What follows belongs to an exercise in optimizing a design on an open flow for small area; a production flow would make more cautious choices.
At most, simulation tests tie the RTL to the original design; equivalence was not proved.
Some runs may be left out. An edit can pass the tests and still lose a function that they never use.
No functional check of the RTL was part of runs 2 to 4.
The clock cells of runs 8 and 9 come from the design's own scripts or RTL, not from TritonCTS.
The clock input has no modelled driver; a real chip could not lean on it and would need a root buffer or a full tree.

==> design/flow/design.v <==
module LED_top (
    input clk,
    input rst,
    input btn1in,
    input btn2in,
    input btn3in,
    output A,
    output B,
    output C,
    output D,
    output R0,
    output G0,
    output B0,
    output R1,
    output G1,
    output B1,
    output OE,
    output LAT,
    output clk_shft
);
reg [2:0] p;
always @(posedge clk or posedge rst)
    if (rst) p <= 3'd0;
    else     p <= p + 3'd1;
assign clk_shft = p[2];
wire tick = (p == 3'd3);
reg       h;
reg [4:0] k;
reg [1:0] y;
always @(posedge clk or posedge rst)
    if (rst) begin
        h <= 1'b0;
        k <= 5'd25;
        y <= 2'd0;
    end else if (tick) begin
        if (k == (h ? 5'd23 : 5'd25)) begin
            k <= 5'd0;
            h <= ~h;
            if (!h) y <= y + 2'd1;
        end else
            k <= k + 5'd1;
    end
wire game_tick = (p == 3'd7) && !h && (k == 5'd25) && (y == 2'd2);
reg [4:0] z;
reg       go;
always @(posedge clk or posedge rst)
    if (rst) begin
        z  <= 5'd0;
        go <= 1'b0;
    end else if (game_tick) begin
        z <= z + 5'd1;
        if (z == 5'd31) go <= 1'b1;
    end
wire first  = (z == 5'd0);
wire ready  = first && (y == 2'd1) && h && (k <= 5'd6);
wire md     = !(first && (y == 2'd0));
wire anybtn = btn1in | btn2in | btn3in;
reg [1:0] d;    
always @(posedge clk or posedge rst)
    if (rst) d <= 2'd0;
    else if (tick)
        case (d)
            2'd0: d <= (md && anybtn) ? 2'd1 : 2'd0;
            2'd1: d <= 2'd2;
            default: d <= anybtn ? 2'd3 : 2'd0;
        endcase
wire shift = (d == 2'd2);
wire Shift = shift | ready;
reg [1:0] lfsr, rnd;
always @(posedge clk or posedge rst)
    if (rst) begin
        lfsr <= 2'd1;
        rnd  <= 2'd0;
    end else if (tick && Shift) begin
        lfsr <= {lfsr[0], lfsr[1] ^ h};
        rnd  <= (lfsr == 2'd2) ? 2'd3 : (lfsr == 2'd1) ? 2'd2 : 2'd1;
    end
reg [1:0] m5, c4, c3, c2, c1, c0;
reg [1:0] i4, i3, i2, i1, i0;
always @(posedge clk or posedge rst)
    if (rst) begin
        m5 <= 2'd0;
        c4 <= 2'd0; c3 <= 2'd0; c2 <= 2'd0; c1 <= 2'd0; c0 <= 2'd0;
        i4 <= 2'd0; i3 <= 2'd0; i2 <= 2'd0; i1 <= 2'd0; i0 <= 2'd0;
    end else if (tick) begin
        if (go) begin
            m5 <= 2'd0;
            i4 <= 2'd0; i3 <= 2'd0; i2 <= 2'd0; i1 <= 2'd0; i0 <= 2'd0;
        end else begin
            if (Shift) m5 <= rnd;
            i4 <= c4; i3 <= c3; i2 <= c2; i1 <= c1; i0 <= c0;
        end
        if (Shift) begin
            c4 <= m5; c3 <= c4; c2 <= c3; c1 <= c2; c0 <= c1;
        end
    end
reg [2:0] tile;
reg [3:0] cm;
reg [3:0] row;
always @(posedge clk or posedge rst)
    if (rst) begin
        tile <= 3'd6;
        cm   <= 4'd6;
        row  <= 4'd0;
    end else if (tick) begin
        if (tile == 3'd6 && cm == 4'd7) begin
            tile <= 3'd0;
            cm   <= 4'd0;
        end else if (cm == 4'd9) begin
            tile <= tile + 3'd1;
            cm   <= 4'd0;
        end else
            cm <= cm + 4'd1;
        if (tile == 3'd6 && cm == 4'd5)
            row <= row + 4'd1;
    end
assign {D, C, B, A} = row - 4'd1;
assign OE  = !(tile == 3'd6 && cm[3:1] == 3'd3);
assign LAT = (tile == 3'd6 && cm == 4'd5);
wire [159:0] down_pic =
{ 160'b0000000000_0000100000_0101000110_0111101000_0010111110_0011110000_0010111110_0111101000_0101000110_0000100000_0000000000_0000000000_0000000000_0001111110_0011111000_0110101100};
wire [159:0] up_pic =
{ 160'b0111101000_0110101100_0011111000_0001111110_0000000000_0000000000_0000100000_0001111100_0010111110_0110111000_0011001110_0110111000_0010111110_0001111100_0000100000_0000000000 };
reg [1:0] code;
always @(*)
    case (tile)
        3'd0: code = i0;
        3'd1: code = i1;
        3'd2: code = i2;
        3'd3: code = i3;
        3'd4: code = i4;
        3'd5: code = m5;
        default: code = 2'd0;
    endcase
wire [7:0] pix = row * 4'd10 + cm;
wire up_bit = ((code == 2'd1 && row < 4'd10) || (code == 2'd2 && row >= 4'd10)) && up_pic[pix];
wire dn_bit = (code == 2'd2 && row < 4'd5 && down_pic[pix]) ||
              (code == 2'd3 && row >= 4'd4 && row != 4'd15 && down_pic[pix + 8'd10]);
reg U, L;
always @(posedge clk or posedge rst)
    if (rst) begin
        U <= 1'b0;
        L <= 1'b0;
    end else if (tick) begin
        U <= up_bit;
        L <= dn_bit;
    end
wire top_band = (row >= 4'd11);
assign R0 = U & top_band;
assign G0 = U & top_band;
assign B0 = U & !top_band;
assign R1 = L;
assign G1 = L & (row < 4'd6);
assign B1 = L & (row >= 4'd6);
endmodule
==> design/flow/run.sh <==
#!/bin/bash
# synth_recipe.tcl (not shown) runs the flow's synth.tcl, then flattens the netlist and writes it again
# the make line also repeats each setting of config.mk as NAME=value (left out here)
make -C /OpenROAD-flow-scripts/flow DESIGN_CONFIG=/design/flow/config.mk WORK_HOME=/design/flow/orfs CLKGATE_MAP_FILE= SYNTH_SCRIPT=/design/flow/synth_recipe.tcl finish
==> design/flow/config.mk <==
export PLATFORM = sky130hd
export DESIGN_NAME = LED_top
export DESIGN_NICKNAME = LED_top
export VERILOG_FILES = /design/flow/design.v
export SDC_FILE = /design/flow/constraint.sdc
export NUM_CORES = 4
export LEC_CHECK = 0
export CAP_MARGIN = 20
export CORE_MARGIN = 2
export CORE_UTILIZATION = 40
export SLEW_MARGIN = 20
==> design/flow/constraint.sdc <==
create_clock -name core_clock -period 12.0 [get_ports {clk}]
set_input_delay 2.4000 -clock core_clock [delete_from_list [all_inputs] [get_ports {clk}]]
set_output_delay 2.4000 -clock core_clock [all_outputs]
set_load 0.01 [all_outputs]
Fig. 1: run 1, placement view
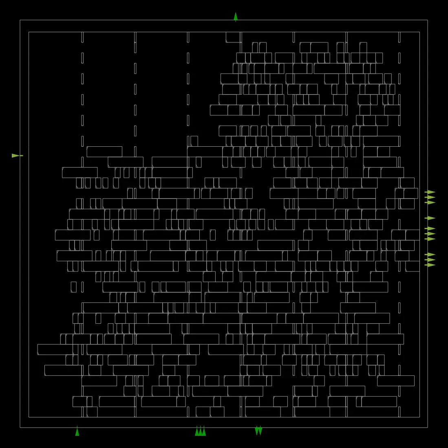
core area: 10300 um2
FFs & Latches: 58

Fig. 2: run 1, logic cells by family
The bar under the picture is 20 um long.
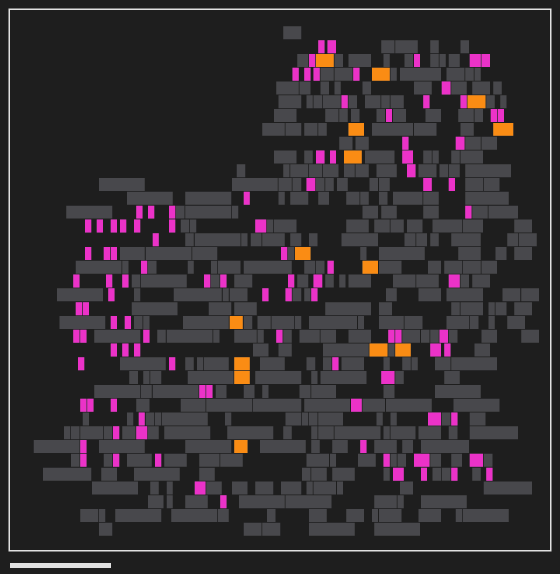
Orange stands for non-inverting ao/oa cells, cells 14. Magenta stands for nand cells, cells 102, where all over the die.
multi-input combinational area share: 0.535
final non-filler cell total: 623
leading cell type in the layout, fill and taps excluded: nand2_1

Fig. 3: run 1, cell classes on the final placement
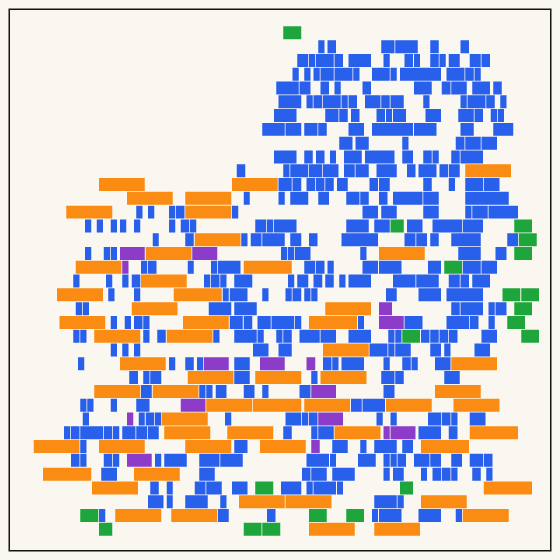
Purple stands for clock drivers and dummy loads, cells 16, share of their area 3.7%. Orange stands for registers, cells 58, share of their area 33%. Blue stands for remaining logic cells, cells 393, share of their area 59%. Green stands for remaining buffers and delay cells, cells 20, share of their area 4.3%.
Layout Utilization: 0.450
row count: 37
Seq/total area: 0.316
post-route cell area: 4620 um2

Fig. 4: run 1, clock network drawn from the DEF
The bar under the picture is 20 um long.
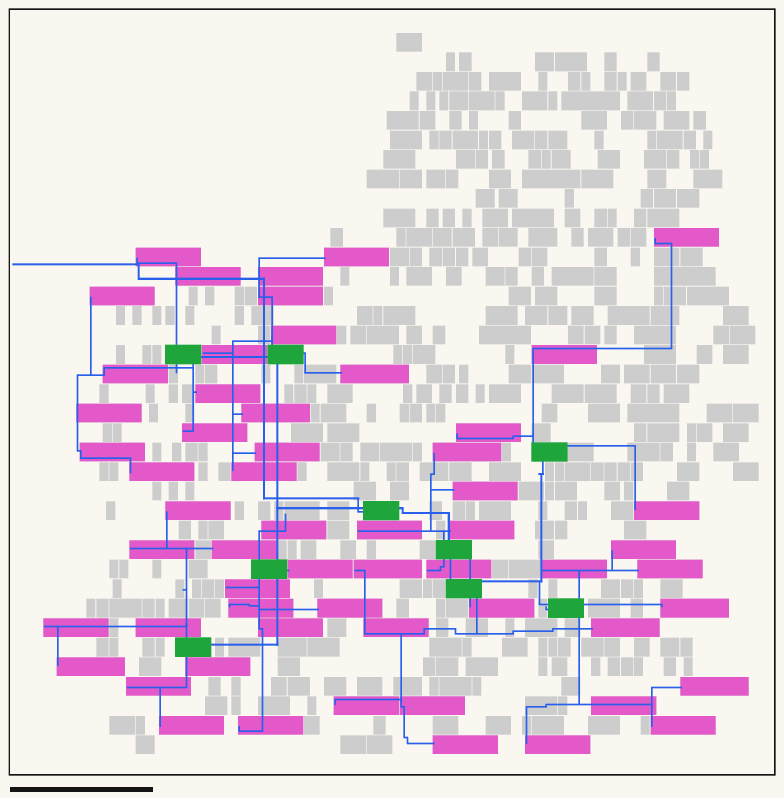
Green stands for clock-net drivers, count 9. Magenta stands for flip-flops, count 58. Blue stands for clock wires, length 820 um.
There are 10 routed clock nets.
Worst Clk Skew: 0.0103 ns
clock latency on the worst-skew pair: 0.33 ns

==> summary.txt, run 1 <==
Drt
  • Vias per cell: 5.41
  • Routed len/inst: 14.4 um
  • Starting DRT DRC Count: 199
  • # DRC: 0
  • Drt pass-1 iters: 5
  • Vias: 3373
  • Antenna Nets Post-Route: 0
  • Total routed wirelength: 8.98 mm

Placed design
  • Final GP Congestion: 0.899
  • Final HPWL DP: 6.38 mm
  • Post-Place Cells: 607
  • Pre-CTS setup slack: 7.71 ns
  • Port Buffer Count: 17

STA
  • Final setup margin: 7.35 ns
  • Final Cycle Share: 0.387
  • TNS Setup: 0 ns
  • Period minus WS final: 4.65 ns
  • Least-Margin Pin Slew: 0.783 ns
  • Hold Slack: 0.436 ns
  • Setup Viol. Count Final: 0
  • Peak Freq: 0.215 GHz
  • Worst rel slew slack: 0.475
  • RSZ-0062 raised after global routing: no
  • Hold Fails Final Rpt: 0
  • Slew Viols, Final: 0

CTS
  • Clk slew on worst S/H paths: 0.06 ns
  • Clock root cell: clkbuf_8
  • # hold bufs at CTS: 0
  • CTS H-Tree Depth: 3
  • Post-CTS Repair Setup Buffers: 0
  • TritonCTS clock tree: done
  • CTS Buffer Depth: 2
  • CTS resizes: 0
  • TritonCTS buffer count: 9
  • # clock sinks: 58

GRT
  • Vias in the first global route: 3273
  • All-Layer GR Usage: 0.172
  • Congestion Overflow GR: 0
  • Pin count of the biggest net entering global routing: 59
  • Initial antenna violation count: 0
  • Global-route wire length before repair: 15.8 mm

Floorplanning
  • Die height: 107 um
  • Die ar.: 11300 um2
  • Die width: 107 um
  • I/O Pins: 18
  • Initial Util: 0.409

Yosys
  • Main synth FF type: dfrtp_1
  • Mapped Cells: 475
  • Synthesized cell area: 4200 um2
  • YS warnings: 1
  • Syn_area_per_cell: 8.85 um2
  • Yosys cell types: 68
  • FF+latch count, synth: 58
  • Sequential-to-total area share from yosys stat: 0.348
  • Ys async rst share: 1.00
  • Number of synthesized flops with an enable pin: 0
  • Syn Nets: 520

Setup path
  • Setup crit start kind: flop
  • CP max FO: 5
  • Critical path required time: 9.60 ns
  • Setup crit end kind: primary output
  • Worst EP arrival: 2.25 ns
  • Kind of critical path: reg -> out

Layout
  • P&R area growth vs syn: 10.0%
  • Antenna Cells: 0
  • Filler cell count: 1028
  • Layout net count: 527
  • Share of cells above drive strength 1: 0.0965

Outcome
  • Outcome: complete, no violations

Job
  • Max_cap viols: 0

Min path
  • Worst hold path type: reg -> reg
[run 1: critical path, cell delays in order (launching register included)]
cell             delay (ns)
dfstp_2                0.56
ha_1                   0.19
nand2_1                0.06
nor3_1                 0.34
and2_1                 0.22
clkdlybuf4s50_1        0.55
[run 1: layout make-up]
class | instances | area [um2] | area share
Multi-Input combinational cell | 351 | 2470 | 0.535
Sequential cell | 58 | 1460 | 0.316
Timing Repair Buffer | 20 | 193 | 0.0417
Tap cell | 136 | 170 | 0.0368
Inverter | 42 | 158 | 0.0341
Clock buffer | 13 | 149 | 0.0322
Clock inverter | 3 | 17.5 | 0.00379
[run 1: placed cells by master, fill, tap and decap left out, types with 4 or more instances in the layout]
master | synthesis | layout
nand2_1 | 79 | 79
dfrtp_1 | 50 | 50
o21ai_0 | 45 | 45
inv_1 | 42 | 41
ha_1 | 38 | 38
clkdlybuf4s50_1 | 0 | 17
xnor2_1 | 16 | 16
a21oi_1 | 14 | 14
nor2_1 | 13 | 13
nor3_1 | 11 | 11
nand3_1 | 10 | 10
mux2i_1 | 10 | 10
clkbuf_8 | 0 | 10
dfstp_2 | 8 | 8
and3_1 | 7 | 7
o22ai_1 | 6 | 6
a211oi_1 | 6 | 6
nor2b_1 | 5 | 5
nand4_1 | 5 | 5
and2_1 | 4 | 4
nand2b_1 | 4 | 4
o211ai_1 | 4 | 4
xor2_1 | 4 | 4
a31oi_1 | 4 | 4
[run 1: synthesized netlist by cell type (all sizes together), types with 3 or more instances]
cell | instances | area share
nand3b | 3 | 0.0054
o22ai | 6 | 0.0089
a22o | 3 | 0.0063
buf | 9 | 0.013
o211ai | 5 | 0.010
a22oi | 4 | 0.0083
mux2 | 3 | 0.0080
xor2 | 6 | 0.016
nor2b | 5 | 0.0074
dfrtp | 50 | 0.30
nor3 | 13 | 0.018
a211oi | 6 | 0.011
inv | 42 | 0.038
nand2b | 4 | 0.0060
clkbuf | 15 | 0.013
a311o | 3 | 0.0071
a31oi | 4 | 0.0060
and3 | 7 | 0.010
nand4 | 5 | 0.0074
nor2 | 14 | 0.014
a21oi | 16 | 0.021
ha | 38 | 0.11
nand2 | 79 | 0.071
nand3 | 10 | 0.012
and2 | 4 | 0.0060
o31ai | 3 | 0.0054
o21ai | 47 | 0.056
mux2i | 10 | 0.024
dfstp | 8 | 0.050
xnor2 | 18 | 0.041
[run 1: logic make-up (layout without fill, tap and decap cells)]
family | after synthesis | in the layout | synth area share
mux | 14 | 14 | 0.0372
fa+ha+maj | 40 | 40 | 0.123
compound gates | 116 | 116 | 0.182
xor+xnor | 26 | 26 | 0.0682
buf+inv | 66 | 78 | 0.0634
simple gates | 155 | 155 | 0.179
flops | 58 | 58 | 0.348
[run 1: sequential cells by signal (all words and copies together), names as in the netlist, 3 cells and up]
| signal | cells |
|---|---|
| row | 4 |
| cm | 4 |
| z | 5 |
| k | 5 |
| p | 3 |
| tile | 3 |
[run 1: routing by layer]
| layer | vias up | wire [um] | GRT usage |
|---|---|---|---|
| met5 | - | 0 | 0 |
| met4 | 0 | 107 | 0.0445 |
| met3 | 12 | 370 | 0.0356 |
| met2 | 71 | 3950 | 0.261 |
| met1 | 1606 | 4550 | 0.249 |
| li1 | 1684 | - | - |
[run 1: metrics by stage]
| step | instance area [um2] | util |
|---|---|---|
| floorplan | 4200 | - |
| global placement | 4460 | 0.434 |
| detailed placement | 4460 | 0.434 |
| CTS | 4620 | 0.450 |
| global route | 4620 | 0.450 |
| finish | 4620 | 0.450 |
[run 1: worst paths after layout]
path | startpoint | end | slack (ns) | cells after the start
min | p[0]$_DFF_PP0_ | p[0]$_DFF_PP0_ | 0.44 | 1
max in group asynchronous | rst | h$_DFFE_PP0P_ | 8.91 | 3
min in group asynchronous | rst | z[0]$_DFFE_PP0P_ | 2.59 | 3
min reg2reg | p[0]$_DFF_PP0_ | p[0]$_DFF_PP0_ | 0.44 | 1
max | tile[1]$_DFFE_PP1P_ | LAT | 7.35 | 5
max reg2reg | cm[1]$_DFFE_PP1P_ | L$_DFFE_PP0P_ | 8.05 | 12
Fig. 5: run 1, the metal 3 layer
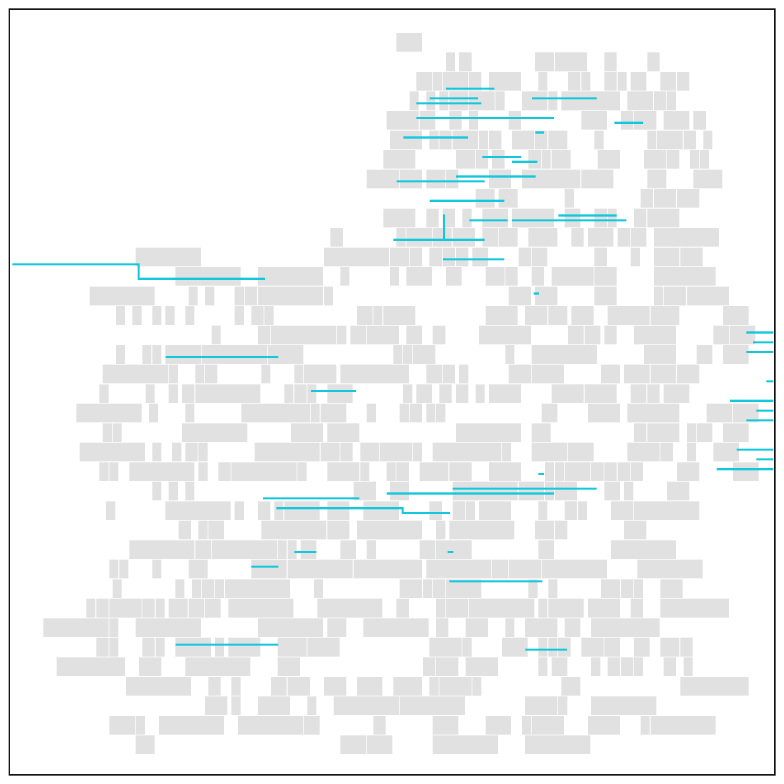

==> run 2: a larger rewrite; changed files in full <==
removed: design/flow/run.sh
==> design/flow/design.v <==
module LED_top (
    input clk,
    input rst,
    input btn1in,
    input btn2in,
    input btn3in,
    output A,
    output B,
    output C,
    output D,
    output R0,
    output G0,
    output B0,
    output R1,
    output G1,
    output B1,
    output OE,
    output LAT,
    output clk_shft
);
reg [2:0] p;
always @(posedge clk or posedge rst)
    if (rst) p <= 3'd0;
    else     p <= p + 3'd1;
assign clk_shft = p[2];
wire tick = (p == 3'd3);
reg       h;
reg [4:0] k;
wire kwrap = h ? (k == 5'd23) : (k == 5'd25);
wire cnt0  = !h && (k == 5'd25);
always @(posedge clk or posedge rst)
    if (rst) begin
        h <= 1'b0;
        k <= 5'd25;
    end else begin
        k <= (tick && kwrap) ? 5'd0 : k + {4'd0, tick};
        h <= h ^ (tick && kwrap);
    end
reg [6:0] w;
wire gx = &w;
always @(posedge clk or posedge rst)
    if (rst) w <= 7'd0;
    else     w <= w + {6'd0, tick && cnt0 && !gx};
wire ready  = (w == 7'd1) && h && (k <= 5'd6);
wire md     = (w != 7'd0);
wire anybtn = btn1in | btn2in | btn3in;
reg [1:0] d;    
always @(posedge clk or posedge rst)
    if (rst) d <= 2'd0;
    else if (tick)
        case (d)
            2'd0: d <= (md && anybtn) ? 2'd1 : 2'd0;
            2'd1: d <= 2'd2;
            default: d <= anybtn ? 2'd3 : 2'd0;
        endcase
wire shift = (d == 2'd2);
wire Shift = shift | ready;
reg [1:0] lfsr, rnd;
always @(posedge clk or posedge rst)
    if (rst) begin
        lfsr <= 2'd1;
        rnd  <= 2'd0;
    end else if (tick && Shift) begin
        lfsr <= {lfsr[0], lfsr[1] ^ h};
        rnd  <= {lfsr[1] ^ lfsr[0], lfsr[1] | ~lfsr[0]};    
    end
reg [1:0] m5, m5d, i4, i3, i2, i1, i0;
reg ls;
always @(posedge clk or posedge rst)
    if (rst) begin
        m5 <= 2'd0; m5d <= 2'd0;
        i4 <= 2'd0; i3 <= 2'd0; i2 <= 2'd0; i1 <= 2'd0; i0 <= 2'd0;
        ls <= 1'b0;
    end else if (tick) begin
        ls  <= Shift;
        m5d <= m5;
        if (Shift) m5 <= rnd;
        if (ls) begin
            i4 <= m5d; i3 <= i4; i2 <= i3; i1 <= i2; i0 <= i1;
        end
    end
reg [2:0] tile;
reg [3:0] cm;
reg [3:0] rm;
wire t6     = tile[2] & tile[1];           
wire t5     = tile[2] & tile[0];
wire cmwrap = cm[3] & cm[0];               
wire xmit   = t6 && (cm[2:0] == 3'd7);
always @(posedge clk or posedge rst)
    if (rst) begin
        tile <= 3'd6;
        cm   <= 4'd8;
        rm   <= 4'd15;
    end else begin
        cm   <= (tick && cmwrap) ? {2'd0, t5, 1'b0} : cm + {3'd0, tick};
        tile <= (tick && cmwrap && t6) ? 3'd0 : tile + {2'd0, tick && cmwrap};
        rm   <= rm + {3'd0, tick && xmit};
    end
assign {D, C, B, A} = rm;
assign OE  = !(t6 && cm[3]);
assign LAT = xmit;
reg [1:0] code;
always @(*)
    if (gx)
        code = 2'd0;
    else
        case (tile)
            3'd0: code = i0;
            3'd1: code = i1;
            3'd2: code = i2;
            3'd3: code = i3;
            3'd4: code = i4;
            3'd5: code = m5;
            default: code = 2'd0;
        endcase
wire pix_up, pix_dn;
wire rom_000, rom_001, rom_002, rom_003, rom_004, rom_005, rom_006, rom_007, rom_008, rom_009, rom_010, rom_011, rom_012, rom_013, rom_014, rom_015, rom_016, rom_017, rom_018, rom_019, rom_020, rom_021, rom_022, rom_023, rom_024, rom_025, rom_026, rom_027, rom_028, rom_029, rom_030, rom_031, rom_032, rom_033, rom_034, rom_035, rom_036, rom_037, rom_038, rom_039, rom_040, rom_041, rom_042, rom_043, rom_044, rom_045, rom_046, rom_047, rom_048, rom_049, rom_050, rom_051, rom_052, rom_053, rom_054, rom_055, rom_056, rom_057, rom_058, rom_059, rom_060, rom_061, rom_062, rom_063, rom_064, rom_065, rom_066, rom_067, rom_068, rom_069, rom_070, rom_071, rom_072, rom_073, rom_074, rom_075, rom_076;
assign rom_000 = ~(cm[2] | rm[0]);
assign rom_001 = ~(rom_000 | cm[3]);
assign rom_002 = cm[0] & cm[1];
assign rom_003 = ~(rm[1] | rm[0]);
assign rom_004 = cm[2] & ~cm[1];
assign rom_005 = ~(rom_004 | rom_003);
assign rom_006 = rom_005 & ~rom_002;
assign rom_007 = rom_006 & rom_001;
assign rom_008 = ~(rm[2] | rm[1]);
assign rom_009 = rm[2] & rm[1];
assign rom_010 = rom_009 & rm[0];
assign rom_011 = ~(rom_010 | rom_008);
assign rom_012 = rom_004 & rom_003;
assign rom_013 = ~rom_012 & rom_011;
assign rom_014 = rom_013 & ~rom_007;
assign rom_015 = ~cm[3] & rm[0];
assign rom_016 = rom_015 & rom_014;
assign rom_017 = cm[2] & rm[0];
assign rom_018 = rom_017 & ~cm[0];
assign rom_019 = ~rom_018 & rom_001;
assign rom_020 = ~(rom_019 | rom_011);
assign rom_021 = rom_003 & rm[2];
assign rom_022 = ~(rom_021 | rom_020);
assign rom_023 = ~(cm[3] | cm[1]);
assign rom_024 = ~(rom_023 | rom_022);
assign rom_025 = rm[2] & rm[3];
assign rom_026 = rom_025 & ~rom_003;
assign rom_027 = ~(rm[2] | rm[3]);
assign rom_028 = ~(rom_027 | rom_026);
assign rom_029 = rom_028 & ~rom_024;
assign rom_030 = rom_029 & ~rom_016;
assign rom_031 = ~rom_030 & code[0];
assign rom_032 = ~(cm[2] | cm[1]);
assign rom_033 = ~(rom_032 | rom_018);
assign rom_034 = ~rom_033 & rom_025;
assign rom_035 = ~rom_002 & rom_000;
assign rom_036 = ~(rom_035 | rom_034);
assign rom_037 = ~(rom_036 | cm[3]);
assign rom_038 = cm[3] & cm[0];
assign rom_039 = rom_023 & ~cm[0];
assign rom_040 = rom_039 & ~cm[2];
assign rom_041 = ~(rom_040 | rom_038);
assign rom_042 = rom_041 & code[1];
assign rom_043 = rom_042 & ~rom_037;
assign rom_044 = rom_017 & rom_002;
assign rom_045 = rm[3] & ~code[0];
assign rom_046 = rom_008 & ~cm[3];
assign rom_047 = rom_046 & ~rom_045;
assign rom_048 = rom_047 & ~rom_044;
assign rom_049 = rom_010 & rm[3];
assign rom_050 = rom_039 & ~rm[0];
assign rom_051 = ~rom_050 & code[0];
assign rom_052 = ~(rom_051 | rom_049);
assign rom_053 = rom_052 & ~rom_048;
assign rom_054 = ~rom_053 & rom_043;
assign pix_dn = rom_054 & ~rom_031;
assign rom_055 = ~rom_044 & rom_015;
assign rom_056 = cm[0] & ~cm[1];
assign rom_057 = ~(rom_056 | rom_055);
assign rom_058 = ~(rom_009 | rom_008);
assign rom_059 = ~(rom_058 | rom_032);
assign rom_060 = rom_059 & ~rom_057;
assign rom_061 = ~(rom_060 | rom_014);
assign rom_062 = ~rom_012 & rm[3];
assign rom_063 = cm[3] & ~rm[0];
assign rom_064 = 4'h2 >> code;
assign rom_065 = rom_064 & ~rom_063;
assign rom_066 = rom_065 & ~rom_062;
assign rom_067 = rom_066 & rom_041;
assign rom_068 = rom_067 & ~rom_061;
assign rom_069 = rom_050 & rm[1];
assign rom_070 = ~(rom_055 | rm[2]);
assign rom_071 = rom_063 & ~rm[1];
assign rom_072 = ~rom_071 & rom_045;
assign rom_073 = rom_072 & rom_011;
assign rom_074 = rom_073 & ~rom_070;
assign rom_075 = rom_074 & ~rom_069;
assign rom_076 = rom_075 & rom_043;
assign pix_up = rom_076 | rom_068;
reg U, L;
always @(posedge clk or posedge rst)
    if (rst) begin
        U <= 1'b0;
        L <= 1'b0;
    end else if (tick) begin
        U <= pix_up;
        L <= pix_dn;
    end
wire top_band = (rm >= 4'd10) && (rm != 4'd15);
wire low_band = (rm <= 4'd4) || (rm == 4'd15);
assign R0 = U & top_band;
assign G0 = U & top_band;
assign B0 = U & !top_band;
assign R1 = L;
assign G1 = L & low_band;
assign B1 = L & !low_band;
endmodule
==> design/flow/flow/run.sh <==
#!/bin/bash
# Own layout flow: the standard flow (standard.sh) with three changes:
#  - synthesis maps with an area-oriented ABC script (flow/abc_area.script,
#    selected by ABC_AREA=1); everything else in synthesis is unchanged, so
#    the registers are those of the standard synthesis;
#  - port buffers are sky130_fd_sc_hd__buf_1 (the ports carry light loads);
#  - clock tree synthesis uses clkbuf_8 only and no dummy loads.
set -euo pipefail
here=$(pwd)
rm -rf "$here/scripts_own"
cp -r "$FLOW_HOME/scripts" "$here/scripts_own"
cp "$here/flow/abc_area.script" "$here/scripts_own/abc_area.script"
bash "$here/standard.sh" \
    "SCRIPTS_DIR=$here/scripts_own" \
    ABC_AREA=1 \
    "BUFFER_PORTS_ARGS=-buffer_cell sky130_fd_sc_hd__buf_1" \
    "CTS_ARGS=-sink_clustering_enable -repair_clock_nets -buf_list sky130_fd_sc_hd__clkbuf_8 -dont_use_dummy_load" \
    finish > "$here/flow_make.log" 2>&1
==> design/flow/flow/abc_area.script <==
strash
dch
amap
topo
==> design/flow/standard.sh <==
#!/bin/bash
# synth_recipe.tcl (not shown) runs the flow's synth.tcl, then flattens the netlist and writes it again
# the make line also repeats each setting of config.mk as NAME=value (left out here)
make -C /OpenROAD-flow-scripts/flow DESIGN_CONFIG=/design/flow/config.mk WORK_HOME=/design/flow/orfs CLKGATE_MAP_FILE= SYNTH_SCRIPT=/design/flow/synth_recipe.tcl "${@:-finish}"
Fig. 6: run 2, the metal 3 layer
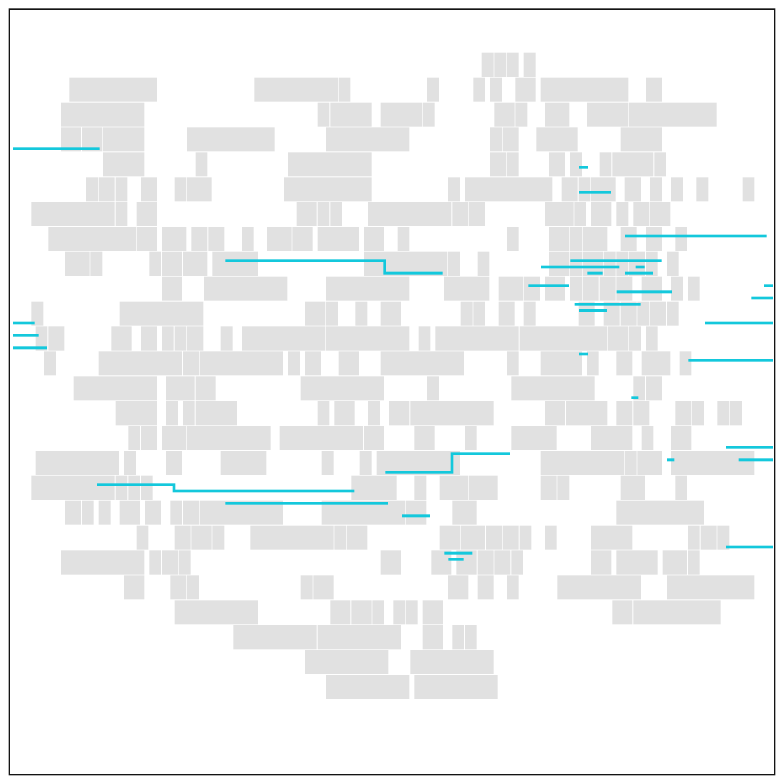
The layer holds 4.1% of the routed length. The longest straight run is 19.5 um.
GRT met3 Usage: 0.0386
total routed wirelength: 5.00 mm
vias: 2032

==> run 2 against run 1 <==
Still clean. Synthesized area decreased by 40%. Cell count decreased by 40%. Via count fell by 40%. Maximum frequency rose by 10%. Non-clock buffer count shrank 3. Critical path depth up 1. Sequential share of layout area grew 14 points. Setup slack better by 0.43 ns. Wire length fell by 44%. Cell area shrank 41%. Register-to-register slack improved by 1.1 ns. Critical path type unchanged. Largest cell class is now sequential cells. Highest routed layer unchanged.
==> summary.txt, run 2 <==
Yosys
  • Synthesized cell area: 2530 um2 (-40%)
  • Synth top area cells: dfrtp_1 39%, dfstp_2 11%, ha_1 7.9%
  • Syn_area_per_cell: 9.06 um2 (+2.4%)
  • Number of synthesized flops with an enable pin: 0 (unchanged)
  • Most frequent cell after synthesis: clkinv_1
  • Main synth FF type: dfrtp_1
  • Synth area leader: dfrtp_1
  • Syn Nets: 300 (-42%)
  • Yosys cell types: 26 (-62%)
  • Mapped Cells: 279 (-41%)
  • Top cell type's share of synthesized area: 0.386 (+0.0882)
  • Ys async rst share: 1.00 (unchanged)
  • YS warnings: 1 (unchanged)
  • Sequential-to-total area share from yosys stat: 0.500 (+0.153)
  • Most frequent cells after synthesis: 53 x clkinv_1, 39 x dfrtp_1, 28 x o22ai_1

CTS
  • CTS Buffer Depth: 2 (unchanged)
  • # hold bufs at CTS: 0 (unchanged)
  • TritonCTS buffer count: 5 (-4)
  • CTS resizes: 0 (unchanged)
  • Post-CTS Repair Setup Buffers: 0 (unchanged)
  • Clock root cell: clkbuf_8
  • # clock sinks: 50 (-14%)
  • CTS H-Tree Depth: 2 (-1)
  • Clock latency on the worst-skew pair: 0.30 ns (-0.03 ns)
  • Clk slew on worst S/H paths: 0.09 ns (+0.03 ns)

GRT
  • Initial antenna violation count: 0 (unchanged)
  • Vias in the first global route: 1889 (-42%)
  • Congestion Overflow GR: 0 (unchanged)
  • Global-route wire length before repair: 8.65 mm (-45%)
  • Pin count of the biggest net entering global routing: 51 (-14%)
  • All-Layer GR Usage: 0.151 (-0.0204)

Setup path
  • Reg2Reg Setup Slack: 9.12 ns (+1.07 ns)
  • Critical path required time: 9.60 ns (about the same)
  • Kind of critical path: reg -> out
  • R2R depth: 6 (-6)
  • Crit path from: rm[2]$_DFF_PP1_
  • Critical Path End: G1
  • Reg-to-Reg Start: p[0]$_DFF_PP0_
  • Worst EP arrival: 1.82 ns (-0.43 ns)
  • CP max FO: 8 (+3)
  • Setup crit end kind: primary output
  • R2r endpoint: i3[0]$_DFFE_PP0P_
  • Setup crit start kind: flop

Floorplanning
  • Die height: 83.5 um (-22%)
  • Initial Util: 0.420 (+0.0107)
  • I/O Pins: 18 (unchanged)
  • Row count: 28 (-24%)
  • Die ar.: 6970 um2 (-39%)
  • Die width: 83.5 um (-22%)
  • Core area: 6030 um2 (-41%)

Layout
  • Most frequent cells in the layout: 52 x clkinv_1, 39 x dfrtp_1, 28 x o22ai_1
  • Max FFs per register: 7
  • Post-route cell area: 2750 um2 (-41%)
  • Largest register by flop count: w
  • P&R area growth vs syn: 8.71%
  • Layout net count: 323 (-39%)
  • Layout Utilization: 0.456 (+0.00635)
  • Share of cells above drive strength 1: 0.0567 (-0.0398)
  • Antenna Cells: 0 (unchanged)
  • Leading cell type in the layout, fill and taps excluded: clkinv_1
  • Largest regs: w: 7 flops, k: 5 flops

STA
  • Peak Freq: 0.237 GHz (+10%)
  • TNS Setup: 0 ns (unchanged)
  • Period minus WS final: 4.22 ns (-0.430 ns)
  • Hold Fails Final Rpt: 0 (unchanged)
  • Final Cycle Share: 0.352 (-0.0359)
  • Setup Viol. Count Final: 0 (unchanged)
  • Least-Margin Pin Slew: 0.845 ns (+0.0615 ns)
  • Worst Clk Skew: 0.0216 ns (+0.0113 ns)
  • Slew Viols, Final: 0 (unchanged)
  • RSZ-0062 raised after global routing: no
  • Worst rel slew slack: 0.436 (-0.0391)

Drt
  • Starting DRT DRC Count: 114 (-43%)
  • Drt pass-1 iters: 4 (-1)
  • # DRC: 0 (unchanged)
  • Antenna Nets Post-Route: 0 (unchanged)
  • Vias per cell: 5.42 (about the same)

Placed design
  • Port Buffer Count: 17 (unchanged)
  • Final GP Congestion: 0.890 (-0.99%)
  • Dpl cell area: 2680 um2 (-40%)
  • Final HPWL DP: 3.61 mm (-43%)

Outcome
  • Outcome: complete, no violations

Job
  • Max_cap viols: 0 (unchanged)

Min path
  • Worst hold path type: reg -> reg
Fig. 7: run 2, placement view
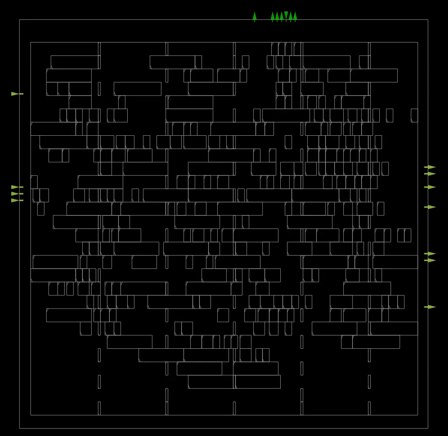
FFs & Latches: 50
final non-filler cell total: 375
tap cells: 75

## run 2: how the worst min path moves through the flow
stage | startpoint | slack (ns) | to | depth (start not counted)
finish | p[0]$_DFF_PP0_ | 0.45 | p[0]$_DFF_PP0_ | 1
global route | p[0]$_DFF_PP0_ | 0.48 | p[0]$_DFF_PP0_ | 1
CTS | p[0]$_DFF_PP0_ | 0.46 | p[0]$_DFF_PP0_ | 1
detailed placement | p[0]$_DFF_PP0_ | 0.45 | p[0]$_DFF_PP0_ | 1
global placement | p[0]$_DFF_PP0_ | 0.45 | p[0]$_DFF_PP0_ | 1
floorplan | p[0]$_DFF_PP0_ | 0.43 | p[0]$_DFF_PP0_ | 1
## run 2: layout make-up
cell class	count	area [um2]
Tap cell	75	93.8
Clock buffer	5	68.8
Multi-Input combinational cell	175	1060
Timing Repair Buffer	17	63.8
Inverter	53	200
Fill cell	588	3280
Sequential cell	50	1260
## run 2: cell families after synthesis
group / synth area share
and+or+nand+nor: 0.161
AOI/OAI and AO/OA: 0.178
buffers and inverters: 0.0816
DFF: 0.500
adders and majority gates: 0.0792
## run 2: stage by stage
stage	worst slack (ns)	instances	hold slack (ns)
after global routing	7.61	375	0.481
final	7.78	375	0.455
after detailed placement	8.08	370	0.446
after CTS	7.76	375	0.463
after floorplan	8.24	279	0.427
after global placement	8.12	370	0.447
## run 2: critical path, stage by stage, from the launching register on
cell      delay [ns]
dfstp_2         0.61
clkinv_1        0.15
nor2_1          0.20
nand3_1         0.12
o21ai_0         0.13
nor2b_1         0.17
buf_1           0.16
## run 2: routing by layer
layer,GRT usage,part of all wire,vias to the layer above
li1,-,-,1035
met5,0,0,-
met2,0.235,0.46,48
met3,0.0386,0.041,8
met1,0.206,0.48,941
met4,0.0543,0.018,0
Fig. 8: run 2, congestion heat map
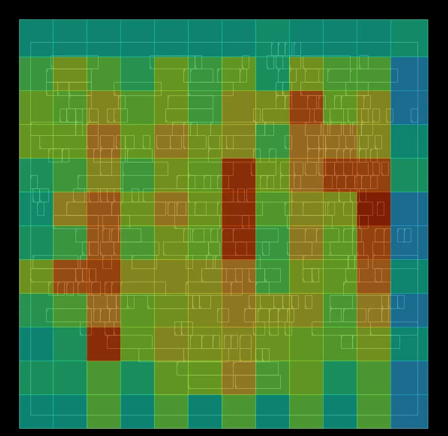

--- run 3 (diff from run 2) ---
--- a/design/flow/design.v
+++ b/design/flow/design.v
@@ -55,30 +55,26 @@
         endcase
 wire shift = (d == 2'd2);
 wire Shift = shift | ready;
-reg [1:0] lfsr, rnd;
+reg [1:0] lfsr, rnd, m5p, i4, i3, i2, i1, i0;
+reg ls;
+wire h_prev = h ^ (k == 5'd0);
 always @(posedge clk or posedge rst)
     if (rst) begin
         lfsr <= 2'd1;
         rnd  <= 2'd0;
-    end else if (tick && Shift) begin
-        lfsr <= {lfsr[0], lfsr[1] ^ h};
-        rnd  <= {lfsr[1] ^ lfsr[0], lfsr[1] | ~lfsr[0]};    
-    end
-reg [1:0] m5, m5d, i4, i3, i2, i1, i0;
-reg ls;
-always @(posedge clk or posedge rst)
-    if (rst) begin
-        m5 <= 2'd0; m5d <= 2'd0;
+        m5p  <= 2'd0;
         i4 <= 2'd0; i3 <= 2'd0; i2 <= 2'd0; i1 <= 2'd0; i0 <= 2'd0;
         ls <= 1'b0;
     end else if (tick) begin
-        ls  <= Shift;
-        m5d <= m5;
-        if (Shift) m5 <= rnd;
+        ls <= Shift;
         if (ls) begin
-            i4 <= m5d; i3 <= i4; i2 <= i3; i1 <= i2; i0 <= i1;
+            lfsr <= {lfsr[0], lfsr[1] ^ h_prev};
+            rnd  <= {lfsr[1] ^ lfsr[0], lfsr[1] | ~lfsr[0]};    
+            m5p  <= rnd;
+            i4 <= m5p; i3 <= i4; i2 <= i3; i1 <= i2; i0 <= i1;
         end
     end
+wire [1:0] m5 = ls ? rnd : m5p;
 reg [2:0] tile;
 reg [3:0] cm;
 reg [3:0] rm;
--- a/design/flow/flow/run.sh
+++ b/design/flow/flow/run.sh
@@ -14,5 +14,5 @@
     "SCRIPTS_DIR=$here/scripts_own" \
     ABC_AREA=1 \
     "BUFFER_PORTS_ARGS=-buffer_cell sky130_fd_sc_hd__buf_1" \
-    "CTS_ARGS=-sink_clustering_enable -repair_clock_nets -buf_list sky130_fd_sc_hd__clkbuf_8 -dont_use_dummy_load" \
+    "CTS_ARGS=-sink_clustering_enable -repair_clock_nets -buf_list sky130_fd_sc_hd__clkbuf_16 -sink_clustering_size 60 -sink_clustering_max_diameter 500 -dont_use_dummy_load" \
     finish > "$here/flow_make.log" 2>&1
Fig. 9: run 3, congestion heat map
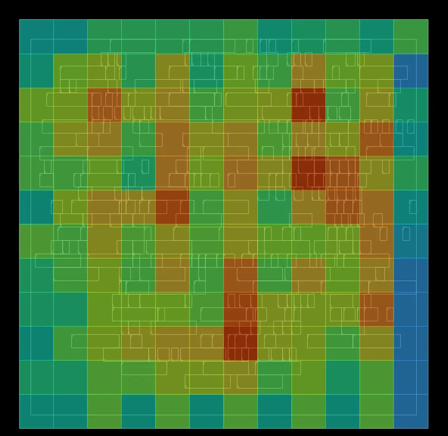
Layout Utilization: 0.465
GRT met3 Usage: 0.0348
All-Layer GR Usage: 0.155
GRT met2 Usage: 0.254
GR Util met1: 0.204

==> run 3 against run 2 <==
Clock skew down 0.014 ns. Via count increased by 0.54%. Sequential share of layout area is 2.2 points lower. Critical path depth did not move. Maximum frequency is 0.81% higher. Setup slack better by 0.034 ns. Critical path type unchanged. Critical endpoint unchanged.
==> summary.txt, run 3 <==
Outcome
  • Outcome: complete, no violations

Yosys
  • Syn Nets: 300 (unchanged)
  • Main synth FF type: dfrtp_1
  • YS warnings: 1 (unchanged)
  • Most frequent cell after synthesis: clkinv_1
  • Synth area leader: dfrtp_1
  • FF+latch count, synth: 48
  • Mapped Cells: 279 (unchanged)
  • Top cell type's share of synthesized area: 0.372 (-0.0139)
  • Synthesized cell area: 2490 um2 (-1.6%)
  • Most frequent cells after synthesis: 48 x clkinv_1, 37 x dfrtp_1, 36 x nor2_1
  • Yosys cell types: 29 (+12%)
  • Ys async rst share: 1.00 (unchanged)
  • Sequential-to-total area share from yosys stat: 0.488 (-0.0121)
  • Syn_area_per_cell: 8.92 um2 (-1.6%)
  • Synth top area cells: dfrtp_1 37%, dfstp_2 12%, ha_1 8.0%
  • Number of synthesized flops with an enable pin: 0 (unchanged)

Layout
  • Most frequent cells in the layout: 47 x clkinv_1, 37 x dfrtp_1, 36 x nor2_1
  • Leading cell type in the layout, fill and taps excluded: clkinv_1
  • Antenna Cells: 0 (unchanged)
  • P&R area growth vs syn: 11.4%
  • Layout net count: 324 (+0.31%)
  • Largest register by flop count: w
  • Largest regs: w: 7 flops, k: 5 flops
  • Max FFs per register: 7 (unchanged)
  • Share of cells above drive strength 1: 0.0598 (+0.00313)

STA
  • Worst rel slew slack: 0.338 (-0.0980)
  • RSZ-0062 raised after global routing: no
  • Period minus WS final: 4.19 ns (-0.0338 ns)
  • Peak Freq: 0.239 GHz (+0.81%)
  • Setup Viol. Count Final: 0 (unchanged)
  • Worst Clk Skew: 0.00720 ns (-0.0144 ns)
  • Hold Fails Final Rpt: 0 (unchanged)
  • Least-Margin Pin Slew: 0.989 ns (+0.144 ns)
  • TNS Setup: 0 ns (unchanged)
  • Slew Viols, Final: 0 (unchanged)
  • Final Cycle Share: 0.349 (-0.00282)
  • Hold Slack: 0.447 ns (-0.00804 ns)

Drt
  • Antenna Nets Post-Route: 0 (unchanged)
  • Vias per cell: 5.43 (+0.27%)
  • Drt pass-1 iters: 6 (+2)
  • Starting DRT DRC Count: 109 (-4.4%)
  • # DRC: 0 (unchanged)
  • Total routed wirelength: 4.94 mm (-1.2%)
  • Vias: 2043 (+0.54%)
  • Routed len/inst: 13.1 um

Setup path
  • Critical path required time: 9.60 ns (about the same)
  • Worst EP arrival: 1.79 ns (-0.03 ns)
  • CP max-delay cell: dfstp_2
  • Setup crit end kind: primary output
  • CP max FO: 9 (+1)
  • R2R depth: 6 (unchanged)
  • R2r endpoint: i2[0]$_DFFE_PP0P_
  • Crit path cell chain: clkinv_1 -> nor2_1 -> nand3_1 -> o21ai_0 -> nor2b_1 -> buf_1
  • Reg-to-Reg Start: p[0]$_DFF_PP0_
  • Kind of critical path: reg -> out
  • Critical path's top delay family: flip-flops
  • Reg2Reg Setup Slack: 8.78 ns (-0.34 ns)
  • CP max stage delay: 0.61 ns (about the same)
  • WP buf/inv: 2 (unchanged)
  • Setup crit start kind: flop

Floorplanning
  • I/O Pins: 18 (unchanged)
  • Die ar.: 6870 um2 (-1.5%)
  • Initial Util: 0.418 (-0.00179)
  • Die height: 82.9 um (-0.76%)
  • Die width: 82.9 um (-0.76%)

CTS
  • TritonCTS clock tree: done
  • CTS Buffer Depth: 2 (unchanged)
  • Clock root cell: clkbuf_16
  • CTS H-Tree Depth: 2 (unchanged)
  • TritonCTS buffer count: 5 (unchanged)
  • Clock latency on the worst-skew pair: 0.29 ns (about the same)
  • Post-CTS Repair Setup Buffers: 0 (unchanged)
  • # clock sinks: 48 (-4.0%)
  • CTS resizes: 0 (unchanged)
  • Clk slew on worst S/H paths: 0.06 ns (-0.03 ns)
  • # hold bufs at CTS: 0 (unchanged)

Min path
  • Worst hold path type: reg -> reg
  • HP Start: p[0]$_DFF_PP0_
  • Hold depth: 1 (unchanged)
  • Min-Delay Endpoint: p[0]$_DFF_PP0_

Placed design
  • Port Buffer Count: 17 (unchanged)
  • Final GP Congestion: 0.861 (-3.2%)
  • Final HPWL DP: 3.66 mm (+1.3%)

GRT
  • Initial antenna violation count: 0 (unchanged)
  • Pin count of the biggest net entering global routing: 49 (-3.9%)
  • Vias in the first global route: 1972 (+4.4%)
  • Global-route wire length before repair: 8.90 mm (+3.0%)
  • Congestion Overflow GR: 0 (unchanged)

Job
  • Max_cap viols: 0 (unchanged)
Fig. 10: run 3, placement view
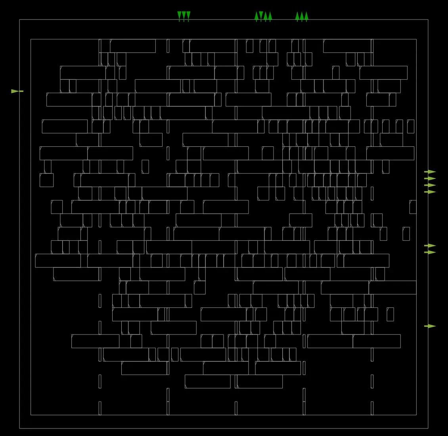
Seq/total area: 0.438
core area: 5960 um2
filler cell count: 599
row count: 28

## run 3: cell types whose count changed in the layout (fill, tap and decap cells not counted), moves of 4 or more
cell       change
nand2_1        -4
clkbuf_16      +5
clkinv_1       -5
clkbuf_8       -5
nor2_1         +9
## run 3: per-stage QoR
step,area (um2),utilization,worst slack [ns],instances
after detailed placement,2650,0.444,8.10,371
after CTS,2770,0.465,7.79,376
final,2770,0.465,7.81,376
after global routing,2770,0.465,7.62,376
after floorplan,2490,-,8.25,279
after global placement,2650,0.444,8.13,371
## run 3: kinds of logic (layout without fill, tap and decap cells)
family | Yosys count | in the layout | share of synthesized area
flip-flops | 48 | 48 | 0.488
AO/OA/AOI/OAI | 72 | 72 | 0.179
adder cells (fa/ha/maj) | 16 | 16 | 0.0804
AND/OR/NAND/NOR | 93 | 93 | 0.173
XOR/XNOR | 1 | 1 | 0.00352
buffers and inverters | 49 | 71 | 0.0754
## run 3: how the worst max path moves through the flow
| stage | start | to | slack [ns] | cells after the start |
|---|---|---|---|---|
| 2_1_floorplan | rm[2]$_DFF_PP1_ | R0 | 8.25 | 6 |
| 3_3_place_gp | rm[2]$_DFF_PP1_ | G1 | 8.13 | 6 |
| 3_5_place_dp | rm[2]$_DFF_PP1_ | G1 | 8.10 | 6 |
| 4_1_cts | rm[2]$_DFF_PP1_ | G1 | 7.79 | 6 |
| 5_1_grt | rm[2]$_DFF_PP1_ | G1 | 7.62 | 6 |
| 6_report | rm[2]$_DFF_PP1_ | G1 | 7.81 | 6 |
## run 3: worst register-to-register path, stage by stage, from the launching register on
cell      delay [ns]
dfrtp_1         0.35
ha_1            0.15
ha_1            0.35
clkinv_1        0.37
nor2_1          0.86
clkinv_1        0.70
o22ai_1         0.35
## run 3: final cells by class
class,count,area (um2),area share
sequential,48,1210,0.438
multi-input combinational,182,1090,0.392
inverter,48,180,0.0650
clock buffer,5,125,0.0451
tap,75,93.8,0.0339
timing repair buffer,18,71.3,0.0257
## run 3: per-layer routing
| layer | global-route usage | up-vias | share of wire |
|---|---|---|---|
| met5 | 0 | - | 0 |
| met4 | 0.0447 | 0 | 0.013 |
| met3 | 0.0348 | 6 | 0.030 |
| met2 | 0.254 | 32 | 0.48 |
| met1 | 0.204 | 967 | 0.48 |
| li1 | - | 1038 | - |
Fig. 11: run 3, cell classes on the final placement
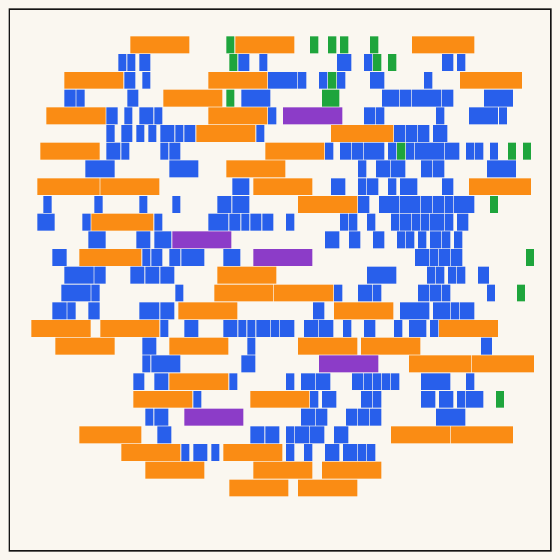

--- run 4 (diff from run 3) ---
--- a/design/flow/flow/run.sh
+++ b/design/flow/flow/run.sh
@@ -14,5 +14,5 @@
     "SCRIPTS_DIR=$here/scripts_own" \
     ABC_AREA=1 \
     "BUFFER_PORTS_ARGS=-buffer_cell sky130_fd_sc_hd__buf_1" \
-    "CTS_ARGS=-sink_clustering_enable -repair_clock_nets -buf_list sky130_fd_sc_hd__clkbuf_16 -sink_clustering_size 60 -sink_clustering_max_diameter 500 -dont_use_dummy_load" \
+    "CTS_ARGS=-repair_clock_nets -buf_list sky130_fd_sc_hd__clkbuf_8 -dont_use_dummy_load" \
     finish > "$here/flow_make.log" 2>&1
Fig. 12: run 4, cell classes on the final placement
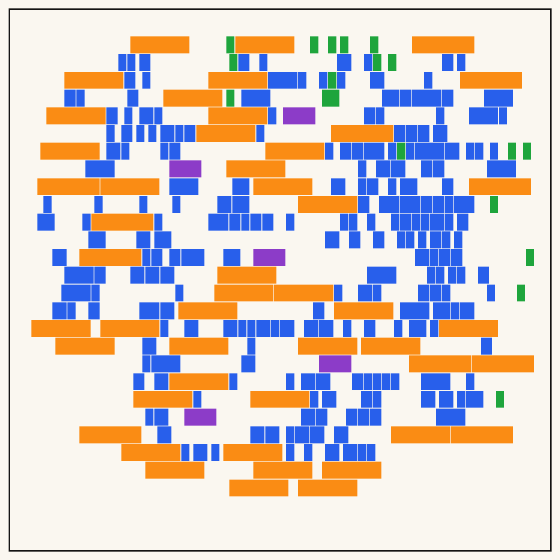
Purple stands for clock-net drivers, cells 5, share of their area 2.6%. Orange stands for registers, cells 48, share of their area 46%. Blue stands for remaining logic cells, cells 230, share of their area 48%. Green stands for remaining buffers and delay cells, cells 18, share of their area 2.7%.
Layout Utilization: 0.456
post-route cell area: 2720 um2
Seq/total area: 0.447

==> run 4 against run 3 <==
Largest cell class unchanged. Cell count is the same. Count of clock-buffer cells in the layout did not move. Via count decreased by 0.78%. Cell area is 2.0% lower. Global-route usage barely moved. Critical endpoint unchanged. First-iteration DRC count is 4.6% higher. Synthesized area unchanged. Core utilization decreased by 0.95 points. Sequential share of layout area rose by 0.91 points. Setup slack lost 0.0089 ns.
==> summary.txt, run 4 <==
CTS
  • # hold bufs at CTS: 0 (unchanged)
  • CTS resizes: 0 (unchanged)
  • TritonCTS clock tree: done
  • CTS Buffer Depth: 2 (unchanged)
  • Clock root cell: clkbuf_8
  • # clock sinks: 48 (unchanged)
  • Clock latency on the worst-skew pair: 0.30 ns (about the same)
  • CTS H-Tree Depth: 2 (unchanged)
  • Post-CTS Repair Setup Buffers: 0 (unchanged)
  • TritonCTS buffer count: 5 (unchanged)
  • Clk slew on worst S/H paths: 0.08 ns (+0.02 ns)

Setup path
  • Setup crit end kind: primary output
  • Setup crit start kind: flop
  • Worst EP arrival: 1.79 ns (about the same)
  • Critical path's top delay family: flip-flops
  • Kind of critical path: reg -> out
  • CP max-delay cell: dfstp_2
  • CP max stage delay: 0.62 ns (about the same)
  • Critical path required time: 9.60 ns (about the same)
  • CP max FO: 9 (unchanged)
  • WP buf/inv: 2 (unchanged)
  • Crit path cell chain: clkinv_1 -> nor2_1 -> nand3_1 -> o21ai_0 -> nor2b_1 -> buf_1

Yosys
  • Yosys cell types: 29 (unchanged)
  • Synthesized cell area: 2490 um2 (unchanged)
  • Synth area leader: dfrtp_1
  • Number of synthesized flops with an enable pin: 0 (unchanged)
  • Synth top area cells: dfrtp_1 37%, dfstp_2 12%, ha_1 8.0%
  • FF+latch count, synth: 48 (unchanged)
  • YS warnings: 1 (unchanged)
  • Most frequent cell after synthesis: clkinv_1
  • Main synth FF type: dfrtp_1
  • Mapped Cells: 279 (unchanged)
  • Top cell type's share of synthesized area: 0.372 (unchanged)
  • Ys async rst share: 1.00 (unchanged)
  • Sequential-to-total area share from yosys stat: 0.488 (unchanged)
  • Syn_area_per_cell: 8.92 um2 (unchanged)
  • Most frequent cells after synthesis: 48 x clkinv_1, 37 x dfrtp_1, 36 x nor2_1
  • Syn Nets: 300 (unchanged)

Placed design
  • Final GP Congestion: 0.861 (unchanged)
  • Port Buffer Count: 17 (unchanged)
  • Final HPWL DP: 3.66 mm (unchanged)
  • Pre-CTS setup slack: 8.10 ns (unchanged)

Drt
  • Vias per cell: 5.39 (-0.78%)
  • Vias: 2027 (-0.78%)
  • Drt pass-1 iters: 6 (unchanged)
  • Starting DRT DRC Count: 114 (+4.6%)
  • # DRC: 0 (unchanged)
  • Antenna Nets Post-Route: 0 (unchanged)
  • Total routed wirelength: 4.94 mm (about the same)
  • Routed len/inst: 13.1 um (about the same)

Floorplanning
  • Die height: 82.9 um (unchanged)
  • Die width: 82.9 um (unchanged)
  • Die ar.: 6870 um2 (unchanged)
  • Core area: 5960 um2 (unchanged)
  • Row count: 28 (unchanged)
  • I/O Pins: 18 (unchanged)
  • Initial Util: 0.418 (unchanged)

STA
  • Slew Viols, Final: 0 (unchanged)
  • Period minus WS final: 4.19 ns (+0.00888 ns)
  • Worst Clk Skew: 0.0116 ns (+0.00442 ns)
  • Least-Margin Pin Slew: 0.989 ns (+0.000405 ns)
  • Hold Fails Final Rpt: 0 (unchanged)
  • Peak Freq: 0.238 GHz (-0.21%)
  • Hold Slack: 0.453 ns (+0.00652 ns)
  • Worst rel slew slack: 0.338 (about the same)
  • TNS Setup: 0 ns (unchanged)
  • Final setup margin: 7.81 ns (-0.00888 ns)
  • RSZ-0062 raised after global routing: no
  • Setup Viol. Count Final: 0 (unchanged)
  • Final Cycle Share: 0.350 (+0.000740)

GRT
  • Global-route wire length before repair: 8.93 mm (+0.30%)
  • Congestion Overflow GR: 0 (unchanged)
  • Pin count of the biggest net entering global routing: 49 (unchanged)
  • All-Layer GR Usage: 0.155 (+0.000211)
  • Vias in the first global route: 1966 (-0.30%)
  • Initial antenna violation count: 0 (unchanged)

Layout
  • Filler cell count: 603 (+0.67%)
  • Multi-input gate area: 1090 um2 (unchanged)
  • Share of cells above drive strength 1: 0.0598 (unchanged)
  • Largest regs: w: 7 flops, k: 5 flops
  • Register area: 1210 um2 (unchanged)
  • Largest register by flop count: w
  • P&R area growth vs syn: 9.10%
  • Max FFs per register: 7 (unchanged)
  • Layout net count: 324 (unchanged)
  • Most frequent cells in the layout: 47 x clkinv_1, 37 x dfrtp_1, 36 x nor2_1
  • Antenna Cells: 0 (unchanged)
  • Leading cell type in the layout, fill and taps excluded: clkinv_1

Job
  • Max_cap viols: 0 (unchanged)

Outcome
  • Outcome: complete, no violations

Min path
  • Worst hold path type: reg -> reg
Fig. 13: run 4, congestion heat map
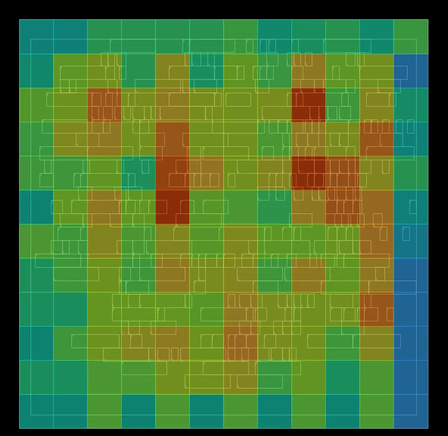
grt peak-use layer: met2
GRT met2 Usage: 0.257

-- run 4: final cells by class --
type	instances	share of cell area
Sequential cell	48	0.447
Multi-Input combinational cell	182	0.400
Inverter	48	0.0664
Tap cell	75	0.0346
Timing Repair Buffer	18	0.0263
Clock buffer	5	0.0253
-- run 4: through the flow --
step | cell area [um2] | instances
2_1_floorplan | 2490 | 279
3_3_place_gp | 2650 | 371
3_5_place_dp | 2650 | 371
4_1_cts | 2720 | 376
5_1_grt | 2720 | 376
6_report | 2720 | 376
-- run 4: logic make-up after synthesis --
| group | share of synthesized area |
|---|---|
| AOI/OAI and AO/OA | 0.179 |
| xor gates and xnor gates | 0.00352 |
| adders and majority gates | 0.0804 |
| buffers and inverters | 0.0754 |
| DFF | 0.488 |
| and+or+nand+nor | 0.173 |
-- run 4: worst paths after layout --
path                                      start                 to  slack (ns)  cells past startpoint
worst max-delay path            rm[2]$_DFF_PP1_                 G1        7.81                      6
worst min-delay path             p[0]$_DFF_PP0_     p[0]$_DFF_PP0_        0.45                      1
worst max register to register   p[0]$_DFF_PP0_  i2[0]$_DFFE_PP0P_        8.78                      6
worst min register to register   p[0]$_DFF_PP0_     p[0]$_DFF_PP0_        0.45                      1
max in group asynchronous                   rst     p[2]$_DFF_PP0_        9.37                      3
min in group asynchronous                   rst     w[6]$_DFF_PP0_        2.24                      3
-- run 4: routing by layer --
metal	GRT usage	share of wire	up-vias
li1	-	-	1034
met1	0.203	0.48	951
met2	0.257	0.48	35
met3	0.0348	0.033	7
met4	0.0447	0.012	0
met5	0	0	-
-- run 4: worst reg2reg max path, stage by stage, from the launching register on --
cell      delay, ns
dfrtp_1        0.36
ha_1           0.15
ha_1           0.35
clkinv_1       0.37
nor2_1         0.86
clkinv_1       0.70
o22ai_1        0.35
Fig. 14: run 4, clock network drawn from the DEF
The bar under the picture is 20 um long.
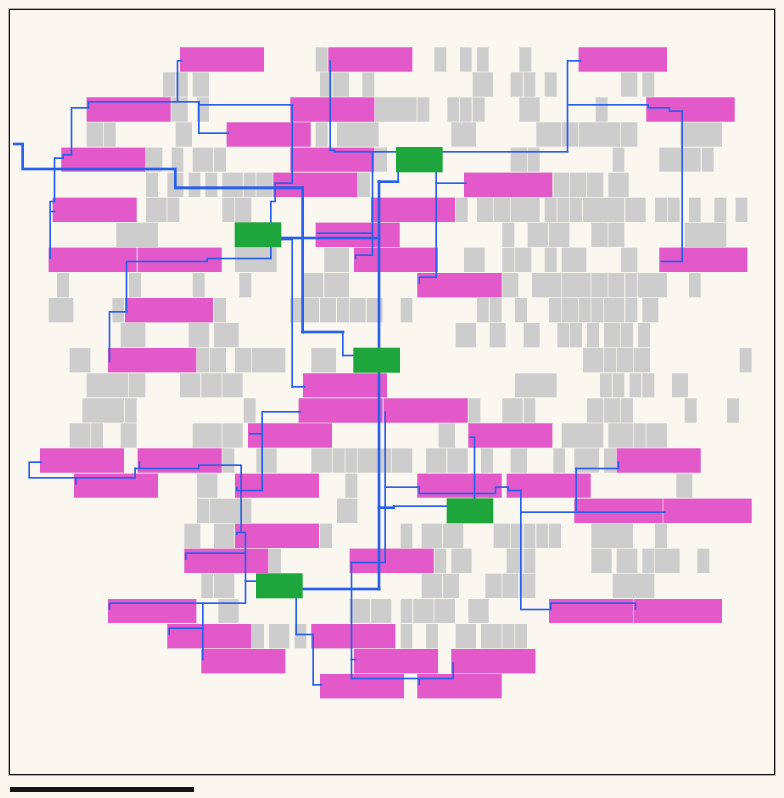

--- run 5 (diff from run 4) ---
--- a/design/flow/design.v
+++ b/design/flow/design.v
@@ -36,13 +36,39 @@
         k <= (tick && kwrap) ? 5'd0 : k + {4'd0, tick};
         h <= h ^ (tick && kwrap);
     end
-reg [6:0] w;
-wire gx = &w;
-always @(posedge clk or posedge rst)
-    if (rst) w <= 7'd0;
-    else     w <= w + {6'd0, tick && cnt0 && !gx};
-wire ready  = (w == 7'd1) && h && (k <= 5'd6);
-wire md     = (w != 7'd0);
+reg [2:0] tile;
+reg [3:0] cm;
+reg [3:0] rm;
+wire t6     = tile[2] & tile[1];           
+wire t5     = tile[2] & tile[0];
+wire cmwrap = cm[3] & cm[0];               
+wire xmit   = t6 && (cm[2:0] == 3'd7);
+always @(posedge clk or posedge rst)
+    if (rst) begin
+        tile <= 3'd6;
+        cm   <= 4'd8;
+        rm   <= 4'd15;
+    end else begin
+        cm   <= (tick && cmwrap) ? {2'd0, t5, 1'b0} : cm + {3'd0, tick};
+        tile <= (tick && cmwrap && t6) ? 3'd0 : tile + {2'd0, tick && cmwrap};
+        rm   <= rm + {3'd0, tick && xmit};
+    end
+assign {D, C, B, A} = rm;
+assign OE  = !(t6 && cm[3]);
+assign LAT = xmit;
+wire idle0 = (rm == 4'd15) && t6 && (cm == 4'd8) && cnt0;
+wire gend  = (rm == 4'd11) && (tile == 3'd4) && (cm == 4'd2) && cnt0;
+reg gx, R;
+always @(posedge clk or posedge rst)
+    if (rst) begin
+        gx <= 1'b0;
+        R  <= 1'b0;
+    end else if (tick) begin
+        if (gend) gx <= 1'b1;
+        R <= idle0 || (R && !(h && (k == 5'd6)));
+    end
+wire ready = R;
+wire md    = !idle0;
 wire anybtn = btn1in | btn2in | btn3in;
 reg [1:0] d;    
 always @(posedge clk or posedge rst)
@@ -75,26 +101,6 @@
         end
     end
 wire [1:0] m5 = ls ? rnd : m5p;
-reg [2:0] tile;
-reg [3:0] cm;
-reg [3:0] rm;
-wire t6     = tile[2] & tile[1];           
-wire t5     = tile[2] & tile[0];
-wire cmwrap = cm[3] & cm[0];               
-wire xmit   = t6 && (cm[2:0] == 3'd7);
-always @(posedge clk or posedge rst)
-    if (rst) begin
-        tile <= 3'd6;
-        cm   <= 4'd8;
-        rm   <= 4'd15;
-    end else begin
-        cm   <= (tick && cmwrap) ? {2'd0, t5, 1'b0} : cm + {3'd0, tick};
-        tile <= (tick && cmwrap && t6) ? 3'd0 : tile + {2'd0, tick && cmwrap};
-        rm   <= rm + {3'd0, tick && xmit};
-    end
-assign {D, C, B, A} = rm;
-assign OE  = !(t6 && cm[3]);
-assign LAT = xmit;
 reg [1:0] code;
 always @(*)
     if (gx)
--- a/design/flow/flow/run.sh
+++ b/design/flow/flow/run.sh
@@ -4,7 +4,8 @@
 #    selected by ABC_AREA=1); everything else in synthesis is unchanged, so
 #    the registers are those of the standard synthesis;
 #  - port buffers are sky130_fd_sc_hd__buf_1 (the ports carry light loads);
-#  - clock tree synthesis uses clkbuf_8 only and no dummy loads.
+#  - clock tree synthesis uses clkbuf_8 only, without sink clustering or
+#    dummy loads.
 set -euo pipefail
 here=$(pwd)
 rm -rf "$here/scripts_own"
Fig. 15: run 5, clock network drawn from the DEF
The bar under the picture is 20 um long.
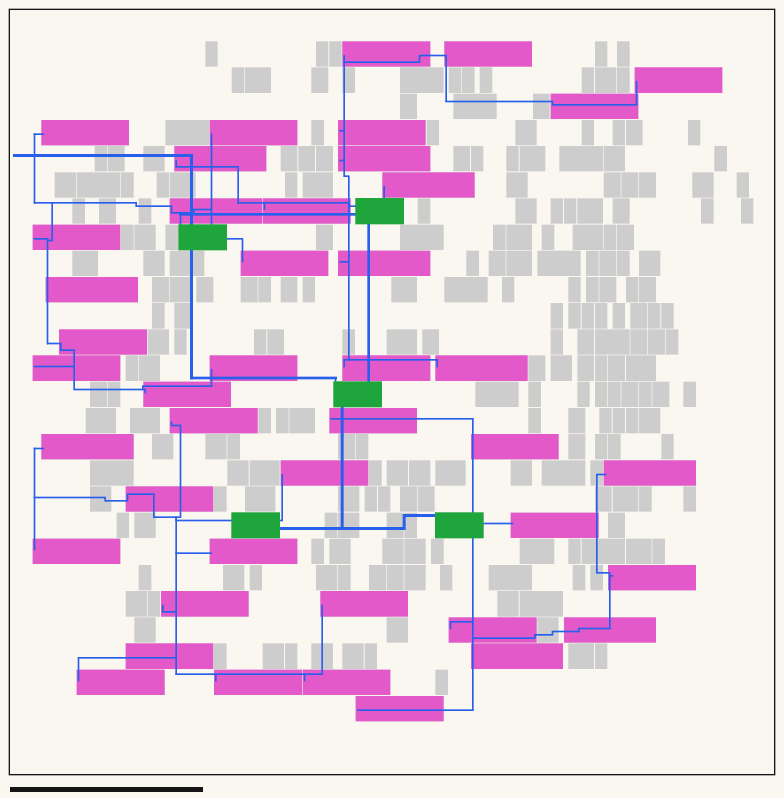
Green stands for clock-net drivers, count 5. Magenta stands for flip-flops, count 43. Blue stands for clock wires, length 557 um.
There are 6 routed clock nets. Position of the flops: all over the die.
Worst Clk Skew: 0.0124 ns
clock latency on the worst-skew pair: 0.29 ns

Fig. 16: run 5, congestion heat map
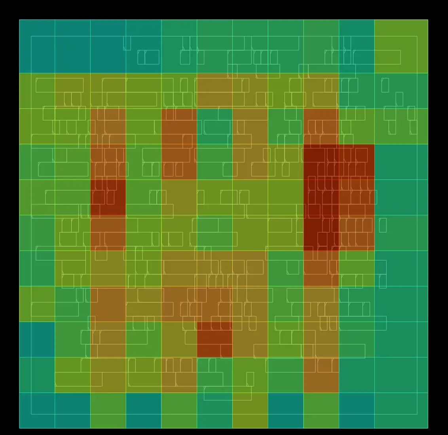
All-Layer GR Usage: 0.170
Layout Utilization: 0.454

==> run 5 against run 4 <==
Cell area shrank 7.8%. Maximum frequency decreased by 3.5%. Flip-flop and latch count decreased by 5. Still clean.
==> summary.txt, run 5 <==
Drt
  • Vias: 1928 (-4.9%)
  • Vias per cell: 5.49 (+1.9%)
  • Starting DRT DRC Count: 121 (+6.1%)
  • Drt pass-1 iters: 4 (-2)
  • Routed len/inst: 14.1 um (+7.0%)
  • Antenna Nets Post-Route: 0 (unchanged)
  • Total routed wirelength: 4.93 mm (-0.14%)
  • # DRC: 0 (unchanged)

Layout
  • Leading cell type in the layout, fill and taps excluded: clkinv_1
  • Layout net count: 300 (-7.4%)
  • P&R area growth vs syn: 10.1%
  • Largest regs: k: 5 flops, cm: 4 flops, rm: 4 flops
  • Most frequent cells in the layout: 41 x clkinv_1, 32 x dfrtp_1, 32 x nor2_1
  • Final non-filler cell total: 351 (-6.6%)
  • Post-route cell area: 2500 um2 (-7.8%)
  • Max FFs per register: 5 (-2)
  • Share of cells above drive strength 1: 0.0645 (+0.00472)
  • Filler cell count: 551 (-8.6%)
  • Antenna Cells: 0 (unchanged)
  • Largest register by flop count: k

STA
  • TNS Setup: 0 ns (unchanged)
  • Worst rel slew slack: 0.553 (+0.215)
  • Setup Viol. Count Final: 0 (unchanged)
  • Final Cycle Share: 0.362 (+0.0126)
  • Slew Viols, Final: 0 (unchanged)
  • Hold Fails Final Rpt: 0 (unchanged)
  • Least-Margin Pin Slew: 0.665 ns (-0.324 ns)
  • Period minus WS final: 4.35 ns (+0.151 ns)
  • RSZ-0062 raised after global routing: no
  • Peak Freq: 0.230 GHz (-3.5%)

Placed design
  • Post-Place Cells: 346 (-6.7%)
  • Final GP Congestion: 0.915 (+6.2%)
  • Final HPWL DP: 3.56 mm (-2.6%)
  • Port Buffer Count: 17 (unchanged)
  • Dpl cell area: 2430 um2 (-8.0%)

GRT
  • Initial antenna violation count: 0 (unchanged)
  • Vias in the first global route: 1766 (-10%)
  • Congestion Overflow GR: 0 (unchanged)
  • Pin count of the biggest net entering global routing: 44 (-10%)
  • Global-route wire length before repair: 8.31 mm (-7.0%)

Min path
  • Worst hold path type: reg -> reg

CTS
  • Clock root cell: clkbuf_8
  • TritonCTS buffer count: 5 (unchanged)
  • # clock sinks: 43 (-10%)
  • Post-CTS Repair Setup Buffers: 0 (unchanged)
  • TritonCTS clock tree: done
  • CTS resizes: 0 (unchanged)
  • CTS H-Tree Depth: 2 (unchanged)
  • # hold bufs at CTS: 0 (unchanged)
  • Clk slew on worst S/H paths: 0.08 ns (about the same)
  • CTS Buffer Depth: 2 (unchanged)

Yosys
  • Synth top area cells: dfrtp_1 35%, dfstp_2 13%, ha_1 7.7%
  • FF+latch count, synth: 43 (-10%)
  • Synthesized cell area: 2270 um2 (-8.7%)
  • Synth area leader: dfrtp_1
  • Most frequent cell after synthesis: clkinv_1
  • Number of synthesized flops with an enable pin: 0 (unchanged)
  • Main synth FF type: dfrtp_1
  • Sequential-to-total area share from yosys stat: 0.480 (-0.00856)
  • YS warnings: 1 (unchanged)
  • Mapped Cells: 256 (-8.2%)
  • Ys async rst share: 1.00 (unchanged)
  • Top cell type's share of synthesized area: 0.352 (-0.0196)
  • Syn_area_per_cell: 8.88 um2 (-0.49%)
  • Most frequent cells after synthesis: 41 x clkinv_1, 32 x dfrtp_1, 32 x nor2_1
  • Syn Nets: 275 (-8.3%)
  • Yosys cell types: 29 (unchanged)

Floorplanning
  • Core area: 5510 um2 (-7.5%)
  • Die width: 79.4 um (-4.2%)
  • Die height: 79.4 um (-4.2%)
  • Die ar.: 6300 um2 (-8.3%)
  • I/O Pins: 18 (unchanged)
  • Initial Util: 0.413 (-0.00522)
  • Row count: 27 (-3.6%)

Setup path
  • Setup crit end kind: primary output
  • Kind of critical path: reg -> out
  • Worst EP arrival: 1.95 ns (+0.16 ns)
  • CP max FO: 7 (-2)
  • Reg2Reg Setup Slack: 9.28 ns (+0.50 ns)
  • Setup crit start kind: flop
  • CP max-delay cell: dfstp_2
  • CP max stage delay: 0.60 ns (-0.02 ns)
  • Critical path required time: 9.60 ns (about the same)
  • Crit path cell chain: clkinv_1 -> ha_1 -> a311oi_1 -> nor2b_1 -> buf_1

Job
  • Max_cap viols: 0 (unchanged)

Outcome
  • Outcome: complete, no violations
-- run 5: changes by cell type after synthesis, moves of 3 or more --
cell      change
o22ai_1      -10
clkinv_1      -7
a21oi_1       -4
a211oi_1      +3
o21a_1        -3
nor2_1        -4
dfrtp_1       -5
nor4_1        +3
nand2_1       +4
-- run 5: routing by layer --
layer / vias to the layer above / routed length (um) / GRT usage
met4: 0 / 125 / 0.0672
li1: 965 / - / -
met5: - / 0 / 0
met1: 901 / 2320 / 0.222
met2: 46 / 2260 / 0.270
met3: 16 / 226 / 0.0441
-- run 5: kinds of logic after synthesis --
group,share of synthesized area
fa+ha+maj,0.0771
buf+inv,0.0710
compound gates,0.175
xor+xnor,0.00386
simple gates,0.193
flops,0.480
-- run 5: final cells by class --
| cell class | instances | area, um2 | share of cell area |
|---|---|---|---|
| flip-flops and latches | 43 | 1090 | 0.436 |
| multi-input cells | 171 | 1020 | 0.408 |
| inverters | 41 | 154 | 0.0615 |
| well taps | 72 | 90.1 | 0.0360 |
| repair buffers | 19 | 78.8 | 0.0315 |
| clock buffers | 5 | 68.8 | 0.0275 |
-- run 5: final timing paths --
kind,cells after the start,start,to
max,5,rm[1]$_DFF_PP1_,B1
min,1,p[0]$_DFF_PP0_,p[0]$_DFF_PP0_
max reg2reg,8,p[0]$_DFF_PP0_,tile[2]$_DFF_PP1_
min reg2reg,1,p[0]$_DFF_PP0_,p[0]$_DFF_PP0_
max in group asynchronous,3,rst,cm[3]$_DFF_PP1_
min in group asynchronous,3,rst,d[0]$_DFFE_PP0P_
-- run 5: per-stage QoR --
step,hold slack [ns],setup WS [ns],util
after floorplan,0.427,8.11,-
after global placement,0.447,8.02,0.442
after detailed placement,0.447,7.96,0.442
after CTS,0.462,7.63,0.454
after global routing,0.479,7.52,0.454
final,0.459,7.65,0.454
-- run 5: critical path, delay by kind of cell, from the launching register on --
| kind | cells | cell delay (ns) |
|---|---|---|
| simple gates | 1 | 0.17 |
| buf+inv | 2 | 0.31 |
| compound gates | 1 | 0.34 |
| fa+ha+maj | 1 | 0.22 |
| flops | 1 | 0.60 |
Fig. 17: run 5, logic cells by family
The bar under the picture is 20 um long.
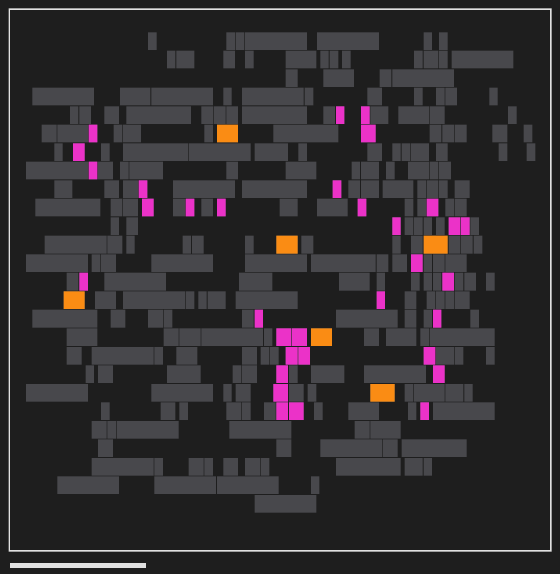

## Run 6: files that changed since run 5, shown whole
==> design/flow/design.v <==
module LED_top (
    input clk,
    input rst,
    input btn1in,
    input btn2in,
    input btn3in,
    output A,
    output B,
    output C,
    output D,
    output R0,
    output G0,
    output B0,
    output R1,
    output G1,
    output B1,
    output OE,
    output LAT,
    output clk_shft
);
reg [2:0] p;
always @(posedge clk or posedge rst)
    if (rst) p <= 3'd0;
    else     p <= p + 3'd1;
assign clk_shft = p[2];
wire tick = (p == 3'd3);
reg       h;
reg [4:0] k;
wire kwrap = h ? (k[4] & k[2] & k[1] & k[0]) : (k[4] & k[3] & k[0]);    
wire cnt0  = k[4] & k[3] & k[0];                                       
always @(posedge clk or posedge rst)
    if (rst) begin
        h <= 1'b0;
        k <= 5'd25;
    end else begin
        k <= (tick && kwrap) ? 5'd0 : k + {4'd0, tick};
        h <= h ^ (tick && kwrap);
    end
reg [2:0] tile;
reg [3:0] cm;
reg [3:0] rm;
wire t6     = tile[2] & tile[1];           
wire t5     = tile[2] & tile[0];
wire cmwrap = cm[3] & cm[0];               
wire xmit   = t6 && (cm[2:0] == 3'd7);
always @(posedge clk or posedge rst)
    if (rst) begin
        tile <= 3'd6;
        cm   <= 4'd8;
        rm   <= 4'd15;
    end else begin
        cm   <= (tick && cmwrap) ? {2'd0, t5, 1'b0} : cm + {3'd0, tick};
        tile <= (tick && cmwrap && t6) ? 3'd0 : tile + {2'd0, tick && cmwrap};
        rm   <= rm + {3'd0, tick && xmit};
    end
assign {D, C, B, A} = rm;
assign OE  = !(t6 && cm[3]);
assign LAT = xmit;
wire idle0 = (rm == 4'd15) && t6 && (cm == 4'd8) && cnt0;
wire gend  = (rm == 4'd11) && (tile == 3'd4) && (cm == 4'd2) && cnt0;
reg gx, R;
always @(posedge clk or posedge rst)
    if (rst) begin
        gx <= 1'b0;
        R  <= 1'b0;
    end else if (tick) begin
        if (gend) gx <= 1'b1;
        R <= idle0 || (R && !(k[2] && k[1]));    
    end
wire ready = R;
wire md    = !idle0;
wire anybtn = btn1in | btn2in | btn3in;
reg [1:0] d;    
always @(posedge clk or posedge rst)
    if (rst) d <= 2'd0;
    else if (tick)
        case (d)
            2'd0: d <= (md && anybtn) ? 2'd1 : 2'd0;
            2'd1: d <= 2'd2;
            default: d <= anybtn ? 2'd3 : 2'd0;
        endcase
wire shift = (d == 2'd2);
wire Shift = shift | ready;
reg [1:0] lfsr, rnd, m5p, i4, i3, i2, i1, i0;
reg ls;
wire h_prev = h ^ (k == 5'd0);
always @(posedge clk or posedge rst)
    if (rst) begin
        lfsr <= 2'd1;
        rnd  <= 2'd0;
        m5p  <= 2'd0;
        i4 <= 2'd0; i3 <= 2'd0; i2 <= 2'd0; i1 <= 2'd0; i0 <= 2'd0;
        ls <= 1'b0;
    end else if (tick) begin
        ls <= Shift;
        if (ls) begin
            lfsr <= {lfsr[0], lfsr[1] ^ h_prev};
            rnd  <= {lfsr[1] ^ lfsr[0], lfsr[1] | ~lfsr[0]};    
            m5p  <= rnd;
            i4 <= m5p; i3 <= i4; i2 <= i3; i1 <= i2; i0 <= i1;
        end
    end
wire pix_up, pix_dn;
wire rom_000, rom_001, rom_002, rom_003, rom_004, rom_005, rom_006, rom_007, rom_008, rom_009, rom_010, rom_011, rom_012, rom_013, rom_014, rom_015, rom_016, rom_017, rom_018, rom_019, rom_020, rom_021, rom_022, rom_023, rom_024, rom_025, rom_026, rom_027, rom_028, rom_029, rom_030, rom_031, rom_032, rom_033, rom_034, rom_035, rom_036, rom_037, rom_038, rom_039, rom_040, rom_041, rom_042, rom_043, rom_044, rom_045, rom_046, rom_047, rom_048, rom_049, rom_050, rom_051, rom_052, rom_053, rom_054, rom_055, rom_056, rom_057, rom_058, rom_059, rom_060, rom_061, rom_062, rom_063, rom_064, rom_065, rom_066, rom_067, rom_068, rom_069, rom_070, rom_071, rom_072, rom_073, rom_074, rom_075, rom_076, rom_077, rom_078, rom_079, rom_080, rom_081, rom_082, rom_083, rom_084, rom_085, rom_086, rom_087, rom_088, rom_089, rom_090, rom_091, rom_092, rom_093, rom_094, rom_095, rom_096, rom_097, rom_098, rom_099, rom_100, rom_101, rom_102, rom_103, rom_104, rom_105, rom_106, rom_107, rom_108, rom_109, rom_110, rom_111, rom_112;
assign rom_043 = rm[0] & ~rm[2];
assign rom_044 = rom_043 & rm[1];
assign rom_045 = ~rm[1] & rm[2];
assign rom_046 = ~(rom_045 | rom_044);
assign rom_047 = rm[1] & ~rm[0];
assign rom_048 = ~rom_047 & rom_046;
assign rom_049 = cm[0] & ~cm[1];
assign rom_050 = ~(cm[2] | cm[1]);
assign rom_051 = cm[2] & rm[0];
assign rom_052 = rom_051 & cm[0];
assign rom_053 = ~(rom_052 | rom_050);
assign rom_054 = ~(rom_053 | rom_049);
assign rom_055 = ~(rom_054 | cm[3]);
assign rom_056 = rom_055 & rom_044;
assign rom_057 = ~(rm[1] | rm[0]);
assign rom_058 = rom_057 & cm[2];
assign rom_059 = ~(rom_058 | cm[3]);
assign rom_060 = ~(rom_059 | cm[0]);
assign rom_061 = ~(cm[2] | rm[0]);
assign rom_062 = ~cm[0] & cm[1];
assign rom_063 = rom_062 & ~rom_051;
assign rom_064 = rom_063 & ~rom_061;
assign rom_065 = ~(rom_064 | rom_060);
assign rom_066 = ~(rom_050 | cm[3]);
assign rom_067 = rom_066 & cm[0];
assign rom_068 = ~rom_067 & rom_065;
assign rom_069 = ~rom_068 & rm[2];
assign rom_070 = ~(rom_069 | rom_056);
assign rom_071 = rom_057 & cm[3];
assign rom_072 = ~rom_071 & rm[3];
assign rom_073 = rom_072 & ~rom_070;
assign rom_074 = rom_073 & rom_048;
assign rom_075 = rom_068 & ~rm[0];
assign rom_076 = ls & ~rnd[0];
assign rom_077 = ~(ls | m5p[0]);
assign rom_078 = ~tile[1] & tile[2];
assign rom_079 = rom_078 & ~rom_077;
assign rom_080 = rom_079 & ~rom_076;
assign rom_081 = tile[1] & ~tile[2];
assign rom_082 = rom_081 & i3[0];
assign rom_083 = ~(tile[1] | tile[2]);
assign rom_084 = rom_083 & i1[0];
assign rom_085 = ~rom_084 & tile[0];
assign rom_086 = rom_085 & ~rom_082;
assign rom_087 = rom_086 & ~rom_080;
assign rom_088 = rom_078 & i4[0];
assign rom_089 = ~(rom_088 | tile[0]);
assign rom_090 = rom_081 & i2[0];
assign rom_091 = rom_083 & i0[0];
assign rom_092 = ~(rom_091 | rom_090);
assign rom_093 = rom_092 & rom_089;
assign rom_094 = ~(rom_093 | rom_087);
assign rom_095 = ~(rm[2] | rm[3]);
assign rom_096 = rom_095 & ~rm[1];
assign rom_097 = rom_096 & rom_055;
assign rom_098 = ~(rom_097 | rom_094);
assign rom_099 = ~(rom_098 | rom_075);
assign rom_100 = ~(rom_099 | rom_074);
assign rom_101 = rom_062 & ~rom_048;
assign rom_102 = rom_050 & cm[0];
assign rom_103 = ~(rom_102 | rom_057);
assign rom_104 = rom_103 & ~rom_101;
assign rom_105 = ~cm[1] & rm[2];
assign rom_106 = ~rom_105 & rom_057;
assign rom_107 = ~(rom_061 | cm[3]);
assign rom_108 = rom_107 & ~rom_106;
assign rom_109 = rom_108 & ~rom_104;
assign rom_110 = rom_065 & ~rom_046;
assign rom_111 = rom_062 & rom_051;
assign rom_112 = ~rom_111 & rom_066;
assign rom_000 = ~rom_112 & rom_048;
assign rom_001 = ~(rom_000 | rom_110);
assign rom_002 = ~(rom_001 | rom_109);
assign rom_003 = rm[2] & rm[3];
assign rom_004 = ~(rom_003 | rom_057);
assign rom_005 = ~cm[0] & rm[2];
assign rom_006 = ~rom_005 & rom_058;
assign rom_007 = ~(rom_006 | rom_004);
assign rom_008 = ~(rom_007 | rom_095);
assign rom_009 = rom_008 & ~rom_002;
assign rom_010 = ~rom_009 & rom_094;
assign rom_011 = ~rnd[1] & ls;
assign rom_012 = ~(m5p[1] | ls);
assign rom_013 = ~rom_012 & rom_078;
assign rom_014 = rom_013 & ~rom_011;
assign rom_015 = rom_083 & i1[1];
assign rom_016 = rom_081 & i3[1];
assign rom_017 = ~rom_016 & tile[0];
assign rom_018 = rom_017 & ~rom_015;
assign rom_019 = rom_018 & ~rom_014;
assign rom_020 = rom_078 & i4[1];
assign rom_021 = ~(rom_020 | tile[0]);
assign rom_022 = rom_083 & i0[1];
assign rom_023 = rom_081 & i2[1];
assign rom_024 = ~(rom_023 | rom_022);
assign rom_025 = rom_024 & rom_021;
assign rom_026 = ~(rom_025 | rom_019);
assign rom_027 = rom_026 & ~gx;
assign rom_028 = rom_027 & ~rom_010;
assign pix_dn = rom_028 & ~rom_100;
assign rom_029 = rom_027 & rom_073;
assign rom_030 = rom_029 & rom_100;
assign rom_031 = ~rom_046 & rm[0];
assign rom_032 = rom_031 & ~rom_068;
assign rom_033 = ~(rom_032 | rom_055);
assign rom_034 = rom_058 & rom_049;
assign rom_035 = rom_057 & ~rm[2];
assign rom_036 = ~(rom_035 | rm[3]);
assign rom_037 = ~(rom_036 | rom_034);
assign rom_038 = ~(rom_037 | gx);
assign rom_039 = rom_038 & rom_094;
assign rom_040 = rom_039 & ~rom_026;
assign rom_041 = rom_040 & ~rom_109;
assign rom_042 = rom_041 & ~rom_033;
assign pix_up = rom_042 | rom_030;
reg U, L;
always @(posedge clk or posedge rst)
    if (rst) begin
        U <= 1'b0;
        L <= 1'b0;
    end else if (tick) begin
        U <= pix_up;
        L <= pix_dn;
    end
wire top_band = (rm >= 4'd10) && (rm != 4'd15);
wire low_band = (rm <= 4'd4) || (rm == 4'd15);
assign R0 = U & top_band;
assign G0 = U & top_band;
assign B0 = U & !top_band;
assign R1 = L;
assign G1 = L & low_band;
assign B1 = L & !low_band;
endmodule
Fig. 18: run 6, logic cells by family
The bar under the picture is 20 um long.
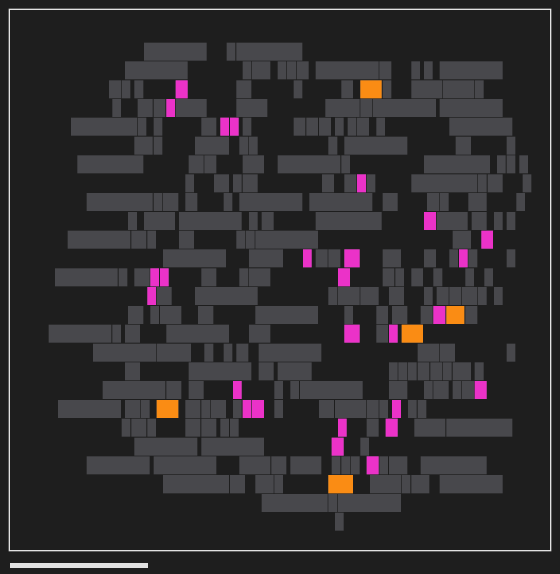
Magenta stands for nand cells, cells 26. Orange stands for non-inverting ao/oa cells, cells 5.
multi-input combinational area share: 0.383
final non-filler cell total: 338
leading cell type in the layout, fill and taps excluded: clkinv_1

==> run 6 against run 5 <==
Synthesized cell count is 3.9% lower. Critical path type unchanged. Count of clock-buffer cells in the layout stayed put. Critical endpoint is now G1. Wire length is 10% lower. Global-route usage is 0.54 points lower. Non-clock buffer count is 1 lower. Critical path depth is 1 higher. Synthesized area is 3.4% lower. Setup slack better by 0.12 ns. Worst hold slack worse by 0.0073 ns.
==> summary.txt, run 6 <==
Outcome
  • Outcome: complete, no violations

Floorplanning
  • Initial Util: 0.422 (+0.00924)
  • I/O Pins: 18 (unchanged)
  • Row count: 26 (-3.7%)
  • Die ar.: 6100 um2 (-3.2%)
  • Core area: 5200 um2 (-5.5%)
  • Die width: 78.1 um (-1.6%)
  • Die height: 78.1 um (-1.6%)

CTS
  • Clk slew on worst S/H paths: 0.08 ns (about the same)
  • # clock sinks: 43 (unchanged)
  • Clock latency on the worst-skew pair: 0.29 ns (about the same)
  • # hold bufs at CTS: 0 (unchanged)
  • TritonCTS buffer count: 5 (unchanged)
  • CTS H-Tree Depth: 2 (unchanged)
  • CTS resizes: 0 (unchanged)
  • TritonCTS clock tree: done
  • Post-CTS Repair Setup Buffers: 0 (unchanged)
  • CTS Buffer Depth: 2 (unchanged)
  • Clock root cell: clkbuf_8

Yosys
  • Main synth FF type: dfrtp_1
  • Synth top area cells: dfrtp_1 36%, dfstp_2 13%, clkinv_1 7.9%
  • Most frequent cell after synthesis: clkinv_1
  • Number of synthesized flops with an enable pin: 0 (unchanged)
  • Largest family of logic cells by synthesized area: compound AO/OA/AOI/OAI gates
  • Synth area leader: dfrtp_1
  • Most frequent cells after synthesis: 46 x clkinv_1, 32 x dfrtp_1, 28 x nor2_1
  • Mapped Cells: 246 (-3.9%)
  • Yosys cell types: 29 (unchanged)
  • Synth Area in XOR/XNOR: 0 (-0.00385)
  • Syn Nets: 262 (-4.7%)
  • Top cell type's share of synthesized area: 0.365 (+0.0122)
  • Syn_area_per_cell: 8.93 um2 (+0.57%)
  • Ys async rst share: 1.00 (unchanged)
  • YS warnings: 1 (unchanged)
  • Synth Area in Adders: 0.0627 (-0.0144)
  • Post-synthesis mux area share: 0 (unchanged)
  • Sequential-to-total area share from yosys stat: 0.496 (+0.0167)
  • FF+latch count, synth: 43 (unchanged)
  • Post-Synth Simple-Gate Area: 0.153 (-0.0406)
  • Synthesized cell area: 2200 um2 (-3.4%)
  • Compound-Gate Fraction of Synth Area: 0.206 (+0.0312)

Setup path
  • CP max stage delay: 0.59 ns (about the same)
  • CP max-delay cell: dfstp_2
  • Worst EP arrival: 1.82 ns (-0.13 ns)
  • CP max FO: 7 (unchanged)
  • Critical path required time: 9.60 ns (about the same)
  • Kind of critical path: reg -> out
  • Crit path cell chain: clkinv_1 -> nor2_1 -> nand3_1 -> o211ai_1 -> nor2b_1 -> buf_1
  • Setup crit end kind: primary output
  • R2R depth: 6 (-2)
  • Setup crit start kind: flop

Placed design
  • Final HPWL DP: 3.32 mm (-6.8%)
  • Port Buffer Count: 17 (unchanged)
  • Post-Place Cells: 333 (-3.8%)
  • Final GP Congestion: 0.885 (-3.2%)

STA
  • Worst rel slew slack: 0.356 (-0.197)
  • RSZ-0062 raised after global routing: no
  • Peak Freq: 0.237 GHz (+2.9%)
  • Final Cycle Share: 0.352 (-0.0101)
  • Period minus WS final: 4.22 ns (-0.122 ns)
  • Setup Viol. Count Final: 0 (unchanged)
  • TNS Setup: 0 ns (unchanged)
  • Worst Clk Skew: 0.0111 ns (-0.00130 ns)
  • Least-Margin Pin Slew: 0.962 ns (+0.297 ns)
  • Slew Viols, Final: 0 (unchanged)
  • Hold Fails Final Rpt: 0 (unchanged)

Drt
  • # DRC: 0 (unchanged)
  • Routed len/inst: 13.1 um (-7.1%)
  • Antenna Nets Post-Route: 0 (unchanged)
  • Starting DRT DRC Count: 106 (-12%)
  • Vias per cell: 5.27 (-4.1%)
  • Drt pass-1 iters: 4 (unchanged)

Layout
  • Filler cell count: 538 (-2.4%)
  • Share of cells above drive strength 1: 0.0634 (-0.00108)
  • P&R area growth vs syn: 10.0% (about the same)
  • Antenna Cells: 0 (unchanged)
  • Max FFs per register: 5 (unchanged)
  • Layout net count: 286 (-4.7%)
  • Largest regs: k: 5 flops, cm: 4 flops, rm: 4 flops
  • Largest register by flop count: k
  • Most frequent cells in the layout: 46 x clkinv_1, 32 x dfrtp_1, 28 x nor2_1

Min path
  • Hold depth: 1 (unchanged)
  • Worst hold path type: reg -> reg

GRT
  • Initial antenna violation count: 0 (unchanged)
  • Pin count of the biggest net entering global routing: 44 (unchanged)
  • Global-route wire length before repair: 8.02 mm (-3.4%)
  • Congestion Overflow GR: 0 (unchanged)
  • All-Layer GR Usage: 0.165 (-0.00541)
  • Vias in the first global route: 1671 (-5.4%)

Job
  • Max_cap viols: 0 (unchanged)
Fig. 19: run 6, the metal 3 layer
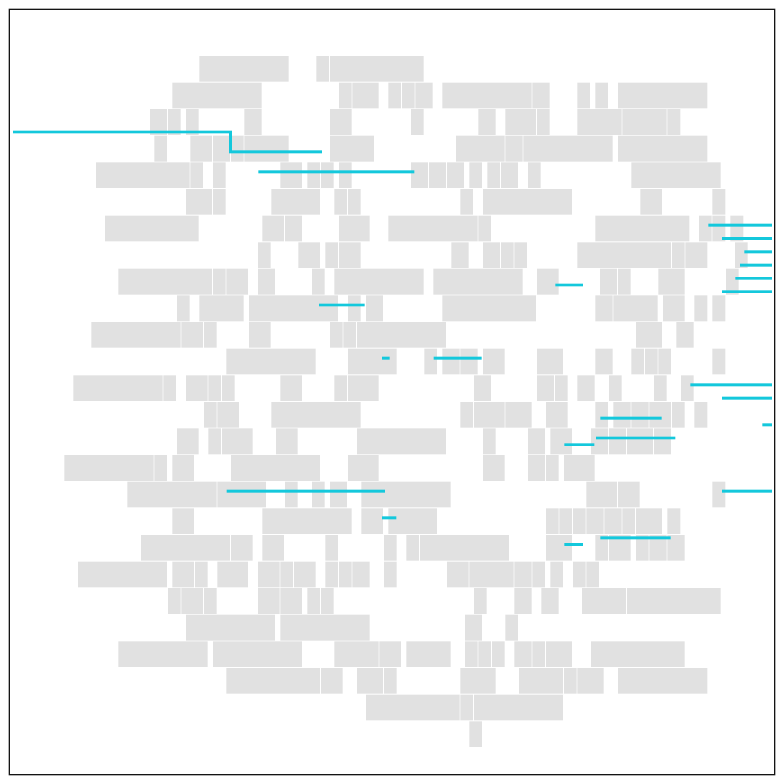
The wires run mostly horizontal. The longest straight run is 22.1 um. The layer carries 146 um of wire. 18 nets have wire on it. The layer holds 3.3% of the routed length.
vias: 1780
total routed wirelength: 4.42 mm
GRT met3 Usage: 0.0345

[run 6: final timing paths]
kind                                  from                end  slack (ns)
setup reg to reg            p[0]$_DFF_PP0_  i2[0]$_DFFE_PP0P_        8.83
hold / removal              p[0]$_DFF_PP0_     p[0]$_DFF_PP0_        0.45
setup / recovery           rm[2]$_DFF_PP1_                 G1        7.78
min in group asynchronous              rst   d[0]$_DFFE_PP0P_        2.19
hold reg to reg             p[0]$_DFF_PP0_     p[0]$_DFF_PP0_        0.45
max in group asynchronous              rst     k[3]$_DFF_PP1_        9.41
[run 6: kinds of logic (layout without fill, tap and decap cells)]
logic type      Yosys count  count (layout)
flops                    43              43
buf+inv                  47              69
compound gates           71              71
fa+ha+maj                11              11
simple gates             74              74
[run 6: stage by stage]
stage / area [um2] / util / worst slack, ns / hold slack [ns]
2_1_floorplan: 2200 / - / 8.25 / 0.427
3_3_place_gp: 2350 / 0.451 / 8.17 / 0.440
3_5_place_dp: 2350 / 0.451 / 8.08 / 0.451
4_1_cts: 2420 / 0.464 / 7.76 / 0.463
5_1_grt: 2420 / 0.464 / 7.57 / 0.474
6_report: 2420 / 0.464 / 7.78 / 0.452
[run 6: metal layers]
layer	share of wire	global-route usage
met1	0.49	0.233
met2	0.46	0.253
met3	0.033	0.0345
met4	0.017	0.0544
met5	0	0
[run 6: final cells by class]
class                           count  area [um2]  share of cell area
Sequential cell                    43        1090               0.451
Multi-Input combinational cell    156         926               0.383
Inverter                           46         173              0.0715
Tap cell                           70        87.6              0.0363
Timing Repair Buffer               18        71.3              0.0295
Clock buffer                        5        68.8              0.0285
[run 6: critical path, delay by kind of cell, from the launching register on]
kind,cells,cell delay (ns)
DFF,1,0.59
and+or+nand+nor,3,0.48
buffers and inverters,2,0.34
AOI/OAI and AO/OA,1,0.13
Fig. 20: run 6, clock network drawn from the DEF
The bar under the picture is 20 um long.
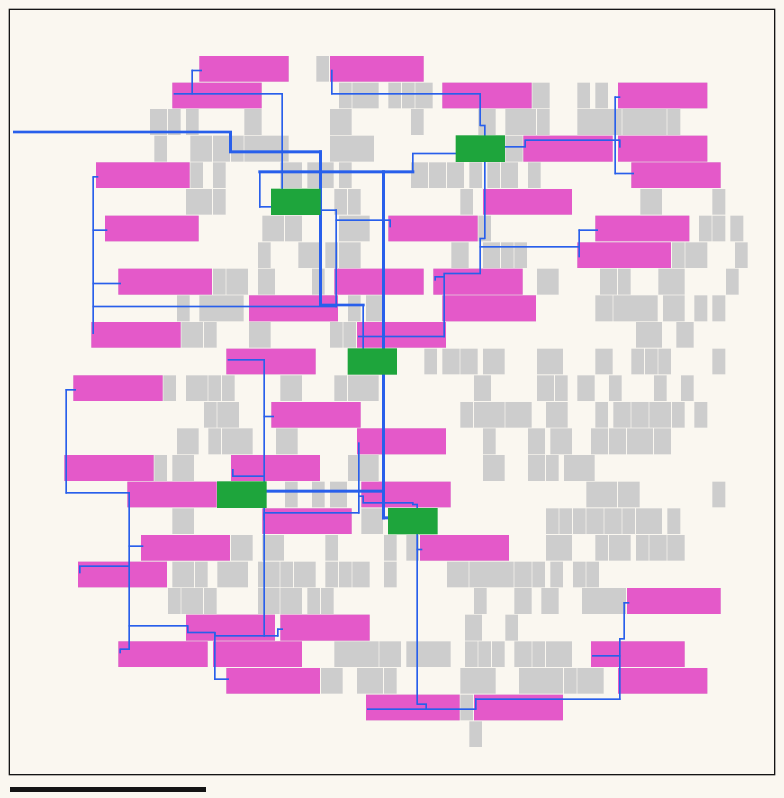

--- run 7 (diff from run 6) ---
--- a/design/flow/design.v
+++ b/design/flow/design.v
@@ -88,18 +88,20 @@
     if (rst) begin
         lfsr <= 2'd1;
         rnd  <= 2'd0;
-        m5p  <= 2'd0;
-        i4 <= 2'd0; i3 <= 2'd0; i2 <= 2'd0; i1 <= 2'd0; i0 <= 2'd0;
-        ls <= 1'b0;
+        ls   <= 1'b0;
     end else if (tick) begin
         ls <= Shift;
         if (ls) begin
             lfsr <= {lfsr[0], lfsr[1] ^ h_prev};
             rnd  <= {lfsr[1] ^ lfsr[0], lfsr[1] | ~lfsr[0]};    
-            m5p  <= rnd;
-            i4 <= m5p; i3 <= i4; i2 <= i3; i1 <= i2; i0 <= i1;
         end
     end
+always @(posedge clk)
+    if (tick && ls) begin
+        m5p <= rnd;
+        i4 <= m5p; i3 <= i4; i2 <= i3; i1 <= i2; i0 <= i1;
+    end
+wire blank = gx | R;
 wire pix_up, pix_dn;
 wire rom_000, rom_001, rom_002, rom_003, rom_004, rom_005, rom_006, rom_007, rom_008, rom_009, rom_010, rom_011, rom_012, rom_013, rom_014, rom_015, rom_016, rom_017, rom_018, rom_019, rom_020, rom_021, rom_022, rom_023, rom_024, rom_025, rom_026, rom_027, rom_028, rom_029, rom_030, rom_031, rom_032, rom_033, rom_034, rom_035, rom_036, rom_037, rom_038, rom_039, rom_040, rom_041, rom_042, rom_043, rom_044, rom_045, rom_046, rom_047, rom_048, rom_049, rom_050, rom_051, rom_052, rom_053, rom_054, rom_055, rom_056, rom_057, rom_058, rom_059, rom_060, rom_061, rom_062, rom_063, rom_064, rom_065, rom_066, rom_067, rom_068, rom_069, rom_070, rom_071, rom_072, rom_073, rom_074, rom_075, rom_076, rom_077, rom_078, rom_079, rom_080, rom_081, rom_082, rom_083, rom_084, rom_085, rom_086, rom_087, rom_088, rom_089, rom_090, rom_091, rom_092, rom_093, rom_094, rom_095, rom_096, rom_097, rom_098, rom_099, rom_100, rom_101, rom_102, rom_103, rom_104, rom_105, rom_106, rom_107, rom_108, rom_109, rom_110, rom_111, rom_112;
 assign rom_043 = rm[0] & ~rm[2];
@@ -199,7 +201,7 @@
 assign rom_024 = ~(rom_023 | rom_022);
 assign rom_025 = rom_024 & rom_021;
 assign rom_026 = ~(rom_025 | rom_019);
-assign rom_027 = rom_026 & ~gx;
+assign rom_027 = rom_026 & ~blank;
 assign rom_028 = rom_027 & ~rom_010;
 assign pix_dn = rom_028 & ~rom_100;
 assign rom_029 = rom_027 & rom_073;
@@ -211,7 +213,7 @@
 assign rom_035 = rom_057 & ~rm[2];
 assign rom_036 = ~(rom_035 | rm[3]);
 assign rom_037 = ~(rom_036 | rom_034);
-assign rom_038 = ~(rom_037 | gx);
+assign rom_038 = ~(rom_037 | blank);
 assign rom_039 = rom_038 & rom_094;
 assign rom_040 = rom_039 & ~rom_026;
 assign rom_041 = rom_040 & ~rom_109;
Fig. 21: run 7, clock network drawn from the DEF
The bar under the picture is 20 um long.
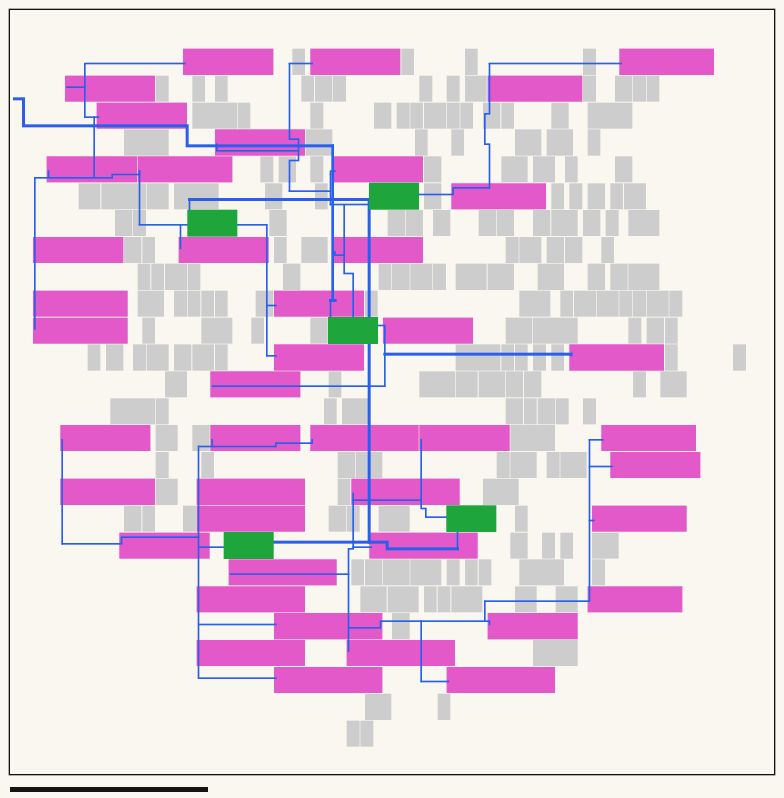
Green stands for clock-net drivers, count 5. Blue stands for clock wires, length 557 um. Magenta stands for flip-flops, count 43.
There are 6 routed clock nets. Position of the flops: all over the die.
Worst Clk Skew: 0.00989 ns

Fig. 22: run 7, logic cells by family
The bar under the picture is 20 um long.
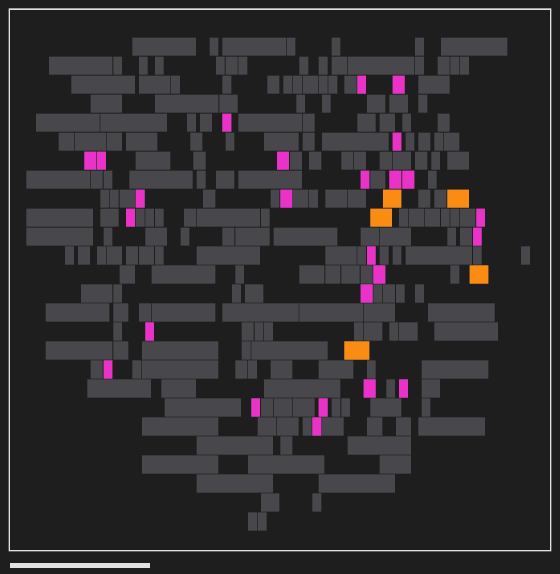
Orange stands for non-inverting ao/oa cells, cells 5. Magenta stands for nand cells, cells 25.
final non-filler cell total: 316
multi-input combinational area share: 0.369

==> run 7 against run 6 <==
Critical path type unchanged. Critical endpoint unchanged. Synthesized cell count fell by 9.3%. Cell count fell by 6.5%. Count of clock-buffer cells in the layout did not move. Cell area fell by 1.6%. Via count fell by 6.5%. Die area fell by 1.9%.
==> summary.txt, run 7 <==
Min path
  • HP Start: i2[0]$_DFFE_PP_
  • Worst hold path type: reg -> reg
  • Min-Delay Endpoint: i1[0]$_DFFE_PP_
  • Hold depth: 0 (-1)

Yosys
  • YS warnings: 1 (unchanged)
  • Most frequent cell after synthesis: clkinv_1
  • Sequential-to-total area share from yosys stat: 0.535 (+0.0383)
  • Most frequent cells after synthesis: 31 x clkinv_1, 30 x nor2_1, 20 x dfrtp_1
  • Syn Nets: 239 (-8.8%)
  • Top cell type's share of synthesized area: 0.233 (-0.132)
  • Main synth FF type: dfrtp_1
  • Number of synthesized flops with an enable pin: 12 (+12)
  • Synth area leader: dfrtp_1
  • Mapped Cells: 223 (-9.3%)
  • Ys async rst share: 0.721 (-0.279)
  • Syn_area_per_cell: 9.64 um2 (+8.1%)
  • FF+latch count, synth: 43 (unchanged)
  • Synth top area cells: dfrtp_1 23%, edfxtp_1 17%, dfstp_2 13%
  • Yosys cell types: 32 (+10%)
  • Synthesized cell area: 2150 um2 (-2.1%)

CTS
  • TritonCTS buffer count: 5 (unchanged)
  • CTS H-Tree Depth: 2 (unchanged)
  • Clk slew on worst S/H paths: 0.08 ns (about the same)
  • CTS Buffer Depth: 2 (unchanged)
  • # clock sinks: 43 (unchanged)
  • TritonCTS clock tree: done
  • # hold bufs at CTS: 0 (unchanged)
  • Post-CTS Repair Setup Buffers: 0 (unchanged)
  • CTS resizes: 0 (unchanged)
  • Clock latency on the worst-skew pair: 0.29 ns (about the same)
  • Clock root cell: clkbuf_8

Layout
  • Post-route cell area: 2380 um2 (-1.6%)
  • Max FFs per register: 5 (unchanged)
  • Share of cells above drive strength 1: 0.0732 (+0.00974)
  • Largest regs: k: 5 flops, cm: 4 flops, rm: 4 flops
  • Layout net count: 264 (-7.7%)
  • Largest register by flop count: k
  • P&R area growth vs syn: 10.6%
  • Antenna Cells: 0 (unchanged)
  • Leading cell type in the layout, fill and taps excluded: clkinv_1
  • Most frequent cells in the layout: 31 x clkinv_1, 30 x nor2_1, 20 x dfrtp_1

Drt
  • Starting DRT DRC Count: 85 (-20%)
  • # DRC: 0 (unchanged)
  • Antenna Nets Post-Route: 0 (unchanged)
  • Vias per cell: 5.27 (about the same)
  • Vias: 1664 (-6.5%)
  • Routed len/inst: 13.6 um (+4.3%)
  • Drt pass-1 iters: 5 (+1)
  • Total routed wirelength: 4.31 mm (-2.4%)

Job
  • Max_cap viols: 0 (unchanged)

STA
  • Period minus WS final: 4.25 ns (+0.0220 ns)
  • Hold Fails Final Rpt: 0 (unchanged)
  • Final Cycle Share: 0.354 (+0.00183)
  • Least-Margin Pin Slew: 0.653 ns (-0.310 ns)
  • Slew Viols, Final: 0 (unchanged)
  • RSZ-0062 raised after global routing: no
  • Setup Viol. Count Final: 0 (unchanged)
  • Peak Freq: 0.236 GHz (-0.52%)
  • Final setup margin: 7.75 ns (-0.0220 ns)
  • Worst rel slew slack: 0.562 (+0.205)
  • TNS Setup: 0 ns (unchanged)

GRT
  • All-Layer GR Usage: 0.158 (-0.00701)
  • Congestion Overflow GR: 0 (unchanged)
  • Global-route wire length before repair: 7.40 mm (-7.8%)
  • Initial antenna violation count: 0 (unchanged)
  • Vias in the first global route: 1581 (-5.4%)
  • Pin count of the biggest net entering global routing: 32 (-27%)

Setup path
  • CP max FO: 7 (unchanged)
  • Reg2Reg Setup Slack: 9.40 ns (+0.57 ns)
  • Setup crit end kind: primary output
  • Worst EP arrival: 1.85 ns (+0.03 ns)
  • Setup crit start kind: flop
  • R2R depth: 8 (+2)
  • Critical path required time: 9.60 ns (about the same)
  • Kind of critical path: reg -> out
  • R2r endpoint: tile[2]$_DFF_PP1_
  • Reg-to-Reg Start: p[0]$_DFF_PP0_

Placed design
  • Pre-CTS setup slack: 8.09 ns (+0.0123 ns)
  • Final GP Congestion: 0.913 (+3.2%)
  • Dpl cell area: 2310 um2 (-1.6%)
  • Port Buffer Count: 17 (unchanged)
  • Final HPWL DP: 3.18 mm (-4.3%)

Floorplanning
  • Row count: 26 (unchanged)
  • Die height: 77.3 um (-0.97%)
  • Core area: 5140 um2 (-1.2%)
  • Initial Util: 0.418 (-0.00342)
  • Die width: 77.3 um (-0.97%)
  • Die ar.: 5980 um2 (-1.9%)
  • I/O Pins: 18 (unchanged)

Outcome
  • Outcome: complete, no violations
==> run 7: worst max-delay path, stage by stage (launching register included) <==
cell	delay, ns
dfstp_2	0.59
clkinv_1	0.18
nor2_1	0.16
nand3_1	0.15
o211ai_1	0.16
nor2b_1	0.15
buf_1	0.16
==> run 7: how the worst max path moves through the flow <==
stage	startpoint	endpoint	slack [ns]	cells after the start
after floorplan	rm[2]$_DFF_PP1_	R0	8.26	6
after global placement	rm[2]$_DFF_PP1_	G1	8.13	6
after detailed placement	rm[2]$_DFF_PP1_	G1	8.09	6
after CTS	rm[2]$_DFF_PP1_	G1	7.75	6
after global routing	rm[2]$_DFF_PP1_	B0	7.58	6
final	rm[2]$_DFF_PP1_	G1	7.75	6
==> run 7: per-layer routing <==
metal / track usage / vias to the layer above / part of all wire
met5: 0 / - / 0
met4: 0.0554 / 0 / 0.023
met3: 0.0349 / 11 / 0.032
met2: 0.248 / 29 / 0.46
met1: 0.216 / 766 / 0.49
li1: - / 858 / -
==> run 7: cell families after synthesis <==
kind of cell             Yosys count  synth area share
flip-flops                        43             0.535
adder cells (fa/ha/maj)           11            0.0640
buffers and inverters             32            0.0576
AO/OA/AOI/OAI                     61             0.182
AND/OR/NAND/NOR                   76             0.162
==> run 7: cell type report <==
cell class | count | area, um2
clock buffer | 5 | 68.8
timing repair buffer | 19 | 78.8
tap | 70 | 87.6
sequential | 43 | 1150
fill | 522 | 2760
multi-input combinational | 148 | 877
inverter | 31 | 116
==> run 7: metrics by stage <==
step | cells | hold WS (ns) | util
2_1_floorplan | 223 | 0.421 | -
3_3_place_gp | 311 | 0.431 | 0.449
3_5_place_dp | 311 | 0.438 | 0.449
4_1_cts | 316 | 0.450 | 0.463
5_1_grt | 316 | 0.463 | 0.463
6_report | 316 | 0.444 | 0.463
Fig. 23: run 7, congestion heat map
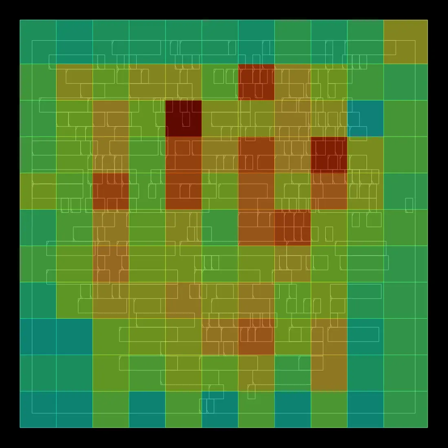

--- run 8 (diff from run 7) ---
==> design/flow/flow/run.sh (replaced) <==
#!/bin/bash
# Own layout flow: the standard flow (standard.sh) with three changes:
#  - synthesis maps with an area-oriented ABC script (flow/abc_area.script,
#    selected by ABC_AREA=1); everything else in synthesis is unchanged, so
#    the registers are those of the standard synthesis;
#  - port buffers are sky130_fd_sc_hd__buf_1 (the ports carry light loads);
#  - the clock tree is two clkbuf_16, each driving half of the flip-flops
#    (flow/manual_cts.tcl, in place of clock_tree_synthesis).
set -euo pipefail
here=$(pwd)
rm -rf "$here/scripts_own"
cp -r "$FLOW_HOME/scripts" "$here/scripts_own"
cp "$here/flow/abc_area.script" "$here/scripts_own/abc_area.script"
# clock tree: flow/manual_cts.tcl in place of clock_tree_synthesis
sed -i 's|^log_cmd clock_tree_synthesis {\*}\$cts_args$|source $::env(MANUAL_CTS_TCL)|' "$here/scripts_own/cts.tcl"
grep -q MANUAL_CTS_TCL "$here/scripts_own/cts.tcl"
bash "$here/standard.sh" \
    "SCRIPTS_DIR=$here/scripts_own" \
    ABC_AREA=1 \
    "BUFFER_PORTS_ARGS=-buffer_cell sky130_fd_sc_hd__buf_1" \
    "MANUAL_CTS_TCL=$here/flow/manual_cts.tcl" \
    finish > "$here/flow_make.log" 2>&1
==> design/flow/flow/manual_cts.tcl (new file) <==
# Clock tree: the clock port drives NBUF buffers (clkbuf_16), each driving the
# flip-flops of one vertical strip of the core (split by x at equal counts),
# placed at the centre of its flip-flops. detailed_placement in cts.tcl then
# legalizes them.
set cts_cell sky130_fd_sc_hd__clkbuf_8
set cts_nbuf 3
set block [ord::get_db_block]
set dbu [$block getDbUnitsPerMicron]
set loads {}
foreach p [get_pins -of_objects [get_nets clk] -filter "direction==input"] {
  set loc [[[sta::sta_to_db_pin $p] getInst] getLocation]
  lappend loads [list [lindex $loc 0] [lindex $loc 1] $p]
}
set loads [lsort -real -index 0 $loads]
set m [llength $loads]
for {set i 0} {$i < $cts_nbuf} {incr i} {
  set grp [lrange $loads [expr {$i * $m / $cts_nbuf}] [expr {($i + 1) * $m / $cts_nbuf - 1}]]
  set sx 0
  set sy 0
  set pins {}
  foreach g $grp {
    set sx [expr {$sx + [lindex $g 0]}]
    set sy [expr {$sy + [lindex $g 1]}]
    lappend pins [lindex $g 2]
  }
  set cx [expr {$sx / [llength $grp] / double($dbu)}]
  set cy [expr {$sy / [llength $grp] / double($dbu)}]
  insert_buffer -buffer_cell $cts_cell -net clk -load_pins $pins -location [list $cx $cy]
}
puts "manual clock tree: $cts_nbuf x $cts_cell for $m clock pins"
Fig. 24: run 8, congestion heat map
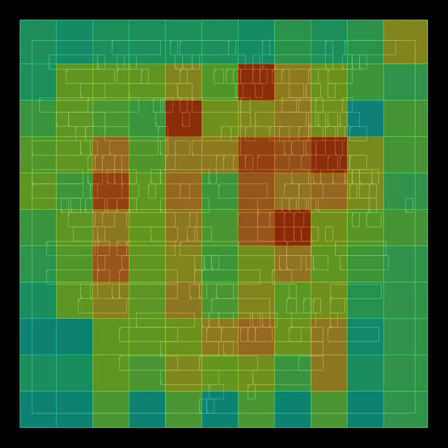
Layout Utilization: 0.457
GRT met2 Usage: 0.258
All-Layer GR Usage: 0.147

==> run 8 against run 7 <==
Cell area fell by 1.2%. Worst hold slack got worse by 0.0070 ns. Critical endpoint is now B0. Clock skew rose by 0.0081 ns.
==> summary.txt, run 8 <==
Setup path
  • Kind of critical path: reg -> out
  • CP max FO: 7 (unchanged)
  • Crit path from: rm[2]$_DFF_PP1_
  • R2R depth: 10 (+2)
  • Setup crit start kind: flop
  • R2r endpoint: U$_DFFE_PP0P_
  • Setup crit end kind: primary output
  • Reg2Reg Setup Slack: 9.41 ns (about the same)
  • Critical Path End: B0
  • Critical path required time: 9.60 ns (about the same)

STA
  • Final Cycle Share: 0.344 (-0.00972)
  • RSZ-0062 raised after global routing: no
  • Worst Clk Skew: 0.0180 ns (+0.00814 ns)
  • Period minus WS final: 4.13 ns (-0.117 ns)
  • Peak Freq: 0.242 GHz (+2.8%)
  • Hold Fails Final Rpt: 0 (unchanged)
  • Final setup margin: 7.87 ns (+0.117 ns)
  • Worst rel slew slack: 0.561 (about the same)
  • TNS Setup: 0 ns (unchanged)

Min path
  • Worst hold path type: reg -> reg
  • Hold depth: 0 (unchanged)

Placed design
  • Pre-CTS setup slack: 8.09 ns (unchanged)
  • Dpl cell area: 2310 um2 (unchanged)
  • Final GP Congestion: 0.913 (unchanged)
  • Final HPWL DP: 3.18 mm (unchanged)
  • Post-Place Cells: 311 (unchanged)

Drt
  • Drt pass-1 iters: 4 (-1)
  • # DRC: 0 (unchanged)
  • Total routed wirelength: 4.24 mm (-1.5%)
  • Antenna Nets Post-Route: 0 (unchanged)
  • Vias: 1650 (-0.84%)
  • Vias per cell: 5.25 (-0.21%)

Yosys
  • Synthesized cell area: 2150 um2 (unchanged)
  • Synth top area cells: dfrtp_1 23%, edfxtp_1 17%, dfstp_2 13%
  • Main synth FF type: dfrtp_1
  • Ys async rst share: 0.721 (unchanged)
  • Synth area leader: dfrtp_1
  • Yosys cell types: 32 (unchanged)
  • Most frequent cell after synthesis: clkinv_1
  • Syn Nets: 239 (unchanged)
  • Number of synthesized flops with an enable pin: 12 (unchanged)
  • Synth Area in XOR/XNOR: 0 (unchanged)
  • Largest family of logic cells by synthesized area: compound AO/OA/AOI/OAI gates
  • Sequential-to-total area share from yosys stat: 0.535 (unchanged)
  • YS warnings: 1 (unchanged)
  • Top cell type's share of synthesized area: 0.233 (unchanged)
  • Post-Synth Simple-Gate Area: 0.162 (unchanged)
  • Compound-Gate Fraction of Synth Area: 0.182 (unchanged)
  • Mapped Cells: 223 (unchanged)

CTS
  • Clk slew on worst S/H paths: 0.10 ns (+0.02 ns)
  • CTS resizes: 0 (unchanged)
  • Clock latency on the worst-skew pair: 0.16 ns (-0.13 ns)
  • # hold bufs at CTS: 0 (unchanged)
  • Post-CTS Repair Setup Buffers: 0 (unchanged)

GRT
  • Congestion Overflow GR: 0 (unchanged)
  • Global-route wire length before repair: 7.35 mm (-0.65%)
  • Vias in the first global route: 1594 (+0.82%)

Layout
  • Antenna Cells: 0 (unchanged)
  • Multi-input gate area: 877 um2 (unchanged)
  • Most frequent cells in the layout: 31 x clkinv_1, 30 x nor2_1, 20 x dfrtp_1
  • Share of cells above drive strength 1: 0.0656 (-0.00760)
  • Leading cell type in the layout, fill and taps excluded: clkinv_1
  • P&R area growth vs syn: 9.31%
  • Largest register by flop count: k
  • Layout net count: 262 (-0.76%)

Floorplanning
  • I/O Pins: 18 (unchanged)
  • Core area: 5140 um2 (unchanged)
  • Die ar.: 5980 um2 (unchanged)
  • Die height: 77.3 um (unchanged)
  • Initial Util: 0.418 (unchanged)
  • Die width: 77.3 um (unchanged)
  • Row count: 26 (unchanged)

Outcome
  • Outcome: complete, no violations

Job
  • Max_cap viols: 0 (unchanged)
Fig. 25: run 8, placement view
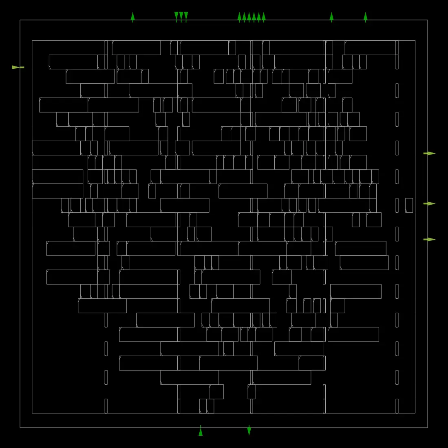
filler cell count: 524
final non-filler cell total: 314

## run 8: cell counts after synthesis
Identical to the previous run, type by type.
## run 8: kinds of logic (layout without fill, tap and decap cells)
family          count (synthesis)  count (layout)
buf+inv                        32              53
compound gates                 61              61
flops                          43              43
simple gates                   76              76
fa+ha+maj                      11              11
## run 8: critical path, stage by stage (launching register included)
cell and delay (ns):
dfstp_2 0.60, clkinv_1 0.18, nor2_1 0.17, nand3_1 0.15
o211ai_1 0.15, nor2b_1 0.16, buf_1 0.16
## run 8: final cells by class, without the clock buffers
cell class | instances | share of cell area
timing repair buffer | 19 | 0.0335
tap | 70 | 0.0373
multi-input combinational | 148 | 0.373
inverter | 31 | 0.0495
sequential | 43 | 0.489
## run 8: how the worst min path moves through the flow
stage / from / end / slack, ns
after floorplan: i1[1]$_DFFE_PP_ / i0[1]$_DFFE_PP_ / 0.42
after CTS: i1[1]$_DFFE_PP_ / i0[1]$_DFFE_PP_ / 0.44
after global routing: m5p[0]$_DFFE_PP_ / i4[0]$_DFFE_PP_ / 0.46
final: i2[0]$_DFFE_PP_ / i1[0]$_DFFE_PP_ / 0.44
after global placement: m5p[0]$_DFFE_PP_ / i4[0]$_DFFE_PP_ / 0.43
after detailed placement: i1[1]$_DFFE_PP_ / i0[1]$_DFFE_PP_ / 0.44
## run 8: through the flow
stage	hold WS [ns]
2_1_floorplan	0.421
3_3_place_gp	0.431
3_5_place_dp	0.438
4_1_cts	0.438
6_report	0.437
5_1_grt	0.457
## run 8: layer usage
metal,up-vias,global-route usage,routed length [um]
met5,-,0,0
met1,770,0.206,2080
met3,6,0.00698,75
met2,20,0.258,2010
met4,0,0.0214,78
li1,854,-,-
Fig. 26: run 8, logic cells by family
The bar under the picture is 20 um long.
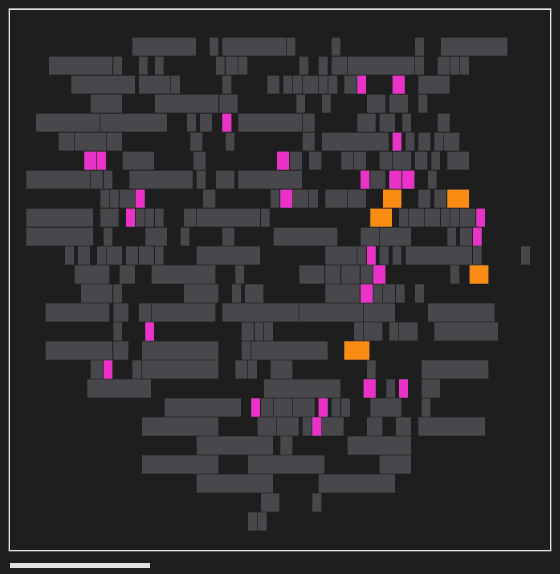

--- run 9 (diff from run 8) ---
--- a/design/flow/flow/manual_cts.tcl
+++ b/design/flow/flow/manual_cts.tcl
@@ -2,8 +2,8 @@
 # flip-flops of one vertical strip of the core (split by x at equal counts),
 # placed at the centre of its flip-flops. detailed_placement in cts.tcl then
 # legalizes them.
-set cts_cell sky130_fd_sc_hd__clkbuf_8
-set cts_nbuf 3
+set cts_cell sky130_fd_sc_hd__clkbuf_16
+set cts_nbuf 2
 set block [ord::get_db_block]
 set dbu [$block getDbUnitsPerMicron]
 set loads {}
Fig. 27: run 9, logic cells by family
The bar under the picture is 20 um long.
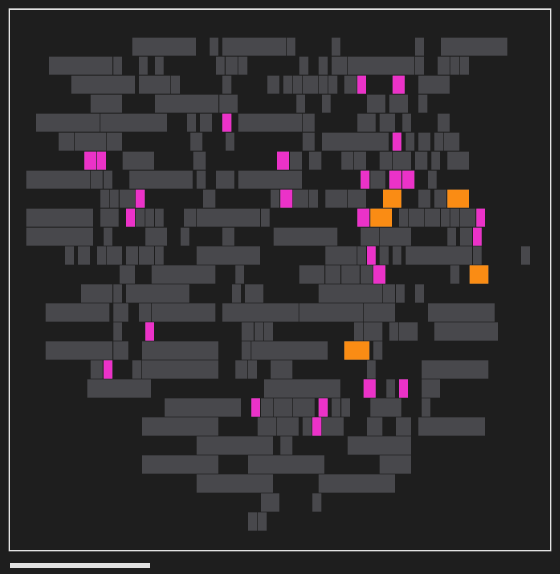
Orange stands for non-inverting ao/oa cells, cells 5. Magenta stands for nand cells, cells 25.
final non-filler cell total: 313
multi-input combinational area share: 0.372

Fig. 28: run 9, clock network drawn from the DEF
The bar under the picture is 20 um long.
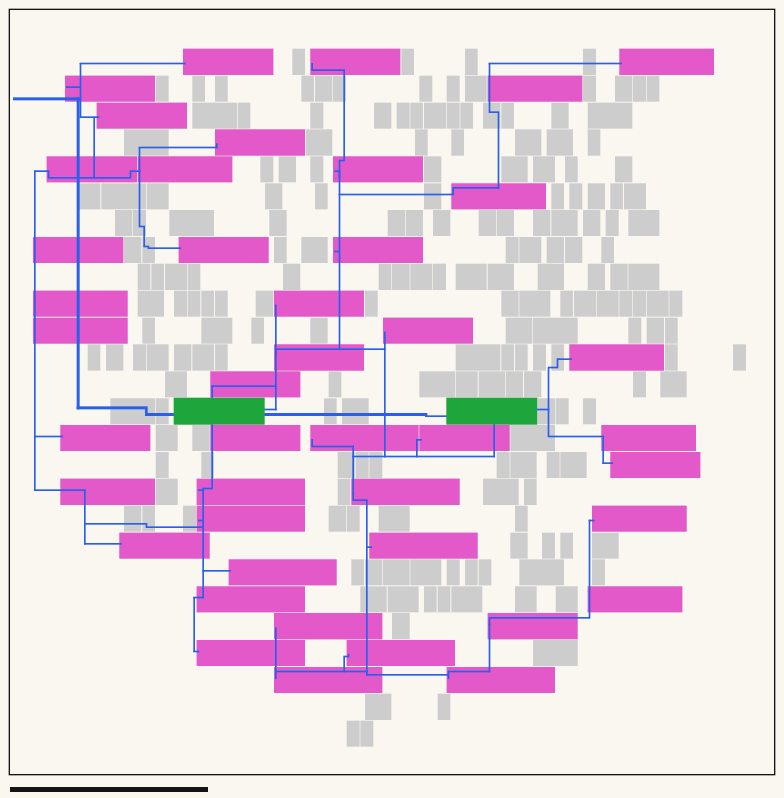
Magenta stands for flip-flops, count 43. Green stands for clock-net drivers, count 2. Blue stands for clock wires, length 479 um.
Position of the flops: all over the die. There are 3 routed clock nets.
clock latency on the worst-skew pair: 0.16 ns
Worst Clk Skew: 0.0154 ns

==> run 9 against run 8 <==
Wire length is 0.54% higher. Sequential share of layout area is 0.18 points lower. Largest cell class unchanged. Via count is 0.73% higher. Critical path type unchanged. Still clean. Maximum frequency is 0.51% higher. Synthesized area stayed put. Global-route usage stayed put. Cell count is 0.32% lower. Worst hold slack better by 0.016 ns. Flip-flop and latch count stayed put.
==> summary.txt, run 9 <==
Yosys
  • Yosys cell types: 32 (unchanged)
  • Synth top area cells: dfrtp_1 23%, edfxtp_1 17%, dfstp_2 13%
  • Synthesized cell area: 2150 um2 (unchanged)
  • Mapped Cells: 223 (unchanged)
  • Synth area leader: dfrtp_1
  • Syn Nets: 239 (unchanged)
  • Number of synthesized flops with an enable pin: 12 (unchanged)
  • YS warnings: 1 (unchanged)
  • Main synth FF type: dfrtp_1
  • Top cell type's share of synthesized area: 0.233 (unchanged)

Outcome
  • Outcome: complete, no violations

Floorplanning
  • Die height: 77.3 um (unchanged)
  • Row count: 26 (unchanged)
  • Core area: 5140 um2 (unchanged)
  • Die ar.: 5980 um2 (unchanged)

Drt
  • Antenna Nets Post-Route: 0 (unchanged)

STA
  • Peak Freq: 0.243 GHz (+0.51%)
  • Final Cycle Share: 0.342 (-0.00174)
  • Final setup margin: 7.89 ns (+0.0208 ns)
  • Period minus WS final: 4.11 ns (-0.0208 ns)
  • Worst rel slew slack: 0.558 (-0.00311)
  • Hold Fails Final Rpt: 0 (unchanged)

Setup path
  • Critical path's top delay family: flip-flops
  • CP max FO: 7 (unchanged)
  • Setup crit start kind: flop
  • Crit path cell chain: clkinv_1 -> nor2_1 -> nand3_1 -> o211ai_1 -> nor2b_1 -> buf_1
  • WP buf/inv: 2 (unchanged)
  • Setup crit end kind: primary output

Min path
  • Worst hold path type: reg -> reg

Layout
  • Layout net count: 261 (-0.38%)
  • Leading cell type in the layout, fill and taps excluded: clkinv_1
  • Antenna Cells: 0 (unchanged)

GRT
  • Vias in the first global route: 1585 (-0.56%)
  • Global-route wire length before repair: 7.34 mm (about the same)

CTS
  • # hold bufs at CTS: 0 (unchanged)
-- run 9: changes by cell type in the layout (fill, tap and decap cells not counted), sizes merged --
cell    before  now
clkbuf       3    2
-- run 9: cell type report, without the clock buffers --
class	instances	area, um2
Multi-Input combinational cell	148	877
Fill cell	521	2780
Tap cell	70	87.6
Sequential cell	43	1150
Timing Repair Buffer	19	78.8
Inverter	31	116
-- run 9: worst reg2reg max path, cell delays in order, from the launching register on --
cell and delay, ns:
dfrtp_1 0.36, ha_1 0.15, ha_1 0.32, clkinv_1 0.36, nor3_1 0.65, ha_1 0.28
ha_1 0.17, nor2_1 0.04, a211oi_1 0.20
-- run 9: worst paths after layout --
path                            startpoint                end  slack, ns  cells past startpoint
max                        rm[2]$_DFF_PP1_                 G1       7.89                      6
min                        i2[1]$_DFFE_PP_    i1[1]$_DFFE_PP_       0.45                      0
max reg2reg                 p[0]$_DFF_PP0_  tile[2]$_DFF_PP1_       9.41                      8
min reg2reg                i2[1]$_DFFE_PP_    i1[1]$_DFFE_PP_       0.45                      0
max in group asynchronous              rst     k[0]$_DFF_PP1_       9.39                      3
min in group asynchronous              rst  tile[0]$_DFF_PP0_       2.27                      3
-- run 9: metrics by stage --
stage | utilization | hold slack (ns) | instance area, um2
4_1_cts | 0.459 | 0.438 | 2360
5_1_grt | 0.459 | 0.468 | 2360
3_3_place_gp | 0.449 | 0.431 | 2310
3_5_place_dp | 0.449 | 0.438 | 2310
6_report | 0.459 | 0.453 | 2360
2_1_floorplan | - | 0.421 | 2150
-- run 9: metal layers --
metal | track usage | vias up | part of all wire | wire (um)
li1 | - | 853 | - | -
met1 | 0.210 | 780 | 0.48 | 2060
met2 | 0.249 | 21 | 0.47 | 2030
met3 | 0.00814 | 8 | 0.019 | 81
met4 | 0.0304 | 0 | 0.024 | 101
met5 | 0 | - | 0 | 0
-- run 9: logic make-up (layout without fill, tap and decap cells) --
group	count (synthesis)	after routing	synth area share
AND/OR/NAND/NOR	76	76	0.162
AO/OA/AOI/OAI	61	61	0.182
flip-flops	43	43	0.535
buffers and inverters	32	52	0.0576
adder cells (fa/ha/maj)	11	11	0.0640

==> separate check: timing with driven ports <==
Ports are ideal in the flow. The routed layouts listed here were re-timed in OpenROAD. Step 1: set_driving_cell puts a clkbuf_16 on clk and a buf_2 on each other input, an assumption about the parent block. Step 2 adds t to the input delays and takes it off the output delays; t is the mean of the earliest and latest rising clock arrival at the registers after step 1. Input paths then give back, and output paths get back, about the clock's delay inside the block. Three values: ideal, step 1, step 2; two values: the first two.
| run | t, ns | slack for setup (ns) | hold slack, ns | worst setup path after step 2 |
|---|---|---|---|---|
| run 1 | 0.355 | 7.350 / 7.320 / 7.675 | 0.436 / 0.436 / 0.436 | register to output |
| run 2 | 0.322 | 7.781 / 7.752 / 8.074 | 0.455 / 0.455 / 0.455 | register to output |
| run 3 | 0.314 | 7.814 / 7.782 / 8.096 | 0.447 / 0.447 / 0.447 | register to output |
| run 4 | 0.318 | 7.806 / 7.778 / 8.095 | 0.453 / 0.453 / 0.453 | register to output |
| run 5 | 0.313 | 7.655 / 7.628 / 7.941 | 0.459 / 0.459 / 0.459 | register to output |
| run 6 | 0.311 | 7.776 / 7.749 / 8.061 | 0.452 / 0.452 / 0.452 | register to output |
| run 7 | 0.312 | 7.754 / 7.728 / 8.040 | 0.444 / 0.444 / 0.444 | register to output |
| run 8 | 0.192 | 7.871 / 7.831 / 8.022 | 0.437 / 0.437 / 0.437 | register to output |
| run 9 | 0.192 | 7.892 / 7.849 / 8.040 | 0.453 / 0.453 / 0.453 | register to output |
After both steps setup and hold are still met in every run listed.
